This design comes from an exercise in tuning for small area and a short achievable clock period on the open sky130 flow, not from production work.
Only simulation tests tie the RTL to the original design; equivalence was not proved.
Some runs may be left out. An edit can pass the tests and still lose a function that they never use.

Run 1, PDN straps and rails:
Scale: 1 px per um. Pins as bars on the die edge.
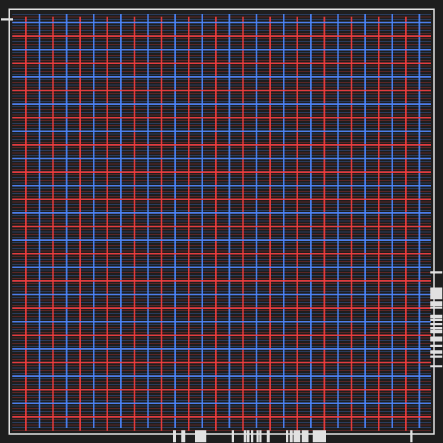
Run 1, signal routing as the flow saved it:
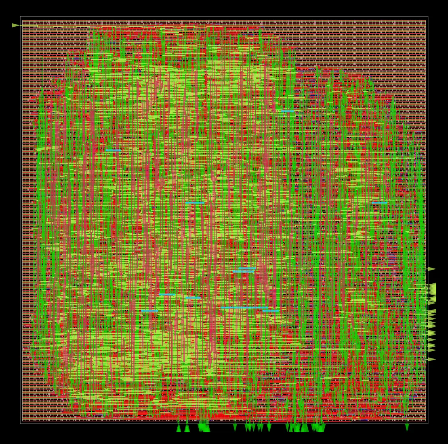
Run 1, clock wires, drivers and flops:
Scale: 1 px per um.
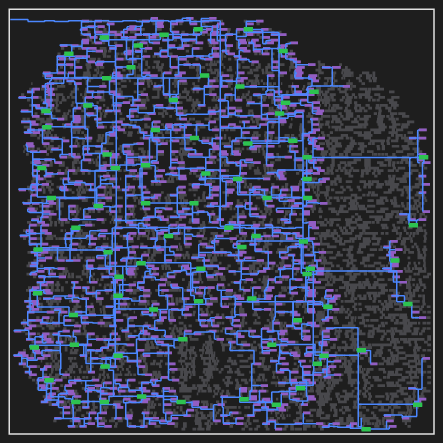
## flow/design.v in outline (module list and top-level ports)
// module pipelined_4stage: 115 lines
// module alu_id: 24 lines
// module alu_ex: 1258 lines
// module add18: 128 lines
// module addpg14: 111 lines
// module pfx: 11 lines
// module pfx_g: 8 lines
// module booth_enc: 14 lines
// module cmp_bit: 9 lines
// module cmp_node: 11 lines
// module cmp_top: 8 lines
// module booth_ppi: 13 lines
// module booth_seli: 10 lines
// module fa: 10 lines
// module ha: 9 lines
// module booth_pp: 12 lines
// module booth_sel: 9 lines
// module bit_xor: 7 lines
// module rf_hold: 9 lines
// module rf_dec: 14 lines
// module rf_read: 14 lines
module pipelined_4stage(clk, rst, imem_addr, imem_data, aluout);
  // ...
==> flow/run.sh <==
#!/bin/bash
# synth_recipe.tcl (not shown) runs the flow's synth.tcl, then flattens the netlist and writes it again
# the make line also repeats each setting of config.mk as NAME=value (left out here)
make -C /OpenROAD-flow-scripts/flow DESIGN_CONFIG=/design/flow/config.mk WORK_HOME=/design/flow/orfs CLKGATE_MAP_FILE= SYNTH_SCRIPT=/design/flow/synth_recipe.tcl finish
==> flow/config.mk <==
export PLATFORM = sky130hd
export DESIGN_NAME = pipelined_4stage
export DESIGN_NICKNAME = pipelined_4stage
export VERILOG_FILES = /design/flow/design.v
export SDC_FILE = /design/flow/constraint.sdc
export NUM_CORES = 4
export LEC_CHECK = 0
export CAP_MARGIN = 20
export CORE_MARGIN = 2
export CORE_UTILIZATION = 35
export CTS_CLUSTER_DIAMETER = 90
export CTS_CLUSTER_SIZE = 20
export PLACE_DENSITY = 0.45
export SETUP_SLACK_MARGIN = 3.6
export SLEW_MARGIN = 20
export SYNTH_HIERARCHICAL = 1
==> flow/constraint.sdc <==
create_clock -name core_clock -period 8.0 [get_ports {clk}]
set_input_delay 1.6000 -clock core_clock [delete_from_list [all_inputs] [get_ports {clk}]]
set_output_delay 1.6000 -clock core_clock [all_outputs]
set_load 0.01 [all_outputs]
==> results.txt, run 1 <==
unrepaired setup endpoints after global routing yes; DR DRC count 0; Die Width between 400 and 500 um; final slew viol count 0; worst path arrival time between 5 and 6 ns; kind of critical path flip-flop to flip-flop; buffering overhead 0.05297; outcome timing/DRC/antenna clean; Worst Path Buf+Inv 2; Initial DRT Pass Iterations 7; CP Depth 14; most common cell after layout, fill and taps aside a22o_1; via count approximately 60k; clock-pin slew on the worst setup and hold paths roughly 0.090 ns; Tcrit/Tclk final 0.5757; Multi-In Gates between 4k and 5k; Starting Density 0.3531; CP Capture Type flip-flop; CP top delay family adder cells; fraction of area in registers 0.3432; later-pin clock latency in the skew report 0.78 ns; Buffers, non-clock 412; dpl ws roughly 2.4 ns; setup total negative slack 0 ns; Ys Warns 10; Avg WL per Cell roughly 44 um; DIE AREA roughly 180000 um^2; DR iter-0 viols between 9k and 10k; Period minus WS final roughly 4.6 ns; layout cells sized above 1 0.1438; antenna violations before repair 23; clock sinks roughly 1.2k; ANT cells 10; Mapped Area around 62000 um^2; final core occ 0.4065; final worst slack 3.395 ns; Post-Synthesis Cells around 5.7k; vias in the first global route roughly 57k; boundary pin count 76; Inserted Clock Buffers 80; H-tree depth 3; Min Hold Slack 0.4352 ns; Fin. Hold Viols 0; Layout clock area frac 0.03502
## Picture notes: 'PDN straps and rails'
Key: red = VSS; blue = VDD
The core has 153 rows. 154 met1 rails follow the rows. 30 straps on met4.

## Picture notes: 'signal routing as the flow saved it'
Met2 Wirelength: 154.2 mm
DRT Wirelength: 368.1 mm

## Picture notes: 'clock wires, drivers and flops'
Key: purple = flip-flops [count 1208]; green = clock drivers [count 80]; blue = clock wires [length 16200 um]
Position of the flops: widely spread.

==> run 1: repair_timing <==
action,4_1_cts,5_1_grt
gates cloned,2,3
gates resized for setup,160,102
hold buffers,0,0
setup endpoints to repair,90,90
pin swaps,32,36
setup buffers,43,8
==> run 1: metal layers <==
layer / part of all wire / wire (um) / GRT usage / vias to the layer above
met5: 0.00054 / 197 / 0 / -
met4: 0.089 / 32650 / 0.2821 / 22
li1: - / - / - / 23620
met2: 0.42 / 154200 / 0.5832 / 5075
met3: 0.12 / 45500 / 0.1225 / 1658
met1: 0.37 / 135600 / 0.4835 / 29970
==> run 1: metrics by stage <==
stage                     instance area, um^2  std cells
after CTS                               70230       8338
after floorplan                         61610       5742
after detailed placement                66660       8171
after global placement                  66650       8170
after global routing                    70790       8350
final                                   70810       8359
## Run 2: what changed since run 1
--- a/flow/design.v
+++ b/flow/design.v
@@ -19,12 +19,12 @@
 reg [4:0] ex_waddr;
 reg ex_valid;                 
 reg ex_com;                   
-reg [18-1:0] wb_lo;         
+reg [25-1:0] wb_lo;         
 reg wb_c;                     
-reg [14-1:0] wb_ph, wb_gh;  
-wire [14-1:0] hi_out, hi_int;
-addpg14 ADDOUT (.p(wb_ph), .g(wb_gh), .ci(wb_c), .s(hi_out));
-addpg14 ADDINT (.p(wb_ph), .g(wb_gh), .ci(wb_c), .s(hi_int));
+reg [7-1:0] wb_ph, wb_gh;  
+wire [7-1:0] hi_out, hi_int;
+addpg7 ADDOUT (.p(wb_ph), .g(wb_gh), .ci(wb_c), .s(hi_out));
+addpg7 ADDINT (.p(wb_ph), .g(wb_gh), .ci(wb_c), .s(hi_int));
 wire [31:0] wb_aluout = {hi_int, wb_lo};
 reg [4:0] wb_waddr;
 wire [31:0] wsel = 32'd1 << wb_waddr;
@@ -87,9 +87,9 @@
     ex_com <= aluop == 3'd4;
   end
 end
-wire [18-1:0] ex_lo;
+wire [25-1:0] ex_lo;
 wire ex_c;
-wire [14-1:0] ex_ph, ex_gh;
+wire [7-1:0] ex_ph, ex_gh;
 wire ex_le;
 alu_ex ALUEX (.a(ex_a), .b(ex_b), .one(ex_one), .two(ex_two), .neg(ex_neg),
   .op_add(ex_add), .op_sub(ex_sub), .op_and(ex_and), .op_xor(ex_xor), .op_com(ex_com),
@@ -102,7 +102,7 @@
     wb_gh <= 0;
     wb_waddr <= 5'd0;
   end else if (ex_com) begin
-    wb_lo <= {{(18-1){1'b0}}, ex_le};
+    wb_lo <= {{(25-1){1'b0}}, ex_le};
     wb_c <= 1'b0;
     wb_ph <= 0;
     wb_gh <= 0;
@@ -152,10 +152,10 @@
   input         op_and,
   input         op_xor,
   input         op_com,
-  output [17:0] lo,      
+  output [24:0] lo,      
   output        clo,     
-  output [13:0] ph,      
-  output [13:0] gh,      
+  output [6:0] ph,      
+  output [6:0] gh,      
   output        le       
 );
   wire [31:0] inj_x = ({32{op_add | op_sub}} & a)
@@ -1383,26 +1383,19 @@
   wire gt5_0;
   cmp_top C5_0 (.gh(gt4_1), .eh(eq4_1), .gl(gt4_0), .g(gt5_0));
   assign le = ~gt5_0;
-  add18 ADDLO (.a(x[17:0]), .b(y[17:0]), .s(lo), .co(clo));
-  ha HP18 (.a(x[18]), .b(y[18]), .s(ph[0]), .co(gh[0]));
-  ha HP19 (.a(x[19]), .b(y[19]), .s(ph[1]), .co(gh[1]));
-  ha HP20 (.a(x[20]), .b(y[20]), .s(ph[2]), .co(gh[2]));
-  ha HP21 (.a(x[21]), .b(y[21]), .s(ph[3]), .co(gh[3]));
-  ha HP22 (.a(x[22]), .b(y[22]), .s(ph[4]), .co(gh[4]));
-  ha HP23 (.a(x[23]), .b(y[23]), .s(ph[5]), .co(gh[5]));
-  ha HP24 (.a(x[24]), .b(y[24]), .s(ph[6]), .co(gh[6]));
-  ha HP25 (.a(x[25]), .b(y[25]), .s(ph[7]), .co(gh[7]));
-  ha HP26 (.a(x[26]), .b(y[26]), .s(ph[8]), .co(gh[8]));
-  ha HP27 (.a(x[27]), .b(y[27]), .s(ph[9]), .co(gh[9]));
-  ha HP28 (.a(x[28]), .b(y[28]), .s(ph[10]), .co(gh[10]));
-  ha HP29 (.a(x[29]), .b(y[29]), .s(ph[11]), .co(gh[11]));
-  ha HP30 (.a(x[30]), .b(y[30]), .s(ph[12]), .co(gh[12]));
-  ha HP31 (.a(x[31]), .b(y[31]), .s(ph[13]), .co(gh[13]));
+  add25 ADDLO (.a(x[24:0]), .b(y[24:0]), .s(lo), .co(clo));
+  ha HP25 (.a(x[25]), .b(y[25]), .s(ph[0]), .co(gh[0]));
+  ha HP26 (.a(x[26]), .b(y[26]), .s(ph[1]), .co(gh[1]));
+  ha HP27 (.a(x[27]), .b(y[27]), .s(ph[2]), .co(gh[2]));
+  ha HP28 (.a(x[28]), .b(y[28]), .s(ph[3]), .co(gh[3]));
+  ha HP29 (.a(x[29]), .b(y[29]), .s(ph[4]), .co(gh[4]));
+  ha HP30 (.a(x[30]), .b(y[30]), .s(ph[5]), .co(gh[5]));
+  ha HP31 (.a(x[31]), .b(y[31]), .s(ph[6]), .co(gh[6]));
 endmodule
-module add18 (
-  input  [17:0] a,
-  input  [17:0] b,
-  output [17:0] s,
+module add25 (
+  input  [24:0] a,
+  input  [24:0] b,
+  output [24:0] s,
   output co
 );
   wire g_0_0, p_0_0;
@@ -1441,6 +1434,20 @@
   ha B16 (.a(a[16]), .b(b[16]), .s(p_16_16), .co(g_16_16));
   wire g_17_17, p_17_17;
   ha B17 (.a(a[17]), .b(b[17]), .s(p_17_17), .co(g_17_17));
+  wire g_18_18, p_18_18;
+  ha B18 (.a(a[18]), .b(b[18]), .s(p_18_18), .co(g_18_18));
+  wire g_19_19, p_19_19;
+  ha B19 (.a(a[19]), .b(b[19]), .s(p_19_19), .co(g_19_19));
+  wire g_20_20, p_20_20;
+  ha B20 (.a(a[20]), .b(b[20]), .s(p_20_20), .co(g_20_20));
+  wire g_21_21, p_21_21;
+  ha B21 (.a(a[21]), .b(b[21]), .s(p_21_21), .co(g_21_21));
+  wire g_22_22, p_22_22;
+  ha B22 (.a(a[22]), .b(b[22]), .s(p_22_22), .co(g_22_22));
+  wire g_23_23, p_23_23;
+  ha B23 (.a(a[23]), .b(b[23]), .s(p_23_23), .co(g_23_23));
+  wire g_24_24, p_24_24;
+  ha B24 (.a(a[24]), .b(b[24]), .s(p_24_24), .co(g_24_24));
   wire g_0_1;
   pfx_g X0_1 (.gh(g_1_1), .ph(p_1_1), .gl(g_0_0), .g(g_0_1));
   wire g_0_2;
@@ -1507,6 +1514,48 @@
   pfx X15_17 (.gh(g_17_17), .ph(p_17_17), .gl(g_15_16), .pl(p_15_16), .g(g_15_17), .p(p_15_17));
   wire g_0_17;
   pfx_g X0_17 (.gh(g_15_17), .ph(p_15_17), .gl(g_0_14), .g(g_0_17));
+  wire g_17_18, p_17_18;
+  pfx X17_18 (.gh(g_18_18), .ph(p_18_18), .gl(g_17_17), .pl(p_17_17), .g(g_17_18), .p(p_17_18));
+  wire g_0_18;
+  pfx_g X0_18 (.gh(g_17_18), .ph(p_17_18), .gl(g_0_16), .g(g_0_18));
+  wire g_17_19, p_17_19;
+  pfx X17_19 (.gh(g_19_19), .ph(p_19_19), .gl(g_17_18), .pl(p_17_18), .g(g_17_19), .p(p_17_19));
+  wire g_0_19;
+  pfx_g X0_19 (.gh(g_17_19), .ph(p_17_19), .gl(g_0_16), .g(g_0_19));
+  wire g_19_20, p_19_20;
+  pfx X19_20 (.gh(g_20_20), .ph(p_20_20), .gl(g_19_19), .pl(p_19_19), .g(g_19_20), .p(p_19_20));
+  wire g_17_20, p_17_20;
+  pfx X17_20 (.gh(g_19_20), .ph(p_19_20), .gl(g_17_18), .pl(p_17_18), .g(g_17_20), .p(p_17_20));
+  wire g_0_20;
+  pfx_g X0_20 (.gh(g_17_20), .ph(p_17_20), .gl(g_0_16), .g(g_0_20));
+  wire g_20_21, p_20_21;
+  pfx X20_21 (.gh(g_21_21), .ph(p_21_21), .gl(g_20_20), .pl(p_20_20), .g(g_20_21), .p(p_20_21));
+  wire g_18_19, p_18_19;
+  pfx X18_19 (.gh(g_19_19), .ph(p_19_19), .gl(g_18_18), .pl(p_18_18), .g(g_18_19), .p(p_18_19));
+  wire g_18_21, p_18_21;
+  pfx X18_21 (.gh(g_20_21), .ph(p_20_21), .gl(g_18_19), .pl(p_18_19), .g(g_18_21), .p(p_18_21));
+  wire g_0_21;
+  pfx_g X0_21 (.gh(g_18_21), .ph(p_18_21), .gl(g_0_17), .g(g_0_21));
+  wire g_21_22, p_21_22;
+  pfx X21_22 (.gh(g_22_22), .ph(p_22_22), .gl(g_21_21), .pl(p_21_21), .g(g_21_22), .p(p_21_22));
+  wire g_19_22, p_19_22;
+  pfx X19_22 (.gh(g_21_22), .ph(p_21_22), .gl(g_19_20), .pl(p_19_20), .g(g_19_22), .p(p_19_22));
+  wire g_0_22;
+  pfx_g X0_22 (.gh(g_19_22), .ph(p_19_22), .gl(g_0_18), .g(g_0_22));
+  wire g_22_23, p_22_23;
+  pfx X22_23 (.gh(g_23_23), .ph(p_23_23), .gl(g_22_22), .pl(p_22_22), .g(g_22_23), .p(p_22_23));
+  wire g_20_23, p_20_23;
+  pfx X20_23 (.gh(g_22_23), .ph(p_22_23), .gl(g_20_21), .pl(p_20_21), .g(g_20_23), .p(p_20_23));
+  wire g_0_23;
+  pfx_g X0_23 (.gh(g_20_23), .ph(p_20_23), .gl(g_0_19), .g(g_0_23));
+  wire g_23_24, p_23_24;
+  pfx X23_24 (.gh(g_24_24), .ph(p_24_24), .gl(g_23_23), .pl(p_23_23), .g(g_23_24), .p(p_23_24));
+  wire g_21_24, p_21_24;
+  pfx X21_24 (.gh(g_23_24), .ph(p_23_24), .gl(g_21_22), .pl(p_21_22), .g(g_21_24), .p(p_21_24));
+  wire g_17_24, p_17_24;
+  pfx X17_24 (.gh(g_21_24), .ph(p_21_24), .gl(g_17_20), .pl(p_17_20), .g(g_17_24), .p(p_17_24));
+  wire g_0_24;
+  pfx_g X0_24 (.gh(g_17_24), .ph(p_17_24), .gl(g_0_16), .g(g_0_24));
   assign s[0] = p_0_0;
   bit_xor S1 (.a(p_1_1), .b(g_0_0), .y(s[1]));
   bit_xor S2 (.a(p_2_2), .b(g_0_1), .y(s[2]));
@@ -1525,13 +1574,20 @@
   bit_xor S15 (.a(p_15_15), .b(g_0_14), .y(s[15]));
   bit_xor S16 (.a(p_16_16), .b(g_0_15), .y(s[16]));
   bit_xor S17 (.a(p_17_17), .b(g_0_16), .y(s[17]));
-  assign co = g_0_17;
+  bit_xor S18 (.a(p_18_18), .b(g_0_17), .y(s[18]));
+  bit_xor S19 (.a(p_19_19), .b(g_0_18), .y(s[19]));
+  bit_xor S20 (.a(p_20_20), .b(g_0_19), .y(s[20]));
+  bit_xor S21 (.a(p_21_21), .b(g_0_20), .y(s[21]));
+  bit_xor S22 (.a(p_22_22), .b(g_0_21), .y(s[22]));
+  bit_xor S23 (.a(p_23_23), .b(g_0_22), .y(s[23]));
+  bit_xor S24 (.a(p_24_24), .b(g_0_23), .y(s[24]));
+  assign co = g_0_24;
 endmodule
-module addpg14 (
-  input  [13:0] p,
-  input  [13:0] g,
+module addpg7 (
+  input  [6:0] p,
+  input  [6:0] g,
   input  ci,
-  output [13:0] s
+  output [6:0] s
 );
   wire g1_1;
   pfx_g X1_1 (.gh(g[0]), .ph(p[0]), .gl(ci), .g(g1_1));
@@ -1547,20 +1603,6 @@
   pfx X1_6 (.gh(g[5]), .ph(p[5]), .gl(g[4]), .pl(p[4]), .g(g1_6), .p(p1_6));
   wire g1_7, p1_7;
   pfx X1_7 (.gh(g[6]), .ph(p[6]), .gl(g[5]), .pl(p[5]), .g(g1_7), .p(p1_7));
-  wire g1_8, p1_8;
-  pfx X1_8 (.gh(g[7]), .ph(p[7]), .gl(g[6]), .pl(p[6]), .g(g1_8), .p(p1_8));
-  wire g1_9, p1_9;
-  pfx X1_9 (.gh(g[8]), .ph(p[8]), .gl(g[7]), .pl(p[7]), .g(g1_9), .p(p1_9));
-  wire g1_10, p1_10;
-  pfx X1_10 (.gh(g[9]), .ph(p[9]), .gl(g[8]), .pl(p[8]), .g(g1_10), .p(p1_10));
-  wire g1_11, p1_11;
-  pfx X1_11 (.gh(g[10]), .ph(p[10]), .gl(g[9]), .pl(p[9]), .g(g1_11), .p(p1_11));
-  wire g1_12, p1_12;
-  pfx X1_12 (.gh(g[11]), .ph(p[11]), .gl(g[10]), .pl(p[10]), .g(g1_12), .p(p1_12));
-  wire g1_13, p1_13;
-  pfx X1_13 (.gh(g[12]), .ph(p[12]), .gl(g[11]), .pl(p[11]), .g(g1_13), .p(p1_13));
-  wire g1_14, p1_14;
-  pfx X1_14 (.gh(g[13]), .ph(p[13]), .gl(g[12]), .pl(p[12]), .g(g1_14), .p(p1_14));
   wire g2_2;
   pfx_g X2_2 (.gh(g1_2), .ph(p1_2), .gl(ci), .g(g2_2));
   wire g2_3;
@@ -1573,20 +1615,6 @@
   pfx X2_6 (.gh(g1_6), .ph(p1_6), .gl(g1_4), .pl(p1_4), .g(g2_6), .p(p2_6));
   wire g2_7, p2_7;
   pfx X2_7 (.gh(g1_7), .ph(p1_7), .gl(g1_5), .pl(p1_5), .g(g2_7), .p(p2_7));
-  wire g2_8, p2_8;
-  pfx X2_8 (.gh(g1_8), .ph(p1_8), .gl(g1_6), .pl(p1_6), .g(g2_8), .p(p2_8));
-  wire g2_9, p2_9;
-  pfx X2_9 (.gh(g1_9), .ph(p1_9), .gl(g1_7), .pl(p1_7), .g(g2_9), .p(p2_9));
-  wire g2_10, p2_10;
-  pfx X2_10 (.gh(g1_10), .ph(p1_10), .gl(g1_8), .pl(p1_8), .g(g2_10), .p(p2_10));
-  wire g2_11, p2_11;
-  pfx X2_11 (.gh(g1_11), .ph(p1_11), .gl(g1_9), .pl(p1_9), .g(g2_11), .p(p2_11));
-  wire g2_12, p2_12;
-  pfx X2_12 (.gh(g1_12), .ph(p1_12), .gl(g1_10), .pl(p1_10), .g(g2_12), .p(p2_12));
-  wire g2_13, p2_13;
-  pfx X2_13 (.gh(g1_13), .ph(p1_13), .gl(g1_11), .pl(p1_11), .g(g2_13), .p(p2_13));
-  wire g2_14, p2_14;
-  pfx X2_14 (.gh(g1_14), .ph(p1_14), .gl(g1_12), .pl(p1_12), .g(g2_14), .p(p2_14));
   wire g3_4;
   pfx_g X3_4 (.gh(g2_4), .ph(p2_4), .gl(ci), .g(g3_4));
   wire g3_5;
@@ -1595,34 +1623,6 @@
   pfx_g X3_6 (.gh(g2_6), .ph(p2_6), .gl(g2_2), .g(g3_6));
   wire g3_7;
   pfx_g X3_7 (.gh(g2_7), .ph(p2_7), .gl(g2_3), .g(g3_7));
-  wire g3_8, p3_8;
-  pfx X3_8 (.gh(g2_8), .ph(p2_8), .gl(g2_4), .pl(p2_4), .g(g3_8), .p(p3_8));
-  wire g3_9, p3_9;
-  pfx X3_9 (.gh(g2_9), .ph(p2_9), .gl(g2_5), .pl(p2_5), .g(g3_9), .p(p3_9));
-  wire g3_10, p3_10;
-  pfx X3_10 (.gh(g2_10), .ph(p2_10), .gl(g2_6), .pl(p2_6), .g(g3_10), .p(p3_10));
-  wire g3_11, p3_11;
-  pfx X3_11 (.gh(g2_11), .ph(p2_11), .gl(g2_7), .pl(p2_7), .g(g3_11), .p(p3_11));
-  wire g3_12, p3_12;
-  pfx X3_12 (.gh(g2_12), .ph(p2_12), .gl(g2_8), .pl(p2_8), .g(g3_12), .p(p3_12));
-  wire g3_13, p3_13;
-  pfx X3_13 (.gh(g2_13), .ph(p2_13), .gl(g2_9), .pl(p2_9), .g(g3_13), .p(p3_13));
-  wire g3_14, p3_14;
-  pfx X3_14 (.gh(g2_14), .ph(p2_14), .gl(g2_10), .pl(p2_10), .g(g3_14), .p(p3_14));
-  wire g4_8;
-  pfx_g X4_8 (.gh(g3_8), .ph(p3_8), .gl(ci), .g(g4_8));
-  wire g4_9;
-  pfx_g X4_9 (.gh(g3_9), .ph(p3_9), .gl(g1_1), .g(g4_9));
-  wire g4_10;
-  pfx_g X4_10 (.gh(g3_10), .ph(p3_10), .gl(g2_2), .g(g4_10));
-  wire g4_11;
-  pfx_g X4_11 (.gh(g3_11), .ph(p3_11), .gl(g2_3), .g(g4_11));
-  wire g4_12;
-  pfx_g X4_12 (.gh(g3_12), .ph(p3_12), .gl(g3_4), .g(g4_12));
-  wire g4_13;
-  pfx_g X4_13 (.gh(g3_13), .ph(p3_13), .gl(g3_5), .g(g4_13));
-  wire g4_14;
-  pfx_g X4_14 (.gh(g3_14), .ph(p3_14), .gl(g3_6), .g(g4_14));
   bit_xor S0 (.a(p[0]), .b(ci), .y(s[0]));
   bit_xor S1 (.a(p[1]), .b(g1_1), .y(s[1]));
   bit_xor S2 (.a(p[2]), .b(g2_2), .y(s[2]));
@@ -1630,13 +1630,6 @@
   bit_xor S4 (.a(p[4]), .b(g3_4), .y(s[4]));
   bit_xor S5 (.a(p[5]), .b(g3_5), .y(s[5]));
   bit_xor S6 (.a(p[6]), .b(g3_6), .y(s[6]));
-  bit_xor S7 (.a(p[7]), .b(g3_7), .y(s[7]));
-  bit_xor S8 (.a(p[8]), .b(g4_8), .y(s[8]));
-  bit_xor S9 (.a(p[9]), .b(g4_9), .y(s[9]));
-  bit_xor S10 (.a(p[10]), .b(g4_10), .y(s[10]));
-  bit_xor S11 (.a(p[11]), .b(g4_11), .y(s[11]));
-  bit_xor S12 (.a(p[12]), .b(g4_12), .y(s[12]));
-  bit_xor S13 (.a(p[13]), .b(g4_13), .y(s[13]));
 endmodule
 module pfx (
   input  gh,
Run 2, signal wires on met1:
Scale: 1 px per um. Supply wires on this layer in grey.
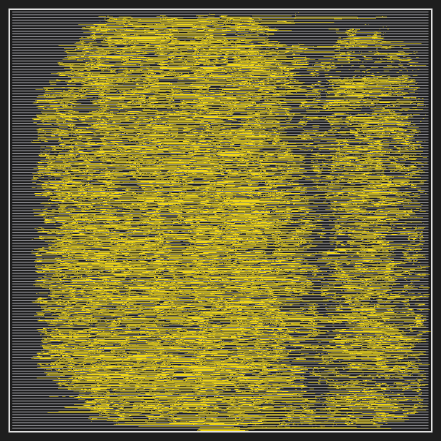
The longest straight run is 172 um. 5938 nets have wire on it. The layer carries 141 mm of wire.

Run 2, clock wires, drivers and flops:
Scale: 1 px per um.
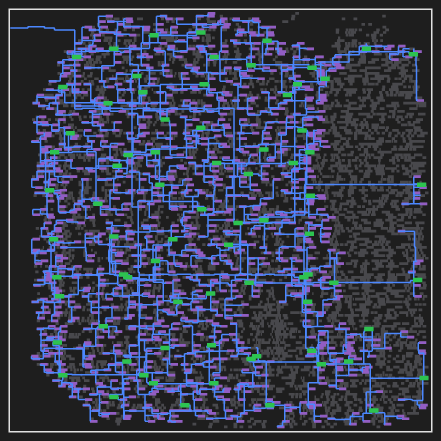
Key: green = clock drivers [count 77]; purple = flip-flops [count 1201]; blue = clock wires [length 16200 um]
There are 78 routed clock nets. Position of the flops: widely spread.

==> run 2 against run 1 <==
Net effect:
- utilization decreased by 0.16 points
- largest cell class unchanged
- still clean
- global-route usage increased by 0.48 points
- count of clock-buffer cells in the layout decreased by 1
- die area decreased by 1.1%
- design area decreased by 0.93%
- sequential share of layout area increased by 0.18 points
- clock skew decreased by 0.0062 ns
- first-iteration DRC count increased by 15%
- final cell count decreased by 1.1%
- register-to-register slack got worse by 0.29 ns
- worst setup slack got worse by 0.29 ns
==> results.txt, run 2 <==
Tcrit/Tclk final 0.6125 (+0.03679); Die Width 421.0 um (-0.53%); H-tree depth 3 (unchanged); non-filler cells, final 8263 (-1.1%); outcome timing/DRC/antenna clean; vias in the first global route 56.28k (-0.76%); layout cells sized above 1 0.1456 (+0.001871); CP Capture Type flip-flop; boundary pin count 76 (unchanged); dpl ws 2.310 ns (-0.07729 ns); Post-Synthesis Cells 5645 (-1.4%); antenna violations before repair 28 (+22%); clock sinks 1201 (-0.58%); final core occ 0.4049 (-0.001567); DIE AREA 177200 um^2 (-1.1%); Initial DRT Pass Iterations 8 (+1); later-pin clock latency in the skew report 0.76 ns (-0.02 ns); DR DRC count 0 (unchanged); Ys Warns 10 (unchanged); clock-pin slew on the worst setup and hold paths 0.09 ns (about the same); Worst Path Buf+Inv 0 (-2); setup total negative slack 0 ns (unchanged); DRT Wirelength 370.9 mm (+0.75%)
## run 2: cell type report
| cell class | instances | share of cell area |
|---|---|---|
| multi-input cells | 4130 | 0.5228 |
| clock buffers | 90 | 0.02936 |
| well taps | 2325 | 0.04147 |
| flip-flops and latches | 1201 | 0.3451 |
| diodes | 12 | 0.0004281 |
| clock inverters | 21 | 0.003728 |
| inverters | 79 | 0.004316 |
| repair buffers | 405 | 0.05287 |
## run 2: layer usage
metal	part of all wire	GRT usage	wire, um
met5	0.00033	0	121
met4	0.081	0.2597	30220
met3	0.13	0.1375	49800
met2	0.40	0.5717	150000
met1	0.38	0.5066	140800
## run 2: what timing repair did
item | CTS | global route
pin swaps | 21 | 45
setup endpoints to repair | 90 | 75
cloned | 4 | 4
setup buffers | 61 | 17
gates resized for setup | 116 | 99
## Run 3: large edit since run 2, in outline
flow/design.v: 1802 -> 1821 lines; modules unchanged: 13
  pipelined_4stage: edited, 115 -> 118 lines
  alu_ex: edited, 1251 -> 1258 lines
  add18: new, 136 lines
  addpg14: new, 111 lines
  booth_ppi: edited, 13 -> 14 lines
  bit_or: new, 7 lines
  rf_dec: edited, 14 -> 17 lines
  rf_read16: new, 14 lines
  removed: add25, addpg7, booth_seli, rf_read
==> module rf_read16 as of run 3 <==
module rf_read16 (
  input  [32:0]  sel,
  input  [527:0] d,
  output [15:0]  q
);
  reg [15:0] r;
  integer i;
  always @(*) begin
    r = 16'b0;
    for (i = 0; i < 33; i = i + 1)
      r = r | ({16{sel[i]}} & d[16*i +: 16]);
  end
  assign q = r;
endmodule
==> module rf_dec as of run 3 <==
module rf_dec (
  input  [4:0]  addr,
  input  [31:0] keep,
  input  [4:0]  waddr,
  output [31:0] sel,
  output        fwd
);
  assign fwd = addr == waddr;
  wire [3:0] lo = 4'd1 << addr[1:0];
  wire [7:0] hi = 8'd1 << addr[4:2];
  genvar i;
  generate
    for (i = 0; i < 32; i = i + 1) begin : S
      assign sel[i] = lo[i % 4] & hi[i / 4] & keep[i];
    end
  endgenerate
endmodule
==> module bit_or as of run 3 <==
module bit_or (
  input  a,
  input  b,
  output y
);
  assign y = a | b;
endmodule
==> module booth_ppi as of run 3 <==
module booth_ppi (
  input  one,
  input  two,
  input  neg,
  input  a,
  input  am1,
  input  i,
  output pp
);
  wire m, t;
  booth_sel S (.one(one), .two(two), .a(a), .am1(am1), .m(m));
  bit_xor X (.a(m), .b(neg), .y(t));
  bit_or O (.a(t), .b(i), .y(pp));
endmodule
==> module addpg14 as of run 3 <==
module addpg14 (
  input  [13:0] p,
  input  [13:0] g,
  input  ci,
  output [13:0] s
);
  wire g1_1;
  pfx_g X1_1 (.gh(g[0]), .ph(p[0]), .gl(ci), .g(g1_1));
  wire g1_2, p1_2;
  pfx X1_2 (.gh(g[1]), .ph(p[1]), .gl(g[0]), .pl(p[0]), .g(g1_2), .p(p1_2));
  wire g1_3, p1_3;
  pfx X1_3 (.gh(g[2]), .ph(p[2]), .gl(g[1]), .pl(p[1]), .g(g1_3), .p(p1_3));
  wire g1_4, p1_4;
  pfx X1_4 (.gh(g[3]), .ph(p[3]), .gl(g[2]), .pl(p[2]), .g(g1_4), .p(p1_4));
  wire g1_5, p1_5;
  pfx X1_5 (.gh(g[4]), .ph(p[4]), .gl(g[3]), .pl(p[3]), .g(g1_5), .p(p1_5));
  wire g1_6, p1_6;
  pfx X1_6 (.gh(g[5]), .ph(p[5]), .gl(g[4]), .pl(p[4]), .g(g1_6), .p(p1_6));
  wire g1_7, p1_7;
  pfx X1_7 (.gh(g[6]), .ph(p[6]), .gl(g[5]), .pl(p[5]), .g(g1_7), .p(p1_7));
  wire g1_8, p1_8;
  pfx X1_8 (.gh(g[7]), .ph(p[7]), .gl(g[6]), .pl(p[6]), .g(g1_8), .p(p1_8));
  wire g1_9, p1_9;
  pfx X1_9 (.gh(g[8]), .ph(p[8]), .gl(g[7]), .pl(p[7]), .g(g1_9), .p(p1_9));
  wire g1_10, p1_10;
  pfx X1_10 (.gh(g[9]), .ph(p[9]), .gl(g[8]), .pl(p[8]), .g(g1_10), .p(p1_10));
  wire g1_11, p1_11;
  pfx X1_11 (.gh(g[10]), .ph(p[10]), .gl(g[9]), .pl(p[9]), .g(g1_11), .p(p1_11));
  wire g1_12, p1_12;
  pfx X1_12 (.gh(g[11]), .ph(p[11]), .gl(g[10]), .pl(p[10]), .g(g1_12), .p(p1_12));
  wire g1_13, p1_13;
  pfx X1_13 (.gh(g[12]), .ph(p[12]), .gl(g[11]), .pl(p[11]), .g(g1_13), .p(p1_13));
  wire g1_14, p1_14;
  pfx X1_14 (.gh(g[13]), .ph(p[13]), .gl(g[12]), .pl(p[12]), .g(g1_14), .p(p1_14));
  wire g2_2;
  pfx_g X2_2 (.gh(g1_2), .ph(p1_2), .gl(ci), .g(g2_2));
  wire g2_3;
  pfx_g X2_3 (.gh(g1_3), .ph(p1_3), .gl(g1_1), .g(g2_3));
  wire g2_4, p2_4;
  pfx X2_4 (.gh(g1_4), .ph(p1_4), .gl(g1_2), .pl(p1_2), .g(g2_4), .p(p2_4));
  wire g2_5, p2_5;
  pfx X2_5 (.gh(g1_5), .ph(p1_5), .gl(g1_3), .pl(p1_3), .g(g2_5), .p(p2_5));
  wire g2_6, p2_6;
  pfx X2_6 (.gh(g1_6), .ph(p1_6), .gl(g1_4), .pl(p1_4), .g(g2_6), .p(p2_6));
  wire g2_7, p2_7;
  pfx X2_7 (.gh(g1_7), .ph(p1_7), .gl(g1_5), .pl(p1_5), .g(g2_7), .p(p2_7));
  wire g2_8, p2_8;
  pfx X2_8 (.gh(g1_8), .ph(p1_8), .gl(g1_6), .pl(p1_6), .g(g2_8), .p(p2_8));
  wire g2_9, p2_9;
  pfx X2_9 (.gh(g1_9), .ph(p1_9), .gl(g1_7), .pl(p1_7), .g(g2_9), .p(p2_9));
  wire g2_10, p2_10;
  pfx X2_10 (.gh(g1_10), .ph(p1_10), .gl(g1_8), .pl(p1_8), .g(g2_10), .p(p2_10));
  wire g2_11, p2_11;
  pfx X2_11 (.gh(g1_11), .ph(p1_11), .gl(g1_9), .pl(p1_9), .g(g2_11), .p(p2_11));
  wire g2_12, p2_12;
  pfx X2_12 (.gh(g1_12), .ph(p1_12), .gl(g1_10), .pl(p1_10), .g(g2_12), .p(p2_12));
  wire g2_13, p2_13;
  pfx X2_13 (.gh(g1_13), .ph(p1_13), .gl(g1_11), .pl(p1_11), .g(g2_13), .p(p2_13));
  wire g2_14, p2_14;
  pfx X2_14 (.gh(g1_14), .ph(p1_14), .gl(g1_12), .pl(p1_12), .g(g2_14), .p(p2_14));
  wire g3_4;
  pfx_g X3_4 (.gh(g2_4), .ph(p2_4), .gl(ci), .g(g3_4));
  wire g3_5;
  pfx_g X3_5 (.gh(g2_5), .ph(p2_5), .gl(g1_1), .g(g3_5));
  wire g3_6;
  pfx_g X3_6 (.gh(g2_6), .ph(p2_6), .gl(g2_2), .g(g3_6));
  wire g3_7;
  pfx_g X3_7 (.gh(g2_7), .ph(p2_7), .gl(g2_3), .g(g3_7));
  wire g3_8, p3_8;
  pfx X3_8 (.gh(g2_8), .ph(p2_8), .gl(g2_4), .pl(p2_4), .g(g3_8), .p(p3_8));
  wire g3_9, p3_9;
  pfx X3_9 (.gh(g2_9), .ph(p2_9), .gl(g2_5), .pl(p2_5), .g(g3_9), .p(p3_9));
  wire g3_10, p3_10;
  pfx X3_10 (.gh(g2_10), .ph(p2_10), .gl(g2_6), .pl(p2_6), .g(g3_10), .p(p3_10));
  wire g3_11, p3_11;
  pfx X3_11 (.gh(g2_11), .ph(p2_11), .gl(g2_7), .pl(p2_7), .g(g3_11), .p(p3_11));
  wire g3_12, p3_12;
  pfx X3_12 (.gh(g2_12), .ph(p2_12), .gl(g2_8), .pl(p2_8), .g(g3_12), .p(p3_12));
  wire g3_13, p3_13;
  pfx X3_13 (.gh(g2_13), .ph(p2_13), .gl(g2_9), .pl(p2_9), .g(g3_13), .p(p3_13));
  wire g3_14, p3_14;
  pfx X3_14 (.gh(g2_14), .ph(p2_14), .gl(g2_10), .pl(p2_10), .g(g3_14), .p(p3_14));
  wire g4_8;
  pfx_g X4_8 (.gh(g3_8), .ph(p3_8), .gl(ci), .g(g4_8));
  wire g4_9;
  pfx_g X4_9 (.gh(g3_9), .ph(p3_9), .gl(g1_1), .g(g4_9));
  wire g4_10;
  pfx_g X4_10 (.gh(g3_10), .ph(p3_10), .gl(g2_2), .g(g4_10));
  wire g4_11;
  pfx_g X4_11 (.gh(g3_11), .ph(p3_11), .gl(g2_3), .g(g4_11));
  wire g4_12;
  pfx_g X4_12 (.gh(g3_12), .ph(p3_12), .gl(g3_4), .g(g4_12));
  wire g4_13;
  pfx_g X4_13 (.gh(g3_13), .ph(p3_13), .gl(g3_5), .g(g4_13));
  wire g4_14;
  pfx_g X4_14 (.gh(g3_14), .ph(p3_14), .gl(g3_6), .g(g4_14));
  bit_xor S0 (.a(p[0]), .b(ci), .y(s[0]));
  bit_xor S1 (.a(p[1]), .b(g1_1), .y(s[1]));
  bit_xor S2 (.a(p[2]), .b(g2_2), .y(s[2]));
  bit_xor S3 (.a(p[3]), .b(g2_3), .y(s[3]));
  bit_xor S4 (.a(p[4]), .b(g3_4), .y(s[4]));
  bit_xor S5 (.a(p[5]), .b(g3_5), .y(s[5]));
  bit_xor S6 (.a(p[6]), .b(g3_6), .y(s[6]));
  bit_xor S7 (.a(p[7]), .b(g3_7), .y(s[7]));
  bit_xor S8 (.a(p[8]), .b(g4_8), .y(s[8]));
  bit_xor S9 (.a(p[9]), .b(g4_9), .y(s[9]));
  bit_xor S10 (.a(p[10]), .b(g4_10), .y(s[10]));
  bit_xor S11 (.a(p[11]), .b(g4_11), .y(s[11]));
  bit_xor S12 (.a(p[12]), .b(g4_12), .y(s[12]));
  bit_xor S13 (.a(p[13]), .b(g4_13), .y(s[13]));
endmodule
==> module add18 as of run 3 <==
module add18 (
  input  [17:0] a,
  input  [17:0] b,
  output [17:0] s,
  output co
);
  wire g_0_0, p_0_0;
  ha B0 (.a(a[0]), .b(b[0]), .s(p_0_0), .co(g_0_0));
  wire g_1_1, p_1_1;
  ha B1 (.a(a[1]), .b(b[1]), .s(p_1_1), .co(g_1_1));
  wire g_2_2, p_2_2;
  ha B2 (.a(a[2]), .b(b[2]), .s(p_2_2), .co(g_2_2));
  wire g_3_3, p_3_3;
  ha B3 (.a(a[3]), .b(b[3]), .s(p_3_3), .co(g_3_3));
  wire g_4_4, p_4_4;
  ha B4 (.a(a[4]), .b(b[4]), .s(p_4_4), .co(g_4_4));
  wire g_5_5, p_5_5;
  ha B5 (.a(a[5]), .b(b[5]), .s(p_5_5), .co(g_5_5));
  wire g_6_6, p_6_6;
  ha B6 (.a(a[6]), .b(b[6]), .s(p_6_6), .co(g_6_6));
  wire g_7_7, p_7_7;
  ha B7 (.a(a[7]), .b(b[7]), .s(p_7_7), .co(g_7_7));
  wire g_8_8, p_8_8;
  ha B8 (.a(a[8]), .b(b[8]), .s(p_8_8), .co(g_8_8));
  wire g_9_9, p_9_9;
  ha B9 (.a(a[9]), .b(b[9]), .s(p_9_9), .co(g_9_9));
  wire g_10_10, p_10_10;
  ha B10 (.a(a[10]), .b(b[10]), .s(p_10_10), .co(g_10_10));
  wire g_11_11, p_11_11;
  ha B11 (.a(a[11]), .b(b[11]), .s(p_11_11), .co(g_11_11));
  wire g_12_12, p_12_12;
  ha B12 (.a(a[12]), .b(b[12]), .s(p_12_12), .co(g_12_12));
  wire g_13_13, p_13_13;
  ha B13 (.a(a[13]), .b(b[13]), .s(p_13_13), .co(g_13_13));
  wire g_14_14, p_14_14;
  ha B14 (.a(a[14]), .b(b[14]), .s(p_14_14), .co(g_14_14));
  wire g_15_15, p_15_15;
  ha B15 (.a(a[15]), .b(b[15]), .s(p_15_15), .co(g_15_15));
  wire g_16_16, p_16_16;
  ha B16 (.a(a[16]), .b(b[16]), .s(p_16_16), .co(g_16_16));
  wire g_17_17, p_17_17;
  ha B17 (.a(a[17]), .b(b[17]), .s(p_17_17), .co(g_17_17));
  wire g_0_1;
  pfx_g X0_1 (.gh(g_1_1), .ph(p_1_1), .gl(g_0_0), .g(g_0_1));
  wire g_0_2;
  pfx_g X0_2 (.gh(g_2_2), .ph(p_2_2), .gl(g_0_1), .g(g_0_2));
  wire g_2_3, p_2_3;
  pfx X2_3 (.gh(g_3_3), .ph(p_3_3), .gl(g_2_2), .pl(p_2_2), .g(g_2_3), .p(p_2_3));
  wire g_0_3;
  pfx_g X0_3 (.gh(g_2_3), .ph(p_2_3), .gl(g_0_1), .g(g_0_3));
  wire g_3_4, p_3_4;
  pfx X3_4 (.gh(g_4_4), .ph(p_4_4), .gl(g_3_3), .pl(p_3_3), .g(g_3_4), .p(p_3_4));
  wire g_0_4;
  pfx_g X0_4 (.gh(g_3_4), .ph(p_3_4), .gl(g_0_2), .g(g_0_4));
  wire g_4_5, p_4_5;
  pfx X4_5 (.gh(g_5_5), .ph(p_5_5), .gl(g_4_4), .pl(p_4_4), .g(g_4_5), .p(p_4_5));
  wire g_0_5;
  pfx_g X0_5 (.gh(g_4_5), .ph(p_4_5), .gl(g_0_3), .g(g_0_5));
  wire g_5_6, p_5_6;
  pfx X5_6 (.gh(g_6_6), .ph(p_6_6), .gl(g_5_5), .pl(p_5_5), .g(g_5_6), .p(p_5_6));
  wire g_0_6;
  pfx_g X0_6 (.gh(g_5_6), .ph(p_5_6), .gl(g_0_4), .g(g_0_6));
  wire g_6_7, p_6_7;
  pfx X6_7 (.gh(g_7_7), .ph(p_7_7), .gl(g_6_6), .pl(p_6_6), .g(g_6_7), .p(p_6_7));
  wire g_0_7;
  pfx_g X0_7 (.gh(g_6_7), .ph(p_6_7), .gl(g_0_5), .g(g_0_7));
  wire g_7_8, p_7_8;
  pfx X7_8 (.gh(g_8_8), .ph(p_8_8), .gl(g_7_7), .pl(p_7_7), .g(g_7_8), .p(p_7_8));
  wire g_0_8;
  pfx_g X0_8 (.gh(g_7_8), .ph(p_7_8), .gl(g_0_6), .g(g_0_8));
  wire g_8_9, p_8_9;
  pfx X8_9 (.gh(g_9_9), .ph(p_9_9), .gl(g_8_8), .pl(p_8_8), .g(g_8_9), .p(p_8_9));
  wire g_0_9;
  pfx_g X0_9 (.gh(g_8_9), .ph(p_8_9), .gl(g_0_7), .g(g_0_9));
  wire g_8_10, p_8_10;
  pfx X8_10 (.gh(g_10_10), .ph(p_10_10), .gl(g_8_9), .pl(p_8_9), .g(g_8_10), .p(p_8_10));
  wire g_0_10;
  pfx_g X0_10 (.gh(g_8_10), .ph(p_8_10), .gl(g_0_7), .g(g_0_10));
  wire g_9_10, p_9_10;
  pfx X9_10 (.gh(g_10_10), .ph(p_10_10), .gl(g_9_9), .pl(p_9_9), .g(g_9_10), .p(p_9_10));
  wire g_9_11, p_9_11;
  pfx X9_11 (.gh(g_11_11), .ph(p_11_11), .gl(g_9_10), .pl(p_9_10), .g(g_9_11), .p(p_9_11));
  wire g_0_11;
  pfx_g X0_11 (.gh(g_9_11), .ph(p_9_11), .gl(g_0_8), .g(g_0_11));
  wire g_11_12, p_11_12;
  pfx X11_12 (.gh(g_12_12), .ph(p_12_12), .gl(g_11_11), .pl(p_11_11), .g(g_11_12), .p(p_11_12));
  wire g_0_12;
  pfx_g X0_12 (.gh(g_11_12), .ph(p_11_12), .gl(g_0_10), .g(g_0_12));
  wire g_11_13, p_11_13;
  pfx X11_13 (.gh(g_13_13), .ph(p_13_13), .gl(g_11_12), .pl(p_11_12), .g(g_11_13), .p(p_11_13));
  wire g_0_13;
  pfx_g X0_13 (.gh(g_11_13), .ph(p_11_13), .gl(g_0_10), .g(g_0_13));
  wire g_13_14, p_13_14;
  pfx X13_14 (.gh(g_14_14), .ph(p_14_14), .gl(g_13_13), .pl(p_13_13), .g(g_13_14), .p(p_13_14));
  wire g_11_14, p_11_14;
  pfx X11_14 (.gh(g_13_14), .ph(p_13_14), .gl(g_11_12), .pl(p_11_12), .g(g_11_14), .p(p_11_14));
  wire g_0_14;
  pfx_g X0_14 (.gh(g_11_14), .ph(p_11_14), .gl(g_0_10), .g(g_0_14));
  wire g_14_15, p_14_15;
  pfx X14_15 (.gh(g_15_15), .ph(p_15_15), .gl(g_14_14), .pl(p_14_14), .g(g_14_15), .p(p_14_15));
  wire g_12_13, p_12_13;
  pfx X12_13 (.gh(g_13_13), .ph(p_13_13), .gl(g_12_12), .pl(p_12_12), .g(g_12_13), .p(p_12_13));
  wire g_12_15, p_12_15;
  pfx X12_15 (.gh(g_14_15), .ph(p_14_15), .gl(g_12_13), .pl(p_12_13), .g(g_12_15), .p(p_12_15));
  wire g_0_15;
  pfx_g X0_15 (.gh(g_12_15), .ph(p_12_15), .gl(g_0_11), .g(g_0_15));
  wire g_15_16, p_15_16;
  pfx X15_16 (.gh(g_16_16), .ph(p_16_16), .gl(g_15_15), .pl(p_15_15), .g(g_15_16), .p(p_15_16));
  wire g_13_16, p_13_16;
  pfx X13_16 (.gh(g_15_16), .ph(p_15_16), .gl(g_13_14), .pl(p_13_14), .g(g_13_16), .p(p_13_16));
  wire g_0_16;
  pfx_g X0_16 (.gh(g_13_16), .ph(p_13_16), .gl(g_0_12), .g(g_0_16));
  wire g_13_17, p_13_17;
  pfx X13_17 (.gh(g_17_17), .ph(p_17_17), .gl(g_13_16), .pl(p_13_16), .g(g_13_17), .p(p_13_17));
  wire g_0_17;
  pfx_g X0_17 (.gh(g_13_17), .ph(p_13_17), .gl(g_0_12), .g(g_0_17));
  assign s[0] = p_0_0;
  bit_xor S1 (.a(p_1_1), .b(g_0_0), .y(s[1]));
  bit_xor S2 (.a(p_2_2), .b(g_0_1), .y(s[2]));
  bit_xor S3 (.a(p_3_3), .b(g_0_2), .y(s[3]));
  bit_xor S4 (.a(p_4_4), .b(g_0_3), .y(s[4]));
  bit_xor S5 (.a(p_5_5), .b(g_0_4), .y(s[5]));
  bit_xor S6 (.a(p_6_6), .b(g_0_5), .y(s[6]));
  bit_xor S7 (.a(p_7_7), .b(g_0_6), .y(s[7]));
  bit_xor S8 (.a(p_8_8), .b(g_0_7), .y(s[8]));
  bit_xor S9 (.a(p_9_9), .b(g_0_8), .y(s[9]));
  bit_xor S10 (.a(p_10_10), .b(g_0_9), .y(s[10]));
  bit_xor S11 (.a(p_11_11), .b(g_0_10), .y(s[11]));
  bit_xor S12 (.a(p_12_12), .b(g_0_11), .y(s[12]));
  bit_xor S13 (.a(p_13_13), .b(g_0_12), .y(s[13]));
  bit_xor S14 (.a(p_14_14), .b(g_0_13), .y(s[14]));
  bit_xor S15 (.a(p_15_15), .b(g_0_14), .y(s[15]));
  bit_xor S16 (.a(p_16_16), .b(g_0_15), .y(s[16]));
  bit_xor S17 (.a(p_17_17), .b(g_0_16), .y(s[17]));
  assign co = g_0_17;
endmodule
Run 3, the whole layout, all layers:
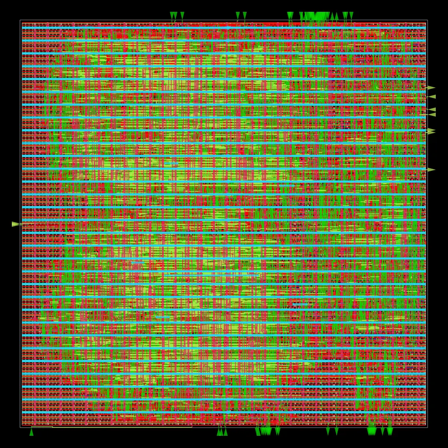
non-filler cells, final: 8643
Die Width: 432.6 um
DIE AREA: 187100 um^2
row count: 157
boundary pin count: 76

Run 3, signal wires on met1:
Scale: 1 px per um. Supply wires on this layer in grey.
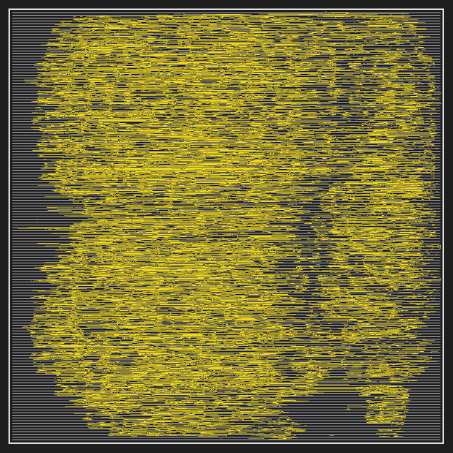
The layer holds 41% of the routed length. The layer carries 142 mm of wire.

==> run 3 against run 2 <==
Net effect:
- critical path type is now input pin to flip-flop
- critical path depth decreased by 4
- area after synthesis rose by 5.6%
- highest routed layer unchanged
- via count shrank 2.2%
- still clean
- hold slack lost 0.056 ns
- wire length shrank 5.4%
- final cell count increased by 4.6%
- maximum frequency up 8.5%
- utilization fell by 1.3 points
- flip-flop and latch count up 7
- synthesized cell count up 6.1%
==> results.txt, run 3 <==
hold crit path type flip-flop to flip-flop; antenna violations before repair 19 (-32%); later-pin clock latency in the skew report 0.77 ns (about the same); final antenna-violating net count 0; GR Util All Layers 0.3600; GR Util met3 0.1227 (-0.01474); GR Util met1 0.4770 (-0.02957); Mapped Area around 64000 um^2; Placed Area about 70000 um^2; DR DRC count 0 (unchanged); Vias/cell approximately 6.9; outcome timing/DRC/antenna clean; busiest grt layer met2; max_slew headroom 0.1462; met2 Use GR 0.5254 (-0.04631); Max Used Layer met5; post-CTS setup buffer count 1 (-98%); FILL cells 17.91k; via count 59.22k; fmax roughly 220 MHz; clock sinks 1208 (+0.58%); largest net degree at the start of global routing 65; setup total negative slack 0 ns (unchanged); CP required about 8.6 ns; CP Depth 12; dpl ws 1.865 ns (-0.4454 ns); DRT met1 WL 142.1 mm (+0.95%); Avg WL per Cell ~40 um; core area 182900 um^2; I/O Buffers 75; Worst path slowest cell clkdlybuf4s50_1; Period minus WS final approximately 4.5 ns; Met2 Wirelength 146.3 mm (-2.4%); Post-Synthesis Cells 5988 (+6.1%); layout cells sized above 1 0.1196 (-0.02606); DRT Wirelength 350.8 mm (-5.4%); routed wl met3 43.89 mm (-12%); cts repair resizes 126 (+8.6%); CTS tree built; Ys Warns 10 (unchanged); final slew viol count 0; H-tree depth 3 (unchanged); clock-pin slew on the worst setup and hold paths 0.08 ns (about the same); CP Capture Type flip-flop; commonest non-fill, non-tap cells in the layout 1296 x a22o_1, 1155 x dfxtp_1, 979 x a22oi_1; Tcrit/Tclk final 0.5644 (-0.04807); unrepaired setup endpoints after global routing yes; CP max stage delay 0.50 ns; Initial DRT Pass Iterations 9 (+1); Worst Path Buf+Inv 4 (+4); final instance area ~72000 um^2; nets@finish 6508; vias in the first global route 55.90k (-0.69%); final core occ 0.3918 (-0.01315); worst path arrival time between 5 and 6 ns; CP startpoint kind input pin
[run 3: cell types whose count changed in the layout (fill, tap and decap cells not counted), sizes merged, moves of 37 or more]
| cell | before | now |
|---|---|---|
| a221o | 62 | 0 |
| and2 | 152 | 189 |
| a22o | 1234 | 1296 |
| a21o | 117 | 154 |
| or2 | 3 | 65 |
| and3 | 67 | 134 |
[run 3: cell type report]
class	instances	area, um^2	share of cell area
Antenna cell	7	17.52	0.0002445
Sequential cell	1208	24310	0.3393
Tap cell	2464	3083	0.04303
Clock buffer	86	2088	0.02915
Timing Repair Buffer	392	3572	0.04986
Inverter	80	300.3	0.004191
Multi-Input combinational cell	4371	37820	0.5279
Clock inverter	35	456.7	0.006374
[run 3: worst reg2reg max path: stages (launching register included)]
cell	delay [ns]
dfxtp_1	0.83
and3b_2	0.54
nand2_1	0.29
and3_1	0.45
buf_4	0.30
a22oi_1	0.20
nand4_1	0.42
nor4_2	0.62
nand2_1	0.24
xor2_1	0.21
and2_1	0.17
## Run 4: what changed since run 3
--- a/flow/config.mk
+++ b/flow/config.mk
@@ -11,6 +11,6 @@
 export CTS_CLUSTER_DIAMETER = 90
 export CTS_CLUSTER_SIZE = 20
 export PLACE_DENSITY = 0.45
-export SETUP_SLACK_MARGIN = 3.6
+export SETUP_SLACK_MARGIN = 3.8
 export SLEW_MARGIN = 20
 export SYNTH_HIERARCHICAL = 1
Run 4, signal wires on met1:
Scale: 1 px per um. Supply wires on this layer in grey.
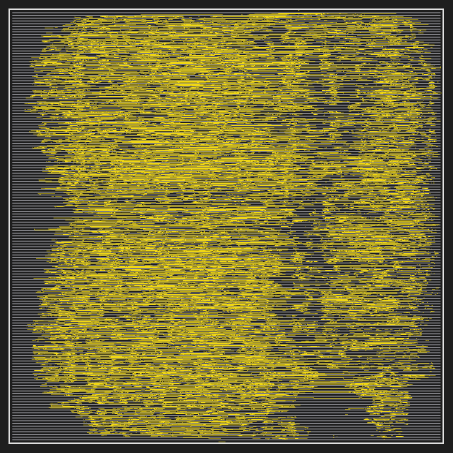
The longest straight run is 155 um. The layer carries 142 mm of wire. The layer holds 41% of the routed length. 6259 nets have wire on it.

Run 4, clock wires, drivers and flops:
Scale: 1 px per um.
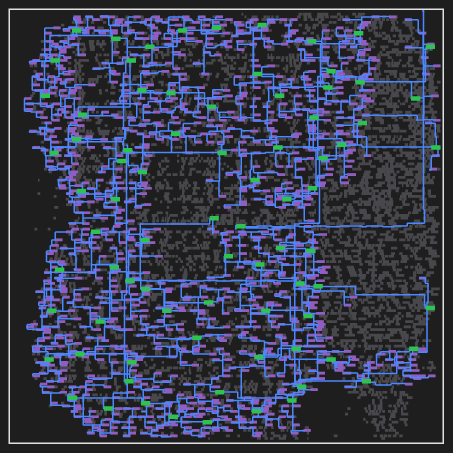
Key: blue = clock wires [length 16600 um]; green = clock drivers [count 80]; purple = flip-flops [count 1208]
There are 81 routed clock nets.

==> run 4 against run 3 <==
Net effect:
- register-to-register slack improved by 0.09 ns
- still clean on timing, DRC and antenna
- via count grew 0.28%
- clock skew decreased by 0.0015 ns
- critical path type unchanged
- critical path depth is the same
==> results.txt, run 4 <==
outcome timing/DRC/antenna clean; Mapped Area 64290 um^2 (unchanged); cts repair resizes 220 (+75%); clock sinks 1208 (unchanged); final antenna-violating net count 0 (unchanged); final core occ 0.3971 (+0.005323); CTS tree built; final instance area 72620 um^2 (+1.4%); post-CTS setup buffer count 31 (+30); CP required 8.64 ns (+0.02 ns); CP Capture Type flip-flop; layout cells sized above 1 0.1425 (+0.02292); unrepaired setup endpoints after global routing yes; DR DRC count 0 (unchanged); antenna violations before repair 28 (+9); Tcrit/Tclk final 0.5422 (-0.02222); non-filler cells, final 8693 (+0.58%); max_slew headroom 0.1683 (+0.02206); hold crit path type flip-flop to flip-flop; clock-pin slew on the worst setup and hold paths 0.08 ns (about the same); area of the multi-input gates 38210 um^2 (+1.0%); worst path arrival time 4.98 ns (-0.16 ns); dpl ws 1.923 ns (+0.05809 ns); Die Width 432.6 um (unchanged); DIE AREA 187100 um^2 (unchanged); FF/Latch Area 24370 um^2 (+0.24%); commonest non-fill, non-tap cells in the layout 1295 x a22o_1, 1136 x dfxtp_1, 970 x a22oi_1; DRT Wirelength 350.6 mm (about the same); row count 157 (unchanged); FILL cells 17.73k (-1.0%); Vias/cell 6.831 (-0.30%); setup total negative slack 0 ns (unchanged); core area 182900 um^2 (unchanged); fmax 230.6 MHz (+4.1%)
[run 4: layer usage]
metal,vias up,share of wire,GRT usage
met5,-,0.00096,0.007286
met4,26,0.055,0.1694
met3,1032,0.12,0.1209
met2,4209,0.42,0.5244
met1,29930,0.41,0.4716
li1,24190,-,-
[run 4: area by class of cell]
class	instances	share of cell area
diodes	11	0.0003790
flip-flops and latches	1208	0.3356
clock inverters	31	0.005462
clock buffers	86	0.02858
multi-input cells	4371	0.5262
inverters	80	0.004135
repair buffers	442	0.05724
well taps	2464	0.04245
[run 4: worst max-delay path, cell delays in order]
cell and delay [ns]:
clkdlybuf4s50_1 0.50, buf_12 0.17, buf_4 0.14, nor3b_2 0.05, and3_1 0.41, buf_4 0.30, a22oi_1 0.21, nand4_1 0.40
nor4_4 0.54, nand2_1 0.27, xor2_1 0.21, and2_1 0.15
## Run 5: what changed since run 4
--- a/flow/config.mk
+++ b/flow/config.mk
@@ -11,6 +11,6 @@
 export CTS_CLUSTER_DIAMETER = 90
 export CTS_CLUSTER_SIZE = 20
 export PLACE_DENSITY = 0.45
-export SETUP_SLACK_MARGIN = 3.8
+export SETUP_SLACK_MARGIN = 4.0
 export SLEW_MARGIN = 20
 export SYNTH_HIERARCHICAL = 1
Run 5, signal routing as the flow saved it:
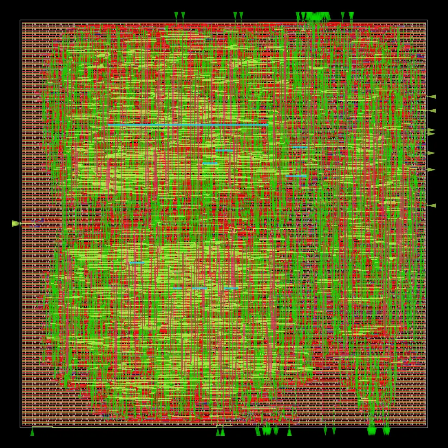
Avg WL per Cell: 40.61 um
Max Used Layer: met5

Run 5, ports around the boundary:
Pins as bars across the die edge, other pins in grey.
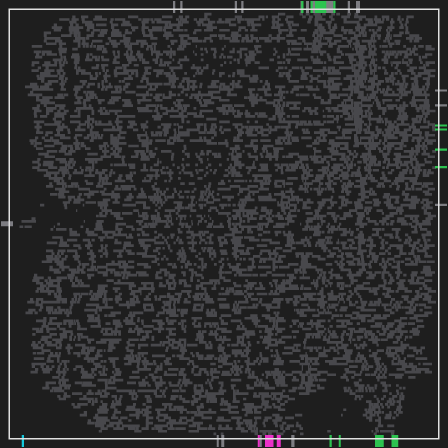
Key: green = aluout [pins 32, direction output, edge 15 bottom, 13 top, 4 right]; magenta = imem_addr [pins 10, direction output, edge bottom]; cyan = clk [pins 1, direction input, edge bottom]

==> run 5 against run 4 <==
Net effect:
- still clean on timing, DRC and antenna
- via count is 0.71% higher
- first-iteration DRC count is 0.97% higher
- flip-flop and latch count stayed put
- critical path depth is 2 higher
- synthesized cell count stayed put
- register-to-register slack worse by 0.03 ns
- count of clock-buffer cells in the layout is 8 higher
- critical endpoint is now wb_c
- largest cell class unchanged
- highest routed layer unchanged
==> results.txt, run 5 <==
outcome timing/DRC/antenna clean; met2 Use GR 0.5325 (+0.008144); layout cells sized above 1 0.1496 (+0.007118); non-filler cells, final 8715 (+0.25%); Met2 Wirelength 148.7 mm (+1.3%); FILL cells 17.69k (-0.27%); CP required 8.65 ns (about the same); DRT met1 WL 145.2 mm (+2.2%); Worst Path Buf+Inv 1 (-3); Mapped Area 64290 um^2 (unchanged); row count 157 (unchanged); routed wl met3 38.66 mm (-8.2%); busiest grt layer met2; fmax 231.2 MHz (+0.30%); CP Capture Type flip-flop; antenna violations before repair 21 (-25%); Worst path slowest cell fa_1; worst path arrival time 4.97 ns (about the same); most frequent cell on the critical path fa_1; CTS tree built; CP top delay family adder cells; final antenna-violating net count 0 (unchanged); DIE AREA 187100 um^2 (unchanged); critical path, cell by cell buf_12 > a22o_1 > xor2_1 > or2_1 > ha_1 > fa_1 > fa_1 > fa_1 > ha_4 > and2_1 > a21o_1 > a21o_1 > a21o_2 > and2_1; CP Depth 14 (+2); Vias/cell 6.863 (+0.46%)
## run 5: final cells by class
type / count / area (um^2) / area share
multi-input combinational: 4371 / 38250 / 0.5232
tap: 2464 / 3083 / 0.04217
antenna: 8 / 20.02 / 0.0002738
timing repair buffer: 451 / 4344 / 0.05942
sequential: 1208 / 24410 / 0.3339
clock buffer: 94 / 2202 / 0.03012
inverter: 80 / 300.3 / 0.004107
clock inverter: 39 / 498.0 / 0.006811
## run 5: metrics by stage
stage,setup WS (ns),hold WS (ns),cell area [um^2],utilization
6_report,3.676,0.4277,73110,0.3998
5_1_grt,3.614,0.4463,73100,0.3997
4_1_cts,3.715,0.4191,72160,0.3946
3_5_place_dp,1.701,0.4121,67860,0.3710
3_3_place_gp,1.757,0.4105,67840,0.3709
2_1_floorplan,3.527,0.4057,64440,-
## run 5: timing repair
action                                  CTS  global route
gates cloned                              1             3
resized for setup                       226           105
endpoints found under the setup margin  162           108
pin swaps                                16            34
buffers inserted                         75            39
## Run 6: what changed since run 5
--- a/flow/config.mk
+++ b/flow/config.mk
@@ -7,10 +7,10 @@
 export LEC_CHECK = 0
 export CAP_MARGIN = 20
 export CORE_MARGIN = 2
-export CORE_UTILIZATION = 35
+export CORE_UTILIZATION = 40
 export CTS_CLUSTER_DIAMETER = 90
 export CTS_CLUSTER_SIZE = 20
-export PLACE_DENSITY = 0.45
-export SETUP_SLACK_MARGIN = 4.0
+export PLACE_DENSITY = 0.55
+export SETUP_SLACK_MARGIN = 3.8
 export SLEW_MARGIN = 20
 export SYNTH_HIERARCHICAL = 1
Run 6, signal wires on met1:
Scale: 1 px per um. Supply wires on this layer in grey.
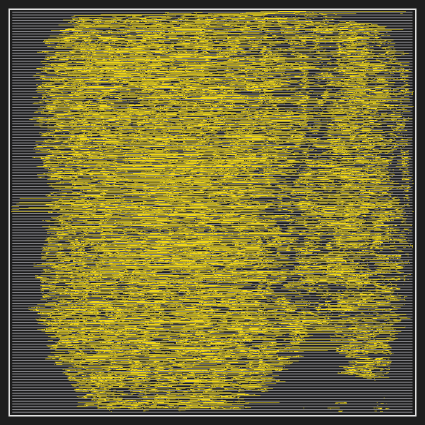
The layer carries 132 mm of wire. 6193 nets have wire on it.

Run 6, ports around the boundary:
Scale: 1 px per um. Pins as bars across the die edge, other pins in grey.
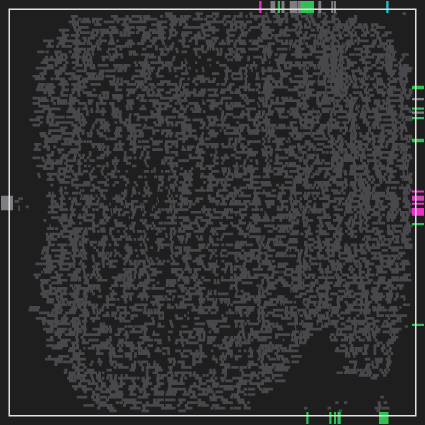
Key: cyan = clk [pins 1, direction input, edge top]; green = aluout [pins 32, direction output, edge 14 bottom, 10 top, 8 right]; magenta = imem_addr [pins 10, direction output, edge 9 right, 1 top]

==> run 6 against run 5 <==
Net effect:
- still clean
- maximum frequency is 0.64% lower
- area after synthesis unchanged
- global-route usage increased by 2.9 points
==> results.txt, run 6 <==
outcome timing/DRC/antenna clean; routed wl met3 47.35 mm (+22%); layout cells sized above 1 0.1381 (-0.01154); row count 147 (-6.4%); area grow syn2layout 11.66%; Worst path slowest cell dlygate4sd2_1; Max Used Layer met5; Largest register FFs around 1.0k; antenna violations before repair 18 (-14%); nets@finish 6559; setup total negative slack 0 ns; final core occ 0.4486 (+0.04885); CP Capture Type flip-flop; critical path, cell by cell dlygate4sd2_1 > nor3b_2 > and3_1 > buf_4 > a22oi_1 > nand4_1 > nor4_2 > nand2_1; dpl ws 2.075 ns (+0.3741 ns); Worst Tran Pin Value between 1 and 1.5 ns; Detailed Place HPWL approximately 210 mm; Root Buffer clkbuf_16; final instance area 71780 um^2 (-1.8%); CTS tree built; final antenna-violating net count 0 (unchanged); unrepaired setup endpoints after global routing yes; Post-Synthesis Cells approximately 6.0k; CP required 8.55 ns (-0.10 ns); final worst slack 3.648 ns (-0.02787 ns); commonest non-fill, non-tap cells in the layout 1296 x a22o_1, 1133 x dfxtp_1, 975 x a22oi_1; CP max FO 18; core area roughly 160000 um^2; boundary pin count between 70 and 80; post-CTS setup buffer count 36 (-52%); DRT met1 WL 131.6 mm (-9.3%); Mapped Area 64290 um^2 (unchanged); CP max stage delay 0.85 ns; Placed Area 67370 um^2 (-0.72%); CP startpoint kind input pin; kind of critical path input pin to flip-flop; fmax 229.8 MHz (-0.64%); DIE AREA 163900 um^2 (-12%); average size of a mapped cell about 11 um^2; worst path arrival time 4.90 ns (-0.07 ns); Met2 Wirelength 134.4 mm (-9.6%); Vias/cell 7.264 (+5.9%); cts repair resizes 200 (-12%); Avg WL per Cell 40.44 um (-0.42%)
## run 6: per-layer routing
layer | track usage | up-vias
met5 | 0 | -
met4 | 0.1994 | 22
met3 | 0.1508 | 1217
met2 | 0.5520 | 4842
met1 | 0.5161 | 30040
li1 | - | 24160
## run 6: final cells by class
type / instances / area (um^2)
diodes: 6 / 15.01
clock buffers: 81 / 1952
clock inverters: 18 / 271.5
fillers: 15030 / 88230
inverters: 80 / 307.8
multi-input cells: 4371 / 38100
flip-flops and latches: 1208 / 24390
well taps: 2086 / 2610
repair buffers: 449 / 4139
## run 6: per-stage QoR
stage	hold WS (ns)	instances
5_1_grt	0.4550	8294
3_3_place_gp	0.4116	8101
6_report	0.4312	8299
4_1_cts	0.4297	8241
2_1_floorplan	0.4057	6005
3_5_place_dp	0.4143	8101
## run 6: worst max-delay path, delay by kind of cell
| family | cells | cell delay, ns |
|---|---|---|
| and+or+nand+nor | 5 | 1.89 |
| buffers and inverters | 2 | 1.19 |
| AOI/OAI and AO/OA | 1 | 0.21 |
## Run 7: what changed since run 6
--- a/flow/config.mk
+++ b/flow/config.mk
@@ -11,6 +11,6 @@
 export CTS_CLUSTER_DIAMETER = 90
 export CTS_CLUSTER_SIZE = 20
 export PLACE_DENSITY = 0.55
-export SETUP_SLACK_MARGIN = 3.8
+export SETUP_SLACK_MARGIN = 4.2
 export SLEW_MARGIN = 20
 export SYNTH_HIERARCHICAL = 1
Run 7, ports around the boundary:
Scale: 1 px per um. Pins as bars across the die edge, other pins in grey.
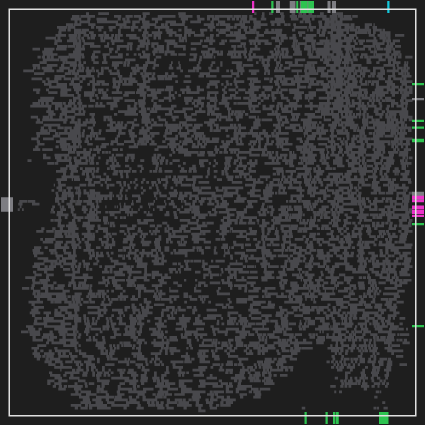
Key: green = aluout [pins 32, direction output, edge 14 bottom, 11 top, 7 right]; magenta = imem_addr [pins 10, direction output, edge 9 right, 1 top]; cyan = clk [pins 1, direction input, edge top]

Run 7, PDN straps and rails:
Scale: 1 px per um. Pins as bars on the die edge.
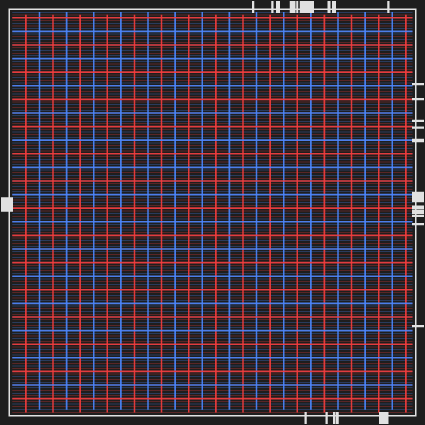
Key: red = VSS; blue = VDD
76 signal pins sit on the boundary. 148 met1 rails follow the rows. 29 straps on met5. The core has 147 rows. 29 straps on met4.

==> run 7 against run 6 <==
Net effect:
- still clean on timing, DRC and antenna
- via count grew 1.6%
- flip-flop and latch count is the same
- design area grew 2.6%
- critical path depth grew 3
- utilization grew 1.2 points
- maximum frequency grew 1.9%
- sequential share of layout area shrank 0.77 points
- hold slack gained 0.0017 ns
- non-clock buffer count grew 103
- critical path type is now flip-flop to flip-flop
- highest routed layer unchanged
==> results.txt, run 7 <==
outcome timing/DRC/antenna clean; layout cells sized above 1 0.1725 (+0.03443); area of the multi-input gates 38710 um^2 (+1.6%); critical path, cell by cell buf_12 > a22o_1 > xor2_1 > fa_1 > fa_1 > fa_1 > fa_2 > fa_1 > fa_1 > ha_1 > and2_1; Root Buffer clkbuf_16; unrepaired setup endpoints after global routing yes; antenna violations before repair 22 (+4); Min Hold Slack 0.4329 ns (+0.001730 ns); Post-Synthesis Cells 5988 (unchanged); CP max stage delay 0.52 ns (-0.33 ns); Avg WL per Cell 40.99 um (+1.4%); fmax 234.2 MHz (+1.9%); FILL cells 14.79k (-1.6%); nets@finish 6662 (+1.6%); CP startpoint kind flip-flop; FF/Latch Area 24450 um^2 (+0.25%); final instance area 73630 um^2 (+2.6%); CP Capture Type flip-flop; CP required 8.60 ns (+0.05 ns); GR Util met3 0.1529 (+0.002092); CP top delay family adder cells; commonest non-fill, non-tap cells in the layout 1291 x a22o_1, 1120 x dfxtp_1, 960 x a22oi_1; Placed Area 67440 um^2 (+0.10%); Largest register FFs 1024 (unchanged); boundary pin count 76 (unchanged); area grow syn2layout 14.54%; Worst Path Buf+Inv 1 (-1); Vias/cell 7.275 (+0.14%); setup total negative slack 0 ns (unchanged); DIE AREA 163900 um^2 (unchanged)
==> run 7: layout make-up <==
type | instances | area share
Clock buffer | 89 | 0.02749
Inverter | 80 | 0.004078
Tap cell | 2086 | 0.03545
Multi-Input combinational cell | 4371 | 0.5257
Sequential cell | 1208 | 0.3320
Timing Repair Buffer | 552 | 0.07123
Clock inverter | 19 | 0.003602
Antenna cell | 11 | 0.0003738
==> run 7: what timing repair did <==
item,in CTS,in global routing
hold buffers,0,0
setup buffers,149,70
gates cloned,1,1
resized for setup,289,182
setup endpoints to repair,163,119
pin swaps,63,91
==> run 7: per-stage QoR <==
stage / util / std cells
6_report: 0.4602 / 8416
5_1_grt: 0.4600 / 8405
4_1_cts: 0.4514 / 8332
3_5_place_dp: 0.4215 / 8074
3_3_place_gp: 0.4214 / 8074
2_1_floorplan: - / 6005
==> run 7: routing by layer <==
layer  share of wire  up-vias  wire length, um
li1                -    24420                -
met2            0.40     4985           138900
met4           0.068       18            23370
met3            0.14     1287            47940
met5         0.00041        -              141
met1            0.39    30520           134600
## Run 8: what changed since run 7
--- a/flow/config.mk
+++ b/flow/config.mk
@@ -11,6 +11,6 @@
 export CTS_CLUSTER_DIAMETER = 90
 export CTS_CLUSTER_SIZE = 20
 export PLACE_DENSITY = 0.55
-export SETUP_SLACK_MARGIN = 4.2
+export SETUP_SLACK_MARGIN = 4.0
 export SLEW_MARGIN = 20
 export SYNTH_HIERARCHICAL = 1
Run 8, signal wires on met1:
Scale: 1 px per um. Supply wires on this layer in grey.
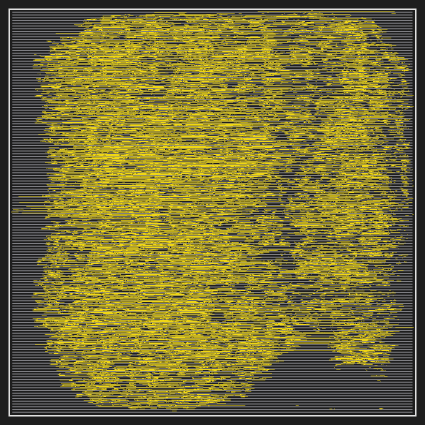
The longest straight run is 138 um. The layer holds 38% of the routed length.

Run 8, the whole layout, all layers:
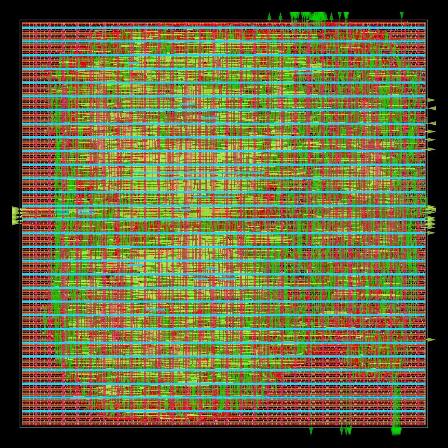
Die Width: 404.9 um
final core occ: 0.4517
die height: 404.9 um
DRT Wirelength: 331.2 mm

==> run 8 against run 7 <==
Net effect:
- design area shrank 1.8%
- die area is the same
- still clean
- register-to-register slack lost 0.08 ns
- largest cell class unchanged
- non-clock buffer count shrank 87
- via count shrank 1.3%
==> results.txt, run 8 <==
final worst slack about 3.7 ns; FF/Latch Area 24400 um^2 (-0.20%); layout cells sized above 1 0.1447 (-0.02778); Placed Instances 8072 (-0.025%); fmax 229.9 MHz (-1.8%); global-route wire length before repair 452.4 mm; row count between 100 and 150; CP required 8.65 ns (+0.05 ns); Starting Density 0.4018; Avg WL per Cell 39.79 um (-2.9%); antenna violations before repair 19 (-14%); Min Hold Slack 0.4414 ns (+0.008427 ns); DIE AREA 163900 um^2 (unchanged); non-filler cells, final 8323 (-1.1%); kind of critical path flip-flop to flip-flop; unrepaired setup endpoints after global routing yes; hold crit path type flip-flop to flip-flop; vias in the first global route about 57k; Post-Synthesis Cells 5988 (unchanged); Worst Skew 0.06383 ns; Vias/cell 7.260 (-0.21%); area of the multi-input gates 38210 um^2 (-1.3%); boundary pin count 76 (unchanged); R2R cell count 13; Tcrit/Tclk final 0.5437; max_slew headroom 0.2106; setup total negative slack 0 ns (unchanged); Initial DRT Pass Iterations 10; core area 160000 um^2; via count between 60k and 70k; critical path, cell by cell buf_12 > a22o_1 > xor2_1 > fa_2 > fa_2 > fa_1 > fa_1 > ha_4 > and2_1 > and2_1 > a21o_1 > xor2_4 > and2_4; GR Util All Layers 0.3866; area grow syn2layout 12.44%; Detailed Place HPWL around 200 mm; Ys Warns 10; Root Buffer clkbuf_16; Worst path slowest cell fa_1; most common cell after layout, fill and taps aside a22o_1; CP Capture Type flip-flop; nets@finish 6577 (-1.3%); GRT overflow 0; FILL cells 14.89k (+0.68%); commonest non-fill, non-tap cells in the layout 1293 x a22o_1, 1128 x dfxtp_1, 977 x a22oi_1; CTS tree built; hold path depth 1; Placed Area 67250 um^2 (-0.28%); later-pin clock latency in the skew report between 0.7 and 0.8 ns; final slew viol count 0; # hold bufs at CTS 0 (unchanged); CP max stage delay 0.55 ns (+0.03 ns); outcome timing/DRC/antenna clean; Period minus WS final between 4 and 5 ns; CP startpoint kind flip-flop; I/O Buffers 75; Largest register FFs 1024 (unchanged); final instance area 72280 um^2 (-1.8%)
run 8: repair_timing:
item                       CTS  global route
gates resized for setup    207           113
pin swaps                   39            50
setup endpoints to repair  154            96
buffers inserted            92            38
gates cloned                 4             4
run 8: layer usage:
layer  track usage  vias to the layer above  wire length [um]
met5       0.01249                        -               347
met4        0.2220                       34             24570
met3        0.1478                     1381             47860
met2        0.5479                     5052            133500
met1        0.4972                    29750            124900
li1              -                    24210                 -
run 8: cell type report:
class | instances | share of cell area
Sequential cell | 1208 | 0.3375
Timing Repair Buffer | 465 | 0.06081
Antenna cell | 4 | 0.0001385
Inverter | 80 | 0.004154
Tap cell | 2086 | 0.03611
Multi-Input combinational cell | 4371 | 0.5287
Clock inverter | 23 | 0.004431
Clock buffer | 86 | 0.02815
run 8: critical path, delay by kind of cell, from the launching register on:
family	cells	cell delay [ns]
buf+inv	1	0.22
fa+ha+maj	5	2.12
flops	1	0.35
xor+xnor	2	0.54
compound gates	2	0.43
simple gates	3	0.54
## Run 9: what changed since run 8
--- a/flow/design.v
+++ b/flow/design.v
@@ -19,12 +19,12 @@
 reg [4:0] ex_waddr;
 reg ex_valid;                 
 reg ex_com;                   
-reg [18-1:0] wb_lo;         
+reg [16-1:0] wb_lo;         
 reg wb_c;                     
-reg [14-1:0] wb_ph, wb_gh;  
-wire [14-1:0] hi_out, hi_int;
-addpg14 ADDOUT (.p(wb_ph), .g(wb_gh), .ci(wb_c), .s(hi_out));
-addpg14 ADDINT (.p(wb_ph), .g(wb_gh), .ci(wb_c), .s(hi_int));
+reg [16-1:0] wb_ph, wb_gh;  
+wire [16-1:0] hi_out, hi_int;
+addpg16 ADDOUT (.p(wb_ph), .g(wb_gh), .ci(wb_c), .s(hi_out));
+addpg16 ADDINT (.p(wb_ph), .g(wb_gh), .ci(wb_c), .s(hi_int));
 wire [31:0] wb_aluout = {hi_int, wb_lo};
 reg [4:0] wb_waddr;
 wire [31:0] wsel = 32'd1 << wb_waddr;
@@ -90,9 +90,9 @@
     ex_com <= aluop == 3'd4;
   end
 end
-wire [18-1:0] ex_lo;
+wire [16-1:0] ex_lo;
 wire ex_c;
-wire [14-1:0] ex_ph, ex_gh;
+wire [16-1:0] ex_ph, ex_gh;
 wire ex_le;
 alu_ex ALUEX (.a(ex_a), .b(ex_b), .one(ex_one), .two(ex_two), .neg(ex_neg),
   .op_add(ex_add), .op_sub(ex_sub), .op_and(ex_and), .op_xor(ex_xor), .op_com(ex_com),
@@ -105,7 +105,7 @@
     wb_gh <= 0;
     wb_waddr <= 5'd0;
   end else if (ex_com) begin
-    wb_lo <= {{(18-1){1'b0}}, ex_le};
+    wb_lo <= {{(16-1){1'b0}}, ex_le};
     wb_c <= 1'b0;
     wb_ph <= 0;
     wb_gh <= 0;
@@ -155,10 +155,10 @@
   input         op_and,
   input         op_xor,
   input         op_com,
-  output [17:0] lo,      
+  output [15:0] lo,      
   output        clo,     
-  output [13:0] ph,      
-  output [13:0] gh,      
+  output [15:0] ph,      
+  output [15:0] gh,      
   output        le       
 );
   wire [31:0] inj_x = ({32{op_add | op_sub}} & a)
@@ -1386,26 +1386,28 @@
   wire gt5_0;
   cmp_top C5_0 (.gh(gt4_1), .eh(eq4_1), .gl(gt4_0), .g(gt5_0));
   assign le = ~gt5_0;
-  add18 ADDLO (.a(x[17:0]), .b(y[17:0]), .s(lo), .co(clo));
-  ha HP18 (.a(x[18]), .b(y[18]), .s(ph[0]), .co(gh[0]));
-  ha HP19 (.a(x[19]), .b(y[19]), .s(ph[1]), .co(gh[1]));
-  ha HP20 (.a(x[20]), .b(y[20]), .s(ph[2]), .co(gh[2]));
-  ha HP21 (.a(x[21]), .b(y[21]), .s(ph[3]), .co(gh[3]));
-  ha HP22 (.a(x[22]), .b(y[22]), .s(ph[4]), .co(gh[4]));
-  ha HP23 (.a(x[23]), .b(y[23]), .s(ph[5]), .co(gh[5]));
-  ha HP24 (.a(x[24]), .b(y[24]), .s(ph[6]), .co(gh[6]));
-  ha HP25 (.a(x[25]), .b(y[25]), .s(ph[7]), .co(gh[7]));
-  ha HP26 (.a(x[26]), .b(y[26]), .s(ph[8]), .co(gh[8]));
-  ha HP27 (.a(x[27]), .b(y[27]), .s(ph[9]), .co(gh[9]));
-  ha HP28 (.a(x[28]), .b(y[28]), .s(ph[10]), .co(gh[10]));
-  ha HP29 (.a(x[29]), .b(y[29]), .s(ph[11]), .co(gh[11]));
-  ha HP30 (.a(x[30]), .b(y[30]), .s(ph[12]), .co(gh[12]));
-  ha HP31 (.a(x[31]), .b(y[31]), .s(ph[13]), .co(gh[13]));
+  add16 ADDLO (.a(x[15:0]), .b(y[15:0]), .s(lo), .co(clo));
+  ha HP16 (.a(x[16]), .b(y[16]), .s(ph[0]), .co(gh[0]));
+  ha HP17 (.a(x[17]), .b(y[17]), .s(ph[1]), .co(gh[1]));
+  ha HP18 (.a(x[18]), .b(y[18]), .s(ph[2]), .co(gh[2]));
+  ha HP19 (.a(x[19]), .b(y[19]), .s(ph[3]), .co(gh[3]));
+  ha HP20 (.a(x[20]), .b(y[20]), .s(ph[4]), .co(gh[4]));
+  ha HP21 (.a(x[21]), .b(y[21]), .s(ph[5]), .co(gh[5]));
+  ha HP22 (.a(x[22]), .b(y[22]), .s(ph[6]), .co(gh[6]));
+  ha HP23 (.a(x[23]), .b(y[23]), .s(ph[7]), .co(gh[7]));
+  ha HP24 (.a(x[24]), .b(y[24]), .s(ph[8]), .co(gh[8]));
+  ha HP25 (.a(x[25]), .b(y[25]), .s(ph[9]), .co(gh[9]));
+  ha HP26 (.a(x[26]), .b(y[26]), .s(ph[10]), .co(gh[10]));
+  ha HP27 (.a(x[27]), .b(y[27]), .s(ph[11]), .co(gh[11]));
+  ha HP28 (.a(x[28]), .b(y[28]), .s(ph[12]), .co(gh[12]));
+  ha HP29 (.a(x[29]), .b(y[29]), .s(ph[13]), .co(gh[13]));
+  ha HP30 (.a(x[30]), .b(y[30]), .s(ph[14]), .co(gh[14]));
+  ha HP31 (.a(x[31]), .b(y[31]), .s(ph[15]), .co(gh[15]));
 endmodule
-module add18 (
-  input  [17:0] a,
-  input  [17:0] b,
-  output [17:0] s,
+module add16 (
+  input  [15:0] a,
+  input  [15:0] b,
+  output [15:0] s,
   output co
 );
   wire g_0_0, p_0_0;
@@ -1440,10 +1442,6 @@
   ha B14 (.a(a[14]), .b(b[14]), .s(p_14_14), .co(g_14_14));
   wire g_15_15, p_15_15;
   ha B15 (.a(a[15]), .b(b[15]), .s(p_15_15), .co(g_15_15));
-  wire g_16_16, p_16_16;
-  ha B16 (.a(a[16]), .b(b[16]), .s(p_16_16), .co(g_16_16));
-  wire g_17_17, p_17_17;
-  ha B17 (.a(a[17]), .b(b[17]), .s(p_17_17), .co(g_17_17));
   wire g_0_1;
   pfx_g X0_1 (.gh(g_1_1), .ph(p_1_1), .gl(g_0_0), .g(g_0_1));
   wire g_0_2;
@@ -1508,16 +1506,6 @@
   pfx X12_15 (.gh(g_14_15), .ph(p_14_15), .gl(g_12_13), .pl(p_12_13), .g(g_12_15), .p(p_12_15));
   wire g_0_15;
   pfx_g X0_15 (.gh(g_12_15), .ph(p_12_15), .gl(g_0_11), .g(g_0_15));
-  wire g_15_16, p_15_16;
-  pfx X15_16 (.gh(g_16_16), .ph(p_16_16), .gl(g_15_15), .pl(p_15_15), .g(g_15_16), .p(p_15_16));
-  wire g_13_16, p_13_16;
-  pfx X13_16 (.gh(g_15_16), .ph(p_15_16), .gl(g_13_14), .pl(p_13_14), .g(g_13_16), .p(p_13_16));
-  wire g_0_16;
-  pfx_g X0_16 (.gh(g_13_16), .ph(p_13_16), .gl(g_0_12), .g(g_0_16));
-  wire g_13_17, p_13_17;
-  pfx X13_17 (.gh(g_17_17), .ph(p_17_17), .gl(g_13_16), .pl(p_13_16), .g(g_13_17), .p(p_13_17));
-  wire g_0_17;
-  pfx_g X0_17 (.gh(g_13_17), .ph(p_13_17), .gl(g_0_12), .g(g_0_17));
   assign s[0] = p_0_0;
   bit_xor S1 (.a(p_1_1), .b(g_0_0), .y(s[1]));
   bit_xor S2 (.a(p_2_2), .b(g_0_1), .y(s[2]));
@@ -1534,15 +1522,13 @@
   bit_xor S13 (.a(p_13_13), .b(g_0_12), .y(s[13]));
   bit_xor S14 (.a(p_14_14), .b(g_0_13), .y(s[14]));
   bit_xor S15 (.a(p_15_15), .b(g_0_14), .y(s[15]));
-  bit_xor S16 (.a(p_16_16), .b(g_0_15), .y(s[16]));
-  bit_xor S17 (.a(p_17_17), .b(g_0_16), .y(s[17]));
-  assign co = g_0_17;
+  assign co = g_0_15;
 endmodule
-module addpg14 (
-  input  [13:0] p,
-  input  [13:0] g,
+module addpg16 (
+  input  [15:0] p,
+  input  [15:0] g,
   input  ci,
-  output [13:0] s
+  output [15:0] s
 );
   wire g1_1;
   pfx_g X1_1 (.gh(g[0]), .ph(p[0]), .gl(ci), .g(g1_1));
@@ -1572,6 +1558,10 @@
   pfx X1_13 (.gh(g[12]), .ph(p[12]), .gl(g[11]), .pl(p[11]), .g(g1_13), .p(p1_13));
   wire g1_14, p1_14;
   pfx X1_14 (.gh(g[13]), .ph(p[13]), .gl(g[12]), .pl(p[12]), .g(g1_14), .p(p1_14));
+  wire g1_15, p1_15;
+  pfx X1_15 (.gh(g[14]), .ph(p[14]), .gl(g[13]), .pl(p[13]), .g(g1_15), .p(p1_15));
+  wire g1_16, p1_16;
+  pfx X1_16 (.gh(g[15]), .ph(p[15]), .gl(g[14]), .pl(p[14]), .g(g1_16), .p(p1_16));
   wire g2_2;
   pfx_g X2_2 (.gh(g1_2), .ph(p1_2), .gl(ci), .g(g2_2));
   wire g2_3;
@@ -1598,6 +1588,10 @@
   pfx X2_13 (.gh(g1_13), .ph(p1_13), .gl(g1_11), .pl(p1_11), .g(g2_13), .p(p2_13));
   wire g2_14, p2_14;
   pfx X2_14 (.gh(g1_14), .ph(p1_14), .gl(g1_12), .pl(p1_12), .g(g2_14), .p(p2_14));
+  wire g2_15, p2_15;
+  pfx X2_15 (.gh(g1_15), .ph(p1_15), .gl(g1_13), .pl(p1_13), .g(g2_15), .p(p2_15));
+  wire g2_16, p2_16;
+  pfx X2_16 (.gh(g1_16), .ph(p1_16), .gl(g1_14), .pl(p1_14), .g(g2_16), .p(p2_16));
   wire g3_4;
   pfx_g X3_4 (.gh(g2_4), .ph(p2_4), .gl(ci), .g(g3_4));
   wire g3_5;
@@ -1620,6 +1614,10 @@
   pfx X3_13 (.gh(g2_13), .ph(p2_13), .gl(g2_9), .pl(p2_9), .g(g3_13), .p(p3_13));
   wire g3_14, p3_14;
   pfx X3_14 (.gh(g2_14), .ph(p2_14), .gl(g2_10), .pl(p2_10), .g(g3_14), .p(p3_14));
+  wire g3_15, p3_15;
+  pfx X3_15 (.gh(g2_15), .ph(p2_15), .gl(g2_11), .pl(p2_11), .g(g3_15), .p(p3_15));
+  wire g3_16, p3_16;
+  pfx X3_16 (.gh(g2_16), .ph(p2_16), .gl(g2_12), .pl(p2_12), .g(g3_16), .p(p3_16));
   wire g4_8;
   pfx_g X4_8 (.gh(g3_8), .ph(p3_8), .gl(ci), .g(g4_8));
   wire g4_9;
@@ -1634,6 +1632,12 @@
   pfx_g X4_13 (.gh(g3_13), .ph(p3_13), .gl(g3_5), .g(g4_13));
   wire g4_14;
   pfx_g X4_14 (.gh(g3_14), .ph(p3_14), .gl(g3_6), .g(g4_14));
+  wire g4_15;
+  pfx_g X4_15 (.gh(g3_15), .ph(p3_15), .gl(g3_7), .g(g4_15));
+  wire g4_16, p4_16;
+  pfx X4_16 (.gh(g3_16), .ph(p3_16), .gl(g3_8), .pl(p3_8), .g(g4_16), .p(p4_16));
+  wire g5_16;
+  pfx_g X5_16 (.gh(g4_16), .ph(p4_16), .gl(ci), .g(g5_16));
   bit_xor S0 (.a(p[0]), .b(ci), .y(s[0]));
   bit_xor S1 (.a(p[1]), .b(g1_1), .y(s[1]));
   bit_xor S2 (.a(p[2]), .b(g2_2), .y(s[2]));
@@ -1648,6 +1652,8 @@
   bit_xor S11 (.a(p[11]), .b(g4_11), .y(s[11]));
   bit_xor S12 (.a(p[12]), .b(g4_12), .y(s[12]));
   bit_xor S13 (.a(p[13]), .b(g4_13), .y(s[13]));
+  bit_xor S14 (.a(p[14]), .b(g4_14), .y(s[14]));
+  bit_xor S15 (.a(p[15]), .b(g4_15), .y(s[15]));
 endmodule
 module pfx (
   input  gh,
Run 9, ports around the boundary:
Scale: 1 px per um. Pins as bars across the die edge, other pins in grey.
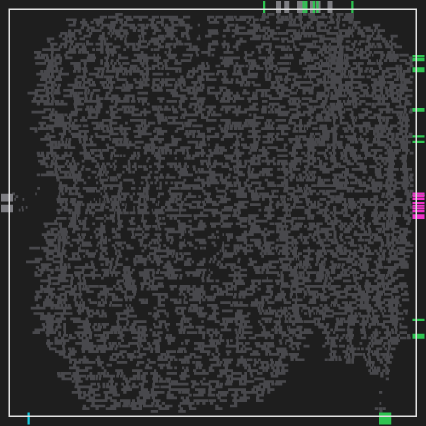
Key: green = aluout [pins 32, direction output, edge 14 right, 12 bottom, 6 top]; cyan = clk [pins 1, direction input, edge bottom]; magenta = imem_addr [pins 10, direction output, edge right]

Run 9, clock wires, drivers and flops:
Scale: 1 px per um.
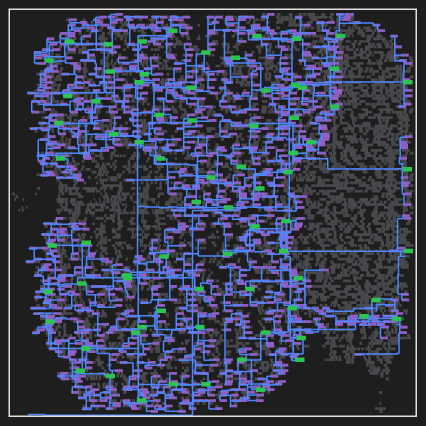
Key: purple = flip-flops [count 1210]; blue = clock wires [length 15100 um]; green = clock drivers [count 75]
Position of the flops: widely spread. There are 76 routed clock nets.

==> run 9 against run 8 <==
Net effect:
- first-iteration DRC count rose by 3.1%
- register-to-register slack improved by 0.11 ns
- count of clock-buffer cells in the layout fell by 4
- flip-flop and latch count rose by 2
- via count fell by 0.44%
- largest cell class unchanged
- area after synthesis rose by 0.31%
- die area rose by 0.30%
- worst setup slack improved by 0.11 ns
- clock skew fell by 0.013 ns
- critical endpoint is now wb_ph[14]
- hold slack got worse by 0.010 ns
==> results.txt, run 9 <==
Post-Synthesis Cells 6013 (+0.42%); setup total negative slack 0 ns (unchanged); met2 Use GR 0.5575 (+0.009620); max_slew headroom 0.2235 (+0.01286); FILL cells 14.98k (+0.64%); die height 405.5 um (+0.15%); CP top delay family adder cells; CP required 8.60 ns (-0.05 ns); cts repair resizes 247 (+19%); nets@finish 6567 (-0.15%); CP max stage delay 0.57 ns (+0.02 ns); CP startpoint kind flip-flop; post-CTS setup buffer count 57 (-38%); Worst path slowest cell fa_1; Max Used Layer met5; Die Width 405.5 um (+0.15%); Tcrit/Tclk final 0.5304 (-0.01338); core area 160400 um^2 (+0.23%); GR Util met1 0.5012 (+0.004019); boundary pin count 76 (unchanged); DRT Wirelength 331.7 mm (+0.15%); busiest grt layer met2; via count 60.16k (-0.44%); Largest register FFs 1024 (unchanged); Met2 Wirelength 135.4 mm (+1.5%); row count 147 (unchanged); fmax 235.7 MHz (+2.5%); area of the multi-input gates 38270 um^2 (+0.16%); outcome timing/DRC/antenna clean; Vias/cell 7.178 (-1.1%); DIE AREA 164400 um^2 (+0.30%); final worst slack 3.757 ns (+0.1070 ns); GRT overflow 0 (unchanged); final instance area 71880 um^2 (-0.56%); # hold bufs at CTS 0 (unchanged); hold crit path type flip-flop to flip-flop; most common cell after layout, fill and taps aside a22o_1; routed wl met3 46.71 mm (-2.4%); global-route wire length before repair 455.2 mm (+0.60%); GR Util met3 0.1465 (-0.001356); I/O Buffers 75 (unchanged); Root Buffer clkbuf_16; antenna violations before repair 19 (unchanged); GR Util All Layers 0.3892 (+0.002599); unrepaired setup endpoints after global routing yes; CTS tree built; hold path depth 1 (unchanged); kind of critical path flip-flop to flip-flop; Avg WL per Cell 39.57 um (-0.55%); Worst Path Buf+Inv 1 (unchanged); Worst Skew 0.05046 ns (-0.01337 ns); commonest non-fill, non-tap cells in the layout 1294 x a22o_1, 1127 x dfxtp_1, 977 x a22oi_1
==> run 9: metrics by stage <==
| step | hold slack (ns) | utilization |
|---|---|---|
| 2_1_floorplan | 0.4057 | - |
| 3_3_place_gp | 0.4125 | 0.4220 |
| 3_5_place_dp | 0.4126 | 0.4221 |
| 4_1_cts | 0.4336 | 0.4449 |
| 5_1_grt | 0.4666 | 0.4481 |
| 6_report | 0.4312 | 0.4482 |
==> run 9: final cells by class <==
type                            count  share of cell area
Sequential cell                  1210              0.3402
Clock buffer                       82             0.02733
Inverter                           80            0.004334
Tap cell                         2160             0.03760
Antenna cell                        4           0.0001393
Timing Repair Buffer              432             0.05391
Clock inverter                     18            0.003969
Multi-Input combinational cell   4395              0.5325
## Run 10: what changed since run 9
--- a/flow/design.v
+++ b/flow/design.v
@@ -19,12 +19,12 @@
 reg [4:0] ex_waddr;
 reg ex_valid;                 
 reg ex_com;                   
-reg [16-1:0] wb_lo;         
+reg [14-1:0] wb_lo;         
 reg wb_c;                     
-reg [16-1:0] wb_ph, wb_gh;  
-wire [16-1:0] hi_out, hi_int;
-addpg16 ADDOUT (.p(wb_ph), .g(wb_gh), .ci(wb_c), .s(hi_out));
-addpg16 ADDINT (.p(wb_ph), .g(wb_gh), .ci(wb_c), .s(hi_int));
+reg [18-1:0] wb_xh, wb_yh;  
+wire [18-1:0] hi_out, hi_int;
+addxy18 ADDOUT (.a(wb_xh), .b(wb_yh), .ci(wb_c), .s(hi_out));
+addxy18 ADDINT (.a(wb_xh), .b(wb_yh), .ci(wb_c), .s(hi_int));
 wire [31:0] wb_aluout = {hi_int, wb_lo};
 reg [4:0] wb_waddr;
 wire [31:0] wsel = 32'd1 << wb_waddr;
@@ -90,31 +90,31 @@
     ex_com <= aluop == 3'd4;
   end
 end
-wire [16-1:0] ex_lo;
+wire [14-1:0] ex_lo;
 wire ex_c;
-wire [16-1:0] ex_ph, ex_gh;
+wire [18-1:0] ex_xh, ex_yh;
 wire ex_le;
 alu_ex ALUEX (.a(ex_a), .b(ex_b), .one(ex_one), .two(ex_two), .neg(ex_neg),
   .op_add(ex_add), .op_sub(ex_sub), .op_and(ex_and), .op_xor(ex_xor), .op_com(ex_com),
-  .lo(ex_lo), .clo(ex_c), .ph(ex_ph), .gh(ex_gh), .le(ex_le));
+  .lo(ex_lo), .clo(ex_c), .xh(ex_xh), .yh(ex_yh), .le(ex_le));
 always @(posedge clk)
   if (rst || !ex_valid) begin
     wb_lo <= 0;
     wb_c <= 1'b0;
-    wb_ph <= 0;
-    wb_gh <= 0;
+    wb_xh <= 0;
+    wb_yh <= 0;
     wb_waddr <= 5'd0;
   end else if (ex_com) begin
-    wb_lo <= {{(16-1){1'b0}}, ex_le};
+    wb_lo <= {{(14-1){1'b0}}, ex_le};
     wb_c <= 1'b0;
-    wb_ph <= 0;
-    wb_gh <= 0;
+    wb_xh <= 0;
+    wb_yh <= 0;
     wb_waddr <= ex_waddr;
   end else begin
     wb_lo <= ex_lo;
     wb_c <= ex_c;
-    wb_ph <= ex_ph;
-    wb_gh <= ex_gh;
+    wb_xh <= ex_xh;
+    wb_yh <= ex_yh;
     wb_waddr <= ex_waddr;
   end
 assign aluout = {hi_out, wb_lo};
@@ -155,10 +155,10 @@
   input         op_and,
   input         op_xor,
   input         op_com,
-  output [15:0] lo,      
+  output [13:0] lo,      
   output        clo,     
-  output [15:0] ph,      
-  output [15:0] gh,      
+  output [17:0] xh,      
+  output [17:0] yh,
   output        le       
 );
   wire [31:0] inj_x = ({32{op_add | op_sub}} & a)
@@ -1386,28 +1386,48 @@
   wire gt5_0;
   cmp_top C5_0 (.gh(gt4_1), .eh(eq4_1), .gl(gt4_0), .g(gt5_0));
   assign le = ~gt5_0;
-  add16 ADDLO (.a(x[15:0]), .b(y[15:0]), .s(lo), .co(clo));
-  ha HP16 (.a(x[16]), .b(y[16]), .s(ph[0]), .co(gh[0]));
-  ha HP17 (.a(x[17]), .b(y[17]), .s(ph[1]), .co(gh[1]));
-  ha HP18 (.a(x[18]), .b(y[18]), .s(ph[2]), .co(gh[2]));
-  ha HP19 (.a(x[19]), .b(y[19]), .s(ph[3]), .co(gh[3]));
-  ha HP20 (.a(x[20]), .b(y[20]), .s(ph[4]), .co(gh[4]));
-  ha HP21 (.a(x[21]), .b(y[21]), .s(ph[5]), .co(gh[5]));
-  ha HP22 (.a(x[22]), .b(y[22]), .s(ph[6]), .co(gh[6]));
-  ha HP23 (.a(x[23]), .b(y[23]), .s(ph[7]), .co(gh[7]));
-  ha HP24 (.a(x[24]), .b(y[24]), .s(ph[8]), .co(gh[8]));
-  ha HP25 (.a(x[25]), .b(y[25]), .s(ph[9]), .co(gh[9]));
-  ha HP26 (.a(x[26]), .b(y[26]), .s(ph[10]), .co(gh[10]));
-  ha HP27 (.a(x[27]), .b(y[27]), .s(ph[11]), .co(gh[11]));
-  ha HP28 (.a(x[28]), .b(y[28]), .s(ph[12]), .co(gh[12]));
-  ha HP29 (.a(x[29]), .b(y[29]), .s(ph[13]), .co(gh[13]));
-  ha HP30 (.a(x[30]), .b(y[30]), .s(ph[14]), .co(gh[14]));
-  ha HP31 (.a(x[31]), .b(y[31]), .s(ph[15]), .co(gh[15]));
+  add14 ADDLO (.a(x[13:0]), .b(y[13:0]), .s(lo), .co(clo));
+  assign xh[0] = x[14];
+  assign yh[0] = y[14];
+  assign xh[1] = x[15];
+  assign yh[1] = y[15];
+  assign xh[2] = x[16];
+  assign yh[2] = y[16];
+  assign xh[3] = x[17];
+  assign yh[3] = y[17];
+  assign xh[4] = x[18];
+  assign yh[4] = y[18];
+  assign xh[5] = x[19];
+  assign yh[5] = y[19];
+  assign xh[6] = x[20];
+  assign yh[6] = y[20];
+  assign xh[7] = x[21];
+  assign yh[7] = y[21];
+  assign xh[8] = x[22];
+  assign yh[8] = y[22];
+  assign xh[9] = x[23];
+  assign yh[9] = y[23];
+  assign xh[10] = x[24];
+  assign yh[10] = y[24];
+  assign xh[11] = x[25];
+  assign yh[11] = y[25];
+  assign xh[12] = x[26];
+  assign yh[12] = y[26];
+  assign xh[13] = x[27];
+  assign yh[13] = y[27];
+  assign xh[14] = x[28];
+  assign yh[14] = y[28];
+  assign xh[15] = x[29];
+  assign yh[15] = y[29];
+  assign xh[16] = x[30];
+  assign yh[16] = y[30];
+  assign xh[17] = x[31];
+  assign yh[17] = y[31];
 endmodule
-module add16 (
-  input  [15:0] a,
-  input  [15:0] b,
-  output [15:0] s,
+module add14 (
+  input  [13:0] a,
+  input  [13:0] b,
+  output [13:0] s,
   output co
 );
   wire g_0_0, p_0_0;
@@ -1438,10 +1458,6 @@
   ha B12 (.a(a[12]), .b(b[12]), .s(p_12_12), .co(g_12_12));
   wire g_13_13, p_13_13;
   ha B13 (.a(a[13]), .b(b[13]), .s(p_13_13), .co(g_13_13));
-  wire g_14_14, p_14_14;
-  ha B14 (.a(a[14]), .b(b[14]), .s(p_14_14), .co(g_14_14));
-  wire g_15_15, p_15_15;
-  ha B15 (.a(a[15]), .b(b[15]), .s(p_15_15), .co(g_15_15));
   wire g_0_1;
   pfx_g X0_1 (.gh(g_1_1), .ph(p_1_1), .gl(g_0_0), .g(g_0_1));
   wire g_0_2;
@@ -1492,20 +1508,6 @@
   pfx X11_13 (.gh(g_13_13), .ph(p_13_13), .gl(g_11_12), .pl(p_11_12), .g(g_11_13), .p(p_11_13));
   wire g_0_13;
   pfx_g X0_13 (.gh(g_11_13), .ph(p_11_13), .gl(g_0_10), .g(g_0_13));
-  wire g_13_14, p_13_14;
-  pfx X13_14 (.gh(g_14_14), .ph(p_14_14), .gl(g_13_13), .pl(p_13_13), .g(g_13_14), .p(p_13_14));
-  wire g_11_14, p_11_14;
-  pfx X11_14 (.gh(g_13_14), .ph(p_13_14), .gl(g_11_12), .pl(p_11_12), .g(g_11_14), .p(p_11_14));
-  wire g_0_14;
-  pfx_g X0_14 (.gh(g_11_14), .ph(p_11_14), .gl(g_0_10), .g(g_0_14));
-  wire g_14_15, p_14_15;
-  pfx X14_15 (.gh(g_15_15), .ph(p_15_15), .gl(g_14_14), .pl(p_14_14), .g(g_14_15), .p(p_14_15));
-  wire g_12_13, p_12_13;
-  pfx X12_13 (.gh(g_13_13), .ph(p_13_13), .gl(g_12_12), .pl(p_12_12), .g(g_12_13), .p(p_12_13));
-  wire g_12_15, p_12_15;
-  pfx X12_15 (.gh(g_14_15), .ph(p_14_15), .gl(g_12_13), .pl(p_12_13), .g(g_12_15), .p(p_12_15));
-  wire g_0_15;
-  pfx_g X0_15 (.gh(g_12_15), .ph(p_12_15), .gl(g_0_11), .g(g_0_15));
   assign s[0] = p_0_0;
   bit_xor S1 (.a(p_1_1), .b(g_0_0), .y(s[1]));
   bit_xor S2 (.a(p_2_2), .b(g_0_1), .y(s[2]));
@@ -1520,15 +1522,13 @@
   bit_xor S11 (.a(p_11_11), .b(g_0_10), .y(s[11]));
   bit_xor S12 (.a(p_12_12), .b(g_0_11), .y(s[12]));
   bit_xor S13 (.a(p_13_13), .b(g_0_12), .y(s[13]));
-  bit_xor S14 (.a(p_14_14), .b(g_0_13), .y(s[14]));
-  bit_xor S15 (.a(p_15_15), .b(g_0_14), .y(s[15]));
-  assign co = g_0_15;
+  assign co = g_0_13;
 endmodule
-module addpg16 (
-  input  [15:0] p,
-  input  [15:0] g,
+module addpg18 (
+  input  [17:0] p,
+  input  [17:0] g,
   input  ci,
-  output [15:0] s
+  output [17:0] s
 );
   wire g1_1;
   pfx_g X1_1 (.gh(g[0]), .ph(p[0]), .gl(ci), .g(g1_1));
@@ -1562,6 +1562,10 @@
   pfx X1_15 (.gh(g[14]), .ph(p[14]), .gl(g[13]), .pl(p[13]), .g(g1_15), .p(p1_15));
   wire g1_16, p1_16;
   pfx X1_16 (.gh(g[15]), .ph(p[15]), .gl(g[14]), .pl(p[14]), .g(g1_16), .p(p1_16));
+  wire g1_17, p1_17;
+  pfx X1_17 (.gh(g[16]), .ph(p[16]), .gl(g[15]), .pl(p[15]), .g(g1_17), .p(p1_17));
+  wire g1_18, p1_18;
+  pfx X1_18 (.gh(g[17]), .ph(p[17]), .gl(g[16]), .pl(p[16]), .g(g1_18), .p(p1_18));
   wire g2_2;
   pfx_g X2_2 (.gh(g1_2), .ph(p1_2), .gl(ci), .g(g2_2));
   wire g2_3;
@@ -1592,6 +1596,10 @@
   pfx X2_15 (.gh(g1_15), .ph(p1_15), .gl(g1_13), .pl(p1_13), .g(g2_15), .p(p2_15));
   wire g2_16, p2_16;
   pfx X2_16 (.gh(g1_16), .ph(p1_16), .gl(g1_14), .pl(p1_14), .g(g2_16), .p(p2_16));
+  wire g2_17, p2_17;
+  pfx X2_17 (.gh(g1_17), .ph(p1_17), .gl(g1_15), .pl(p1_15), .g(g2_17), .p(p2_17));
+  wire g2_18, p2_18;
+  pfx X2_18 (.gh(g1_18), .ph(p1_18), .gl(g1_16), .pl(p1_16), .g(g2_18), .p(p2_18));
   wire g3_4;
   pfx_g X3_4 (.gh(g2_4), .ph(p2_4), .gl(ci), .g(g3_4));
   wire g3_5;
@@ -1618,6 +1626,10 @@
   pfx X3_15 (.gh(g2_15), .ph(p2_15), .gl(g2_11), .pl(p2_11), .g(g3_15), .p(p3_15));
   wire g3_16, p3_16;
   pfx X3_16 (.gh(g2_16), .ph(p2_16), .gl(g2_12), .pl(p2_12), .g(g3_16), .p(p3_16));
+  wire g3_17, p3_17;
+  pfx X3_17 (.gh(g2_17), .ph(p2_17), .gl(g2_13), .pl(p2_13), .g(g3_17), .p(p3_17));
+  wire g3_18, p3_18;
+  pfx X3_18 (.gh(g2_18), .ph(p2_18), .gl(g2_14), .pl(p2_14), .g(g3_18), .p(p3_18));
   wire g4_8;
   pfx_g X4_8 (.gh(g3_8), .ph(p3_8), .gl(ci), .g(g4_8));
   wire g4_9;
@@ -1636,8 +1648,16 @@
   pfx_g X4_15 (.gh(g3_15), .ph(p3_15), .gl(g3_7), .g(g4_15));
   wire g4_16, p4_16;
   pfx X4_16 (.gh(g3_16), .ph(p3_16), .gl(g3_8), .pl(p3_8), .g(g4_16), .p(p4_16));
+  wire g4_17, p4_17;
+  pfx X4_17 (.gh(g3_17), .ph(p3_17), .gl(g3_9), .pl(p3_9), .g(g4_17), .p(p4_17));
+  wire g4_18, p4_18;
+  pfx X4_18 (.gh(g3_18), .ph(p3_18), .gl(g3_10), .pl(p3_10), .g(g4_18), .p(p4_18));
   wire g5_16;
   pfx_g X5_16 (.gh(g4_16), .ph(p4_16), .gl(ci), .g(g5_16));
+  wire g5_17;
+  pfx_g X5_17 (.gh(g4_17), .ph(p4_17), .gl(g1_1), .g(g5_17));
+  wire g5_18;
+  pfx_g X5_18 (.gh(g4_18), .ph(p4_18), .gl(g2_2), .g(g5_18));
   bit_xor S0 (.a(p[0]), .b(ci), .y(s[0]));
   bit_xor S1 (.a(p[1]), .b(g1_1), .y(s[1]));
   bit_xor S2 (.a(p[2]), .b(g2_2), .y(s[2]));
@@ -1654,6 +1674,23 @@
   bit_xor S13 (.a(p[13]), .b(g4_13), .y(s[13]));
   bit_xor S14 (.a(p[14]), .b(g4_14), .y(s[14]));
   bit_xor S15 (.a(p[15]), .b(g4_15), .y(s[15]));
+  bit_xor S16 (.a(p[16]), .b(g5_16), .y(s[16]));
+  bit_xor S17 (.a(p[17]), .b(g5_17), .y(s[17]));
+endmodule
+module addxy18 (
+  input  [18-1:0] a,
+  input  [18-1:0] b,
+  input  ci,
+  output [18-1:0] s
+);
+  wire [18-1:0] p, g;
+  genvar i;
+  generate
+    for (i = 0; i < 18; i = i + 1) begin : B
+      ha H (.a(a[i]), .b(b[i]), .s(p[i]), .co(g[i]));
+    end
+  endgenerate
+  addpg18 A (.p(p), .g(g), .ci(ci), .s(s));
 endmodule
 module pfx (
   input  gh,
Run 10, the whole layout, all layers:
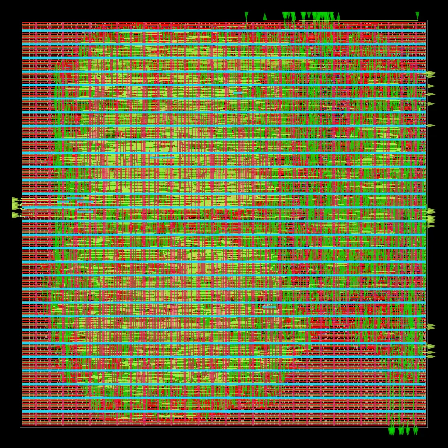
final core occ: 0.4456
DIE AREA: 166300 um^2
Die Width: 407.8 um

Run 10, ports around the boundary:
Scale: 1 px per um. Pins as bars across the die edge, other pins in grey.
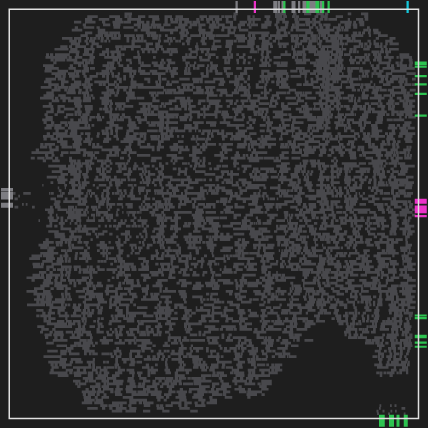
Key: cyan = clk [pins 1, direction input, edge top]; green = aluout [pins 32, direction output, edge 13 right, 12 bottom, 7 top]; magenta = imem_addr [pins 10, direction output, edge 9 right, 1 top]
All pins by edge: 32 top, 22 right, 12 bottom, 10 left.

==> run 10 against run 9 <==
Net effect:
- register-to-register slack improved by 0.25 ns
- sequential share of layout area decreased by 0.16 points
- die area increased by 1.1%
- still clean
- count of clock-buffer cells in the layout increased by 2
- maximum frequency increased by 2.5%
- utilization decreased by 0.26 points
- clock skew increased by 0.0072 ns
- hold slack improved by 0.0099 ns
==> results.txt, run 10 <==
CTS tree built; ANT cells 2 (-2); sequential cell count 1213 (+0.25%); kind of critical path flip-flop to output port; Post-Synthesis Cells 6097 (+1.4%); cts repair resizes 279 (+13%); outcome timing/DRC/antenna clean; antenna violations before repair 15 (-4); buffering overhead 0.05163 (-0.002282); fraction of area in multi-input gates 0.5366 (+0.004148); max_slew headroom 0.1784 (-0.04510); row count 148 (+0.68%); FILL cells 15.26k (+1.8%); # hold bufs at CTS 0 (unchanged); final instance area 72370 um^2 (+0.68%); fmax 241.5 MHz (+2.5%); core area 162400 um^2 (+1.3%); unrepaired setup endpoints after global routing yes; CP startpoint kind flip-flop; fraction of area in registers 0.3387 (-0.001596); boundary pin count 76 (unchanged); Vias/cell 7.172 (about the same); Avg WL per Cell 38.90 um (-1.7%); most common cell after layout, fill and taps aside a22o_1; GRT overflow 0 (unchanged); global-route wire length before repair 451.8 mm (-0.74%); Buffers, non-clock 425 (-1.6%); hold crit path type flip-flop to flip-flop; Tcrit/Tclk final 0.5176 (-0.01278); Root Buffer clkbuf_16
[run 10: changes by cell type in the layout (fill, tap and decap cells not counted), sizes merged]
cell           change
inv                +6
clkdlybuf4s50      -4
ha                +18
dfxtp              +3
clkinvlp           -2
dlygate4sd2        -4
clkdlybuf4s15      +2
and2              +14
diode              -2
a21o              +13
xor2               +2
clkinv             -4
bufbuf             +1
[run 10: metal layers]
| metal | wire length, um | vias to the layer above | part of all wire | global-route usage |
|---|---|---|---|---|
| met5 | 93 | - | 0.00028 | 0.0008621 |
| met4 | 20720 | 14 | 0.063 | 0.1872 |
| met3 | 45690 | 1159 | 0.14 | 0.1341 |
| met2 | 134000 | 5060 | 0.41 | 0.5405 |
| met1 | 127800 | 29890 | 0.39 | 0.4951 |
| li1 | - | 24400 | - | - |
[run 10: critical path, cell delays in order, from the launching register on]
cell and delay, ns:
dfxtp_2 0.34, ha_4 0.26, a21o_1 0.22, a21o_1 0.18
a21o_1 0.16, a21o_1 0.15, a21o_1 0.15, xor2_1 0.20
buf_2 0.17
## Run 11: what changed since run 10
--- a/flow/config.mk
+++ b/flow/config.mk
@@ -11,6 +11,6 @@
 export CTS_CLUSTER_DIAMETER = 90
 export CTS_CLUSTER_SIZE = 20
 export PLACE_DENSITY = 0.55
-export SETUP_SLACK_MARGIN = 4.0
+export SETUP_SLACK_MARGIN = 4.2
 export SLEW_MARGIN = 20
 export SYNTH_HIERARCHICAL = 1
Run 11, the whole layout, all layers:
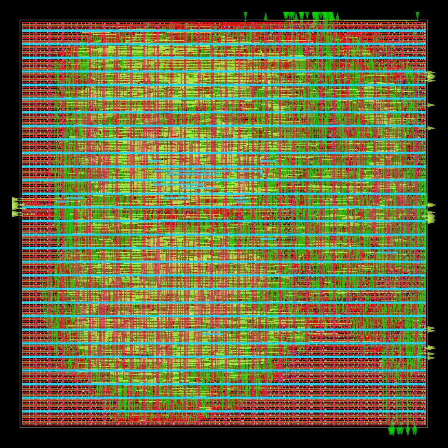
row count: 148
non-filler cells, final: 8522
DRT Wirelength: 329.6 mm
die height: 407.8 um

Run 11, ports around the boundary:
Scale: 1 px per um. Pins as bars across the die edge, other pins in grey.
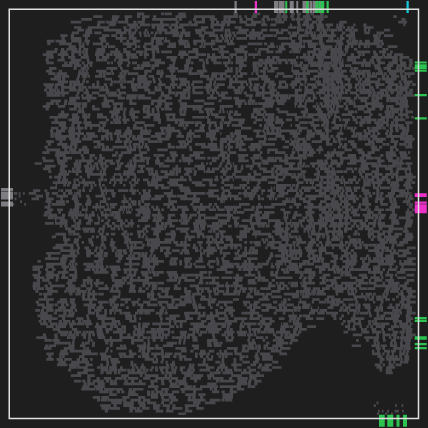
Key: cyan = clk [pins 1, direction input, edge top]; green = aluout [pins 32, direction output, edge 13 right, 12 bottom, 7 top]; magenta = imem_addr [pins 10, direction output, edge 9 right, 1 top]

==> run 11 against run 10 <==
Net effect:
- via count is 1.1% higher
- critical endpoint is now aluout[29]
- wire length is 0.40% higher
- die area stayed put
- global-route usage is 0.15 points higher
- register-to-register slack hardly changed
- still clean on timing, DRC and antenna
- design area is 2.2% higher
- synthesized cell count stayed put
- maximum frequency is 1.1% lower
- critical path type unchanged
==> results.txt, run 11 <==
GRT overflow 0 (unchanged); DIE AREA 166300 um^2 (unchanged); fmax 238.8 MHz (-1.1%); # hold bufs at CTS 0 (unchanged); unrepaired setup endpoints after global routing yes; CP top delay family compound AO/OA/AOI/OAI gates; max_slew headroom 0.1851 (+0.006748); Fin. Hold Viols 0; GR Util met1 0.4836 (-0.01150); Worst path slowest cell dfxtp_4; global-route wire length before repair 453.5 mm (+0.38%); most frequent cell on the critical path a21o_1; Worst Path Buf+Inv 2 (+1); CP Capture Type output port; boundary pin count 76 (unchanged); FF-to-FF setup slack ~4 ns; Tcrit/Tclk final 0.5234 (+0.005831); met2 Use GR 0.5404 (about the same); Root Buffer clkbuf_16; most common cell after layout, fill and taps aside a22o_1; CP Depth 8 (unchanged); antenna violations before repair 25 (+10); critical path, cell by cell ha_4 > a21o_1 > buf_6 > a21o_1 > a21o_1 > a21o_1 > xor2_2 > buf_2; core area 162400 um^2 (unchanged); hold crit path type flip-flop to flip-flop; Post-Synthesis Cells 6097 (unchanged); FILL cells 15.06k (-1.3%); Vias/cell 7.180 (+0.10%); outcome timing/DRC/antenna clean
run 11: per-layer routing:
layer | wire length [um] | part of all wire | vias to the layer above
met5 | 380 | 0.0012 | -
met4 | 22550 | 0.068 | 30
met3 | 47340 | 0.14 | 1332
met2 | 134400 | 0.41 | 5261
met1 | 124900 | 0.38 | 30020
li1 | - | - | 24550
run 11: repair_timing:
| item | 4_1_cts | 5_1_grt |
|---|---|---|
| resized for setup | 423 | 171 |
| setup endpoints to repair | 158 | 199 |
| cloned | 2 | 1 |
| pin swaps | 100 | 132 |
| setup buffers | 117 | 67 |
run 11: layout make-up:
type                            count  area share
Multi-Input combinational cell   4442      0.5338
Inverter                           80    0.004161
Timing Repair Buffer              499     0.06280
Clock buffer                       82     0.02615
Tap cell                         2175     0.03679
Sequential cell                  1213      0.3322
Clock inverter                     21    0.003789
Antenna cell                       10   0.0003383
## Run 12: what changed since run 11
--- a/flow/config.mk
+++ b/flow/config.mk
@@ -7,10 +7,10 @@
 export LEC_CHECK = 0
 export CAP_MARGIN = 20
 export CORE_MARGIN = 2
-export CORE_UTILIZATION = 40
+export CORE_UTILIZATION = 45
 export CTS_CLUSTER_DIAMETER = 90
 export CTS_CLUSTER_SIZE = 20
-export PLACE_DENSITY = 0.55
-export SETUP_SLACK_MARGIN = 4.2
+export PLACE_DENSITY = 0.6
+export SETUP_SLACK_MARGIN = 4.0
 export SLEW_MARGIN = 20
 export SYNTH_HIERARCHICAL = 1
Run 12, signal routing as the flow saved it:
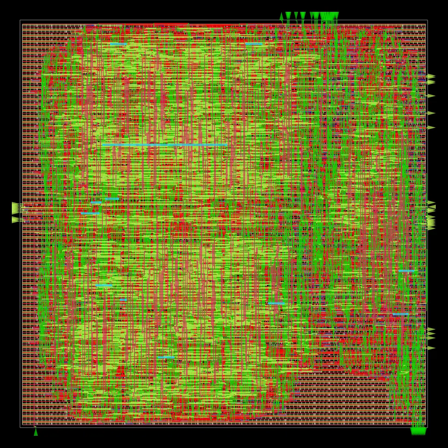
routed wl met3: 49.60 mm
GR Util All Layers: 0.4263
Avg WL per Cell: 40.39 um

Run 12, clock wires, drivers and flops:
Scale: 1 px per um.
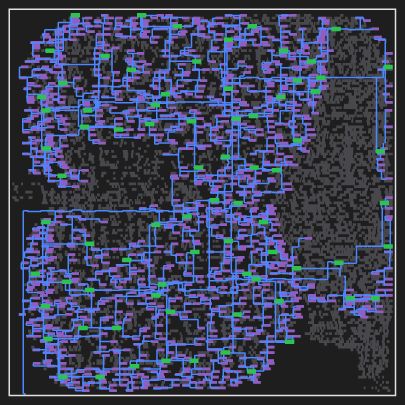
Key: green = clock drivers [count 77]; blue = clock wires [length 14800 um]; purple = flip-flops [count 1213]
There are 78 routed clock nets. Position of the flops: widely spread.

==> run 12 against run 11 <==
Net effect:
- hold slack better by 0.010 ns
- sequential share of layout area grew 1.0 points
- utilization up 4.2 points
- die area decreased by 11%
- worst setup slack better by 0.030 ns
- critical endpoint is now ex_a[17]
==> results.txt, run 12 <==
Layout clock area frac 0.03160 (+0.001661); clock buffers 83 (+1.2%); Multi-In Gates 4442 (unchanged); post-CTS setup buffer count 22 (-81%); hold crit path type flip-flop to flip-flop; DRT met1 WL 126.2 mm (+1.1%); CP Capture Type flip-flop; n_taps 1903 (-13%); Tcrit/Tclk final 0.5196 (-0.003764); buffering overhead 0.04815 (-0.01465); boundary pin count 76 (unchanged); unrepaired setup endpoints after global routing yes; DIE AREA 148000 um^2 (-11%); sequential cell count 1213 (unchanged); FF-to-FF setup slack 3.94 ns (-0.06 ns); die height 384.7 um (-5.7%); fraction of area in multi-input gates 0.5401 (+0.006358); Top class by area multi-input gates; most common cell after layout, fill and taps aside a22o_1; fmax 240.6 MHz (+0.72%); ANT cells 11 (+1); Vias/cell 7.481 (+4.2%); cts repair resizes 262 (-38%); max_slew headroom 0.1418 (-0.04328); Max Used Layer met5; FILL cells 13.07k (-13%); GRT overflow 0 (unchanged); Worst Tran Pin Value ~1.3 ns; outcome timing/DRC/antenna clean; Fin. Hold Viols 0 (unchanged); core area 143800 um^2 (-11%); fraction of area in registers 0.3423 (+0.01003); row count 139 (-6.1%); DRT Wirelength 328.9 mm (-0.21%); antenna violations before repair 28 (+12%)
run 12: stage by stage:
stage	hold slack [ns]	instance area [um^2]	cells	util	setup WS, ns
detailed placement	0.4141	67810	7992	0.4715	1.967
CTS	0.4401	70960	8117	0.4934	3.816
finish	0.4438	71590	8143	0.4978	3.843
global route	0.4594	71560	8132	0.4976	3.799
global placement	0.4128	67810	7992	0.4714	1.984
floorplan	0.4057	65320	6114	-	3.527
run 12: critical path, cell delays in order:
cell             delay [ns]
clkdlybuf4s15_1        0.47
and2_4                 0.38
and3_1                 0.39
buf_4                  0.30
a22oi_1                0.17
nand4_1                0.28
nor4_1                 0.76
nand2_1                0.33
run 12: per-layer routing:
layer  vias to the layer above  track usage
met4                        24       0.2079
met2                      5252       0.6024
met3                      1234       0.1859
met5                         -            0
met1                     30050       0.5515
li1                      24360            -

==> layout pictures side by side <==
Signal wires on met1.
Scale: 1 px per um. Supply wires on this layer in grey.
(a)
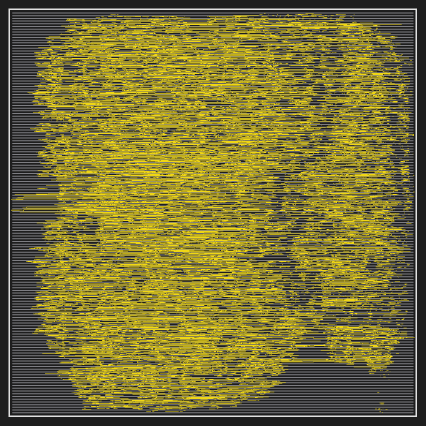
(b)
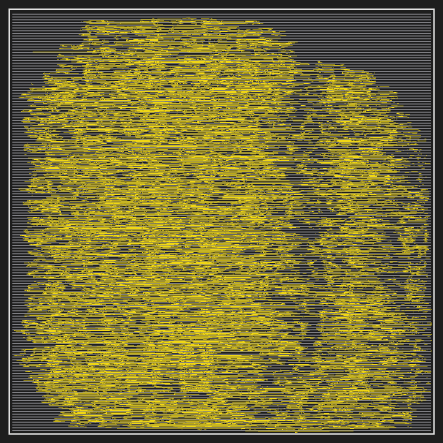
(b): run 1
(a): run 9


==> layout pictures side by side <==
Signal routing as the flow saved it.
picture 1
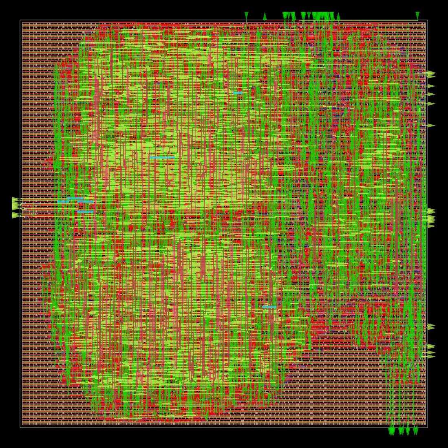
picture 2
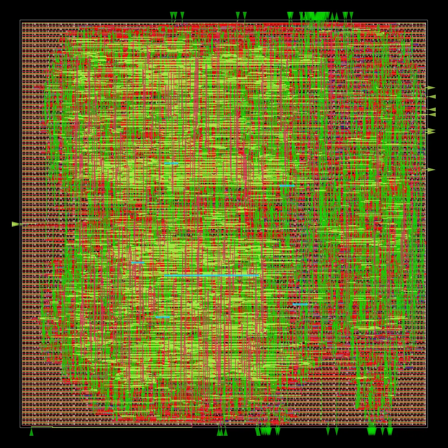
picture 3
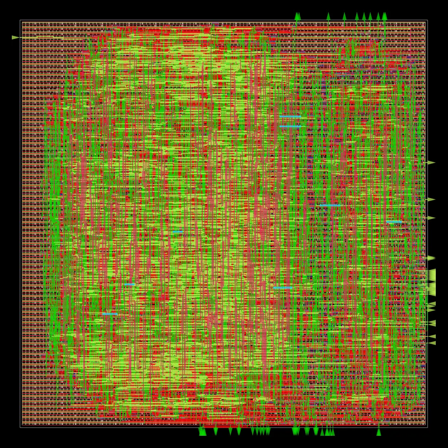
Picture 1 comes from run 10.
Picture 2 comes from run 3.
Picture 3 comes from run 2.

## what the ideal ports hide
The flow's constraints put no driver on any port. The routed layouts listed below were extracted and timed again, unchanged, in two steps.
Step 1, drivers: a clkbuf_16 drives clk and a buf_2 each remaining input, both assumed.
Step 2 adds t to the input delays and takes it off the output delays; t is the mean of the earliest and latest rising clock arrival at the registers after step 1. Input paths then give back, and output paths get back, about the clock's delay inside the block.
Three values: ideal, step 1, step 2; two values: the first two.
run | t, ns | setup slack, ns | latest minus earliest clock arrival (ns) | pins driven straight from the clock port
run 1 | 0.847 | 3.395 / 3.395 / 2.754 | 0.063 / 0.063 | 1
run 2 | 0.826 | 3.100 / 3.100 / 2.668 | 0.060 / 0.060 | 1
run 3 | 0.831 | 3.485 / 3.515 / 2.684 | 0.059 / 0.059 | 1
run 4 | 0.851 | 3.663 / 3.598 / 2.747 | 0.061 / 0.061 | 1
run 5 | 0.837 | 3.676 / 3.676 / 3.036 | 0.053 / 0.054 | 1
run 6 | 0.809 | 3.648 / 3.691 / 2.881 | 0.055 / 0.055 | 1
run 7 | 0.803 | 3.729 / 3.729 / 3.281 | 0.053 / 0.053 | 1
run 8 | 0.814 | 3.650 / 3.650 / 3.111 | 0.069 / 0.069 | 1
run 9 | 0.803 | 3.757 / 3.757 / 3.164 | 0.051 / 0.051 | 1
run 10 | 0.800 | 3.859 / 3.775 / 3.133 | 0.063 / 0.063 | 1
run 11 | 0.821 | 3.813 / 3.727 / 3.250 | 0.079 / 0.079 | 1
run 12 | 0.804 | 3.843 / 3.812 / 3.098 | 0.074 / 0.074 | 1
After both steps every run listed still meets setup and hold. The setup slack of run 4, which loses most, moves by -0.065 ns with the drivers and by -0.916 ns with both steps.
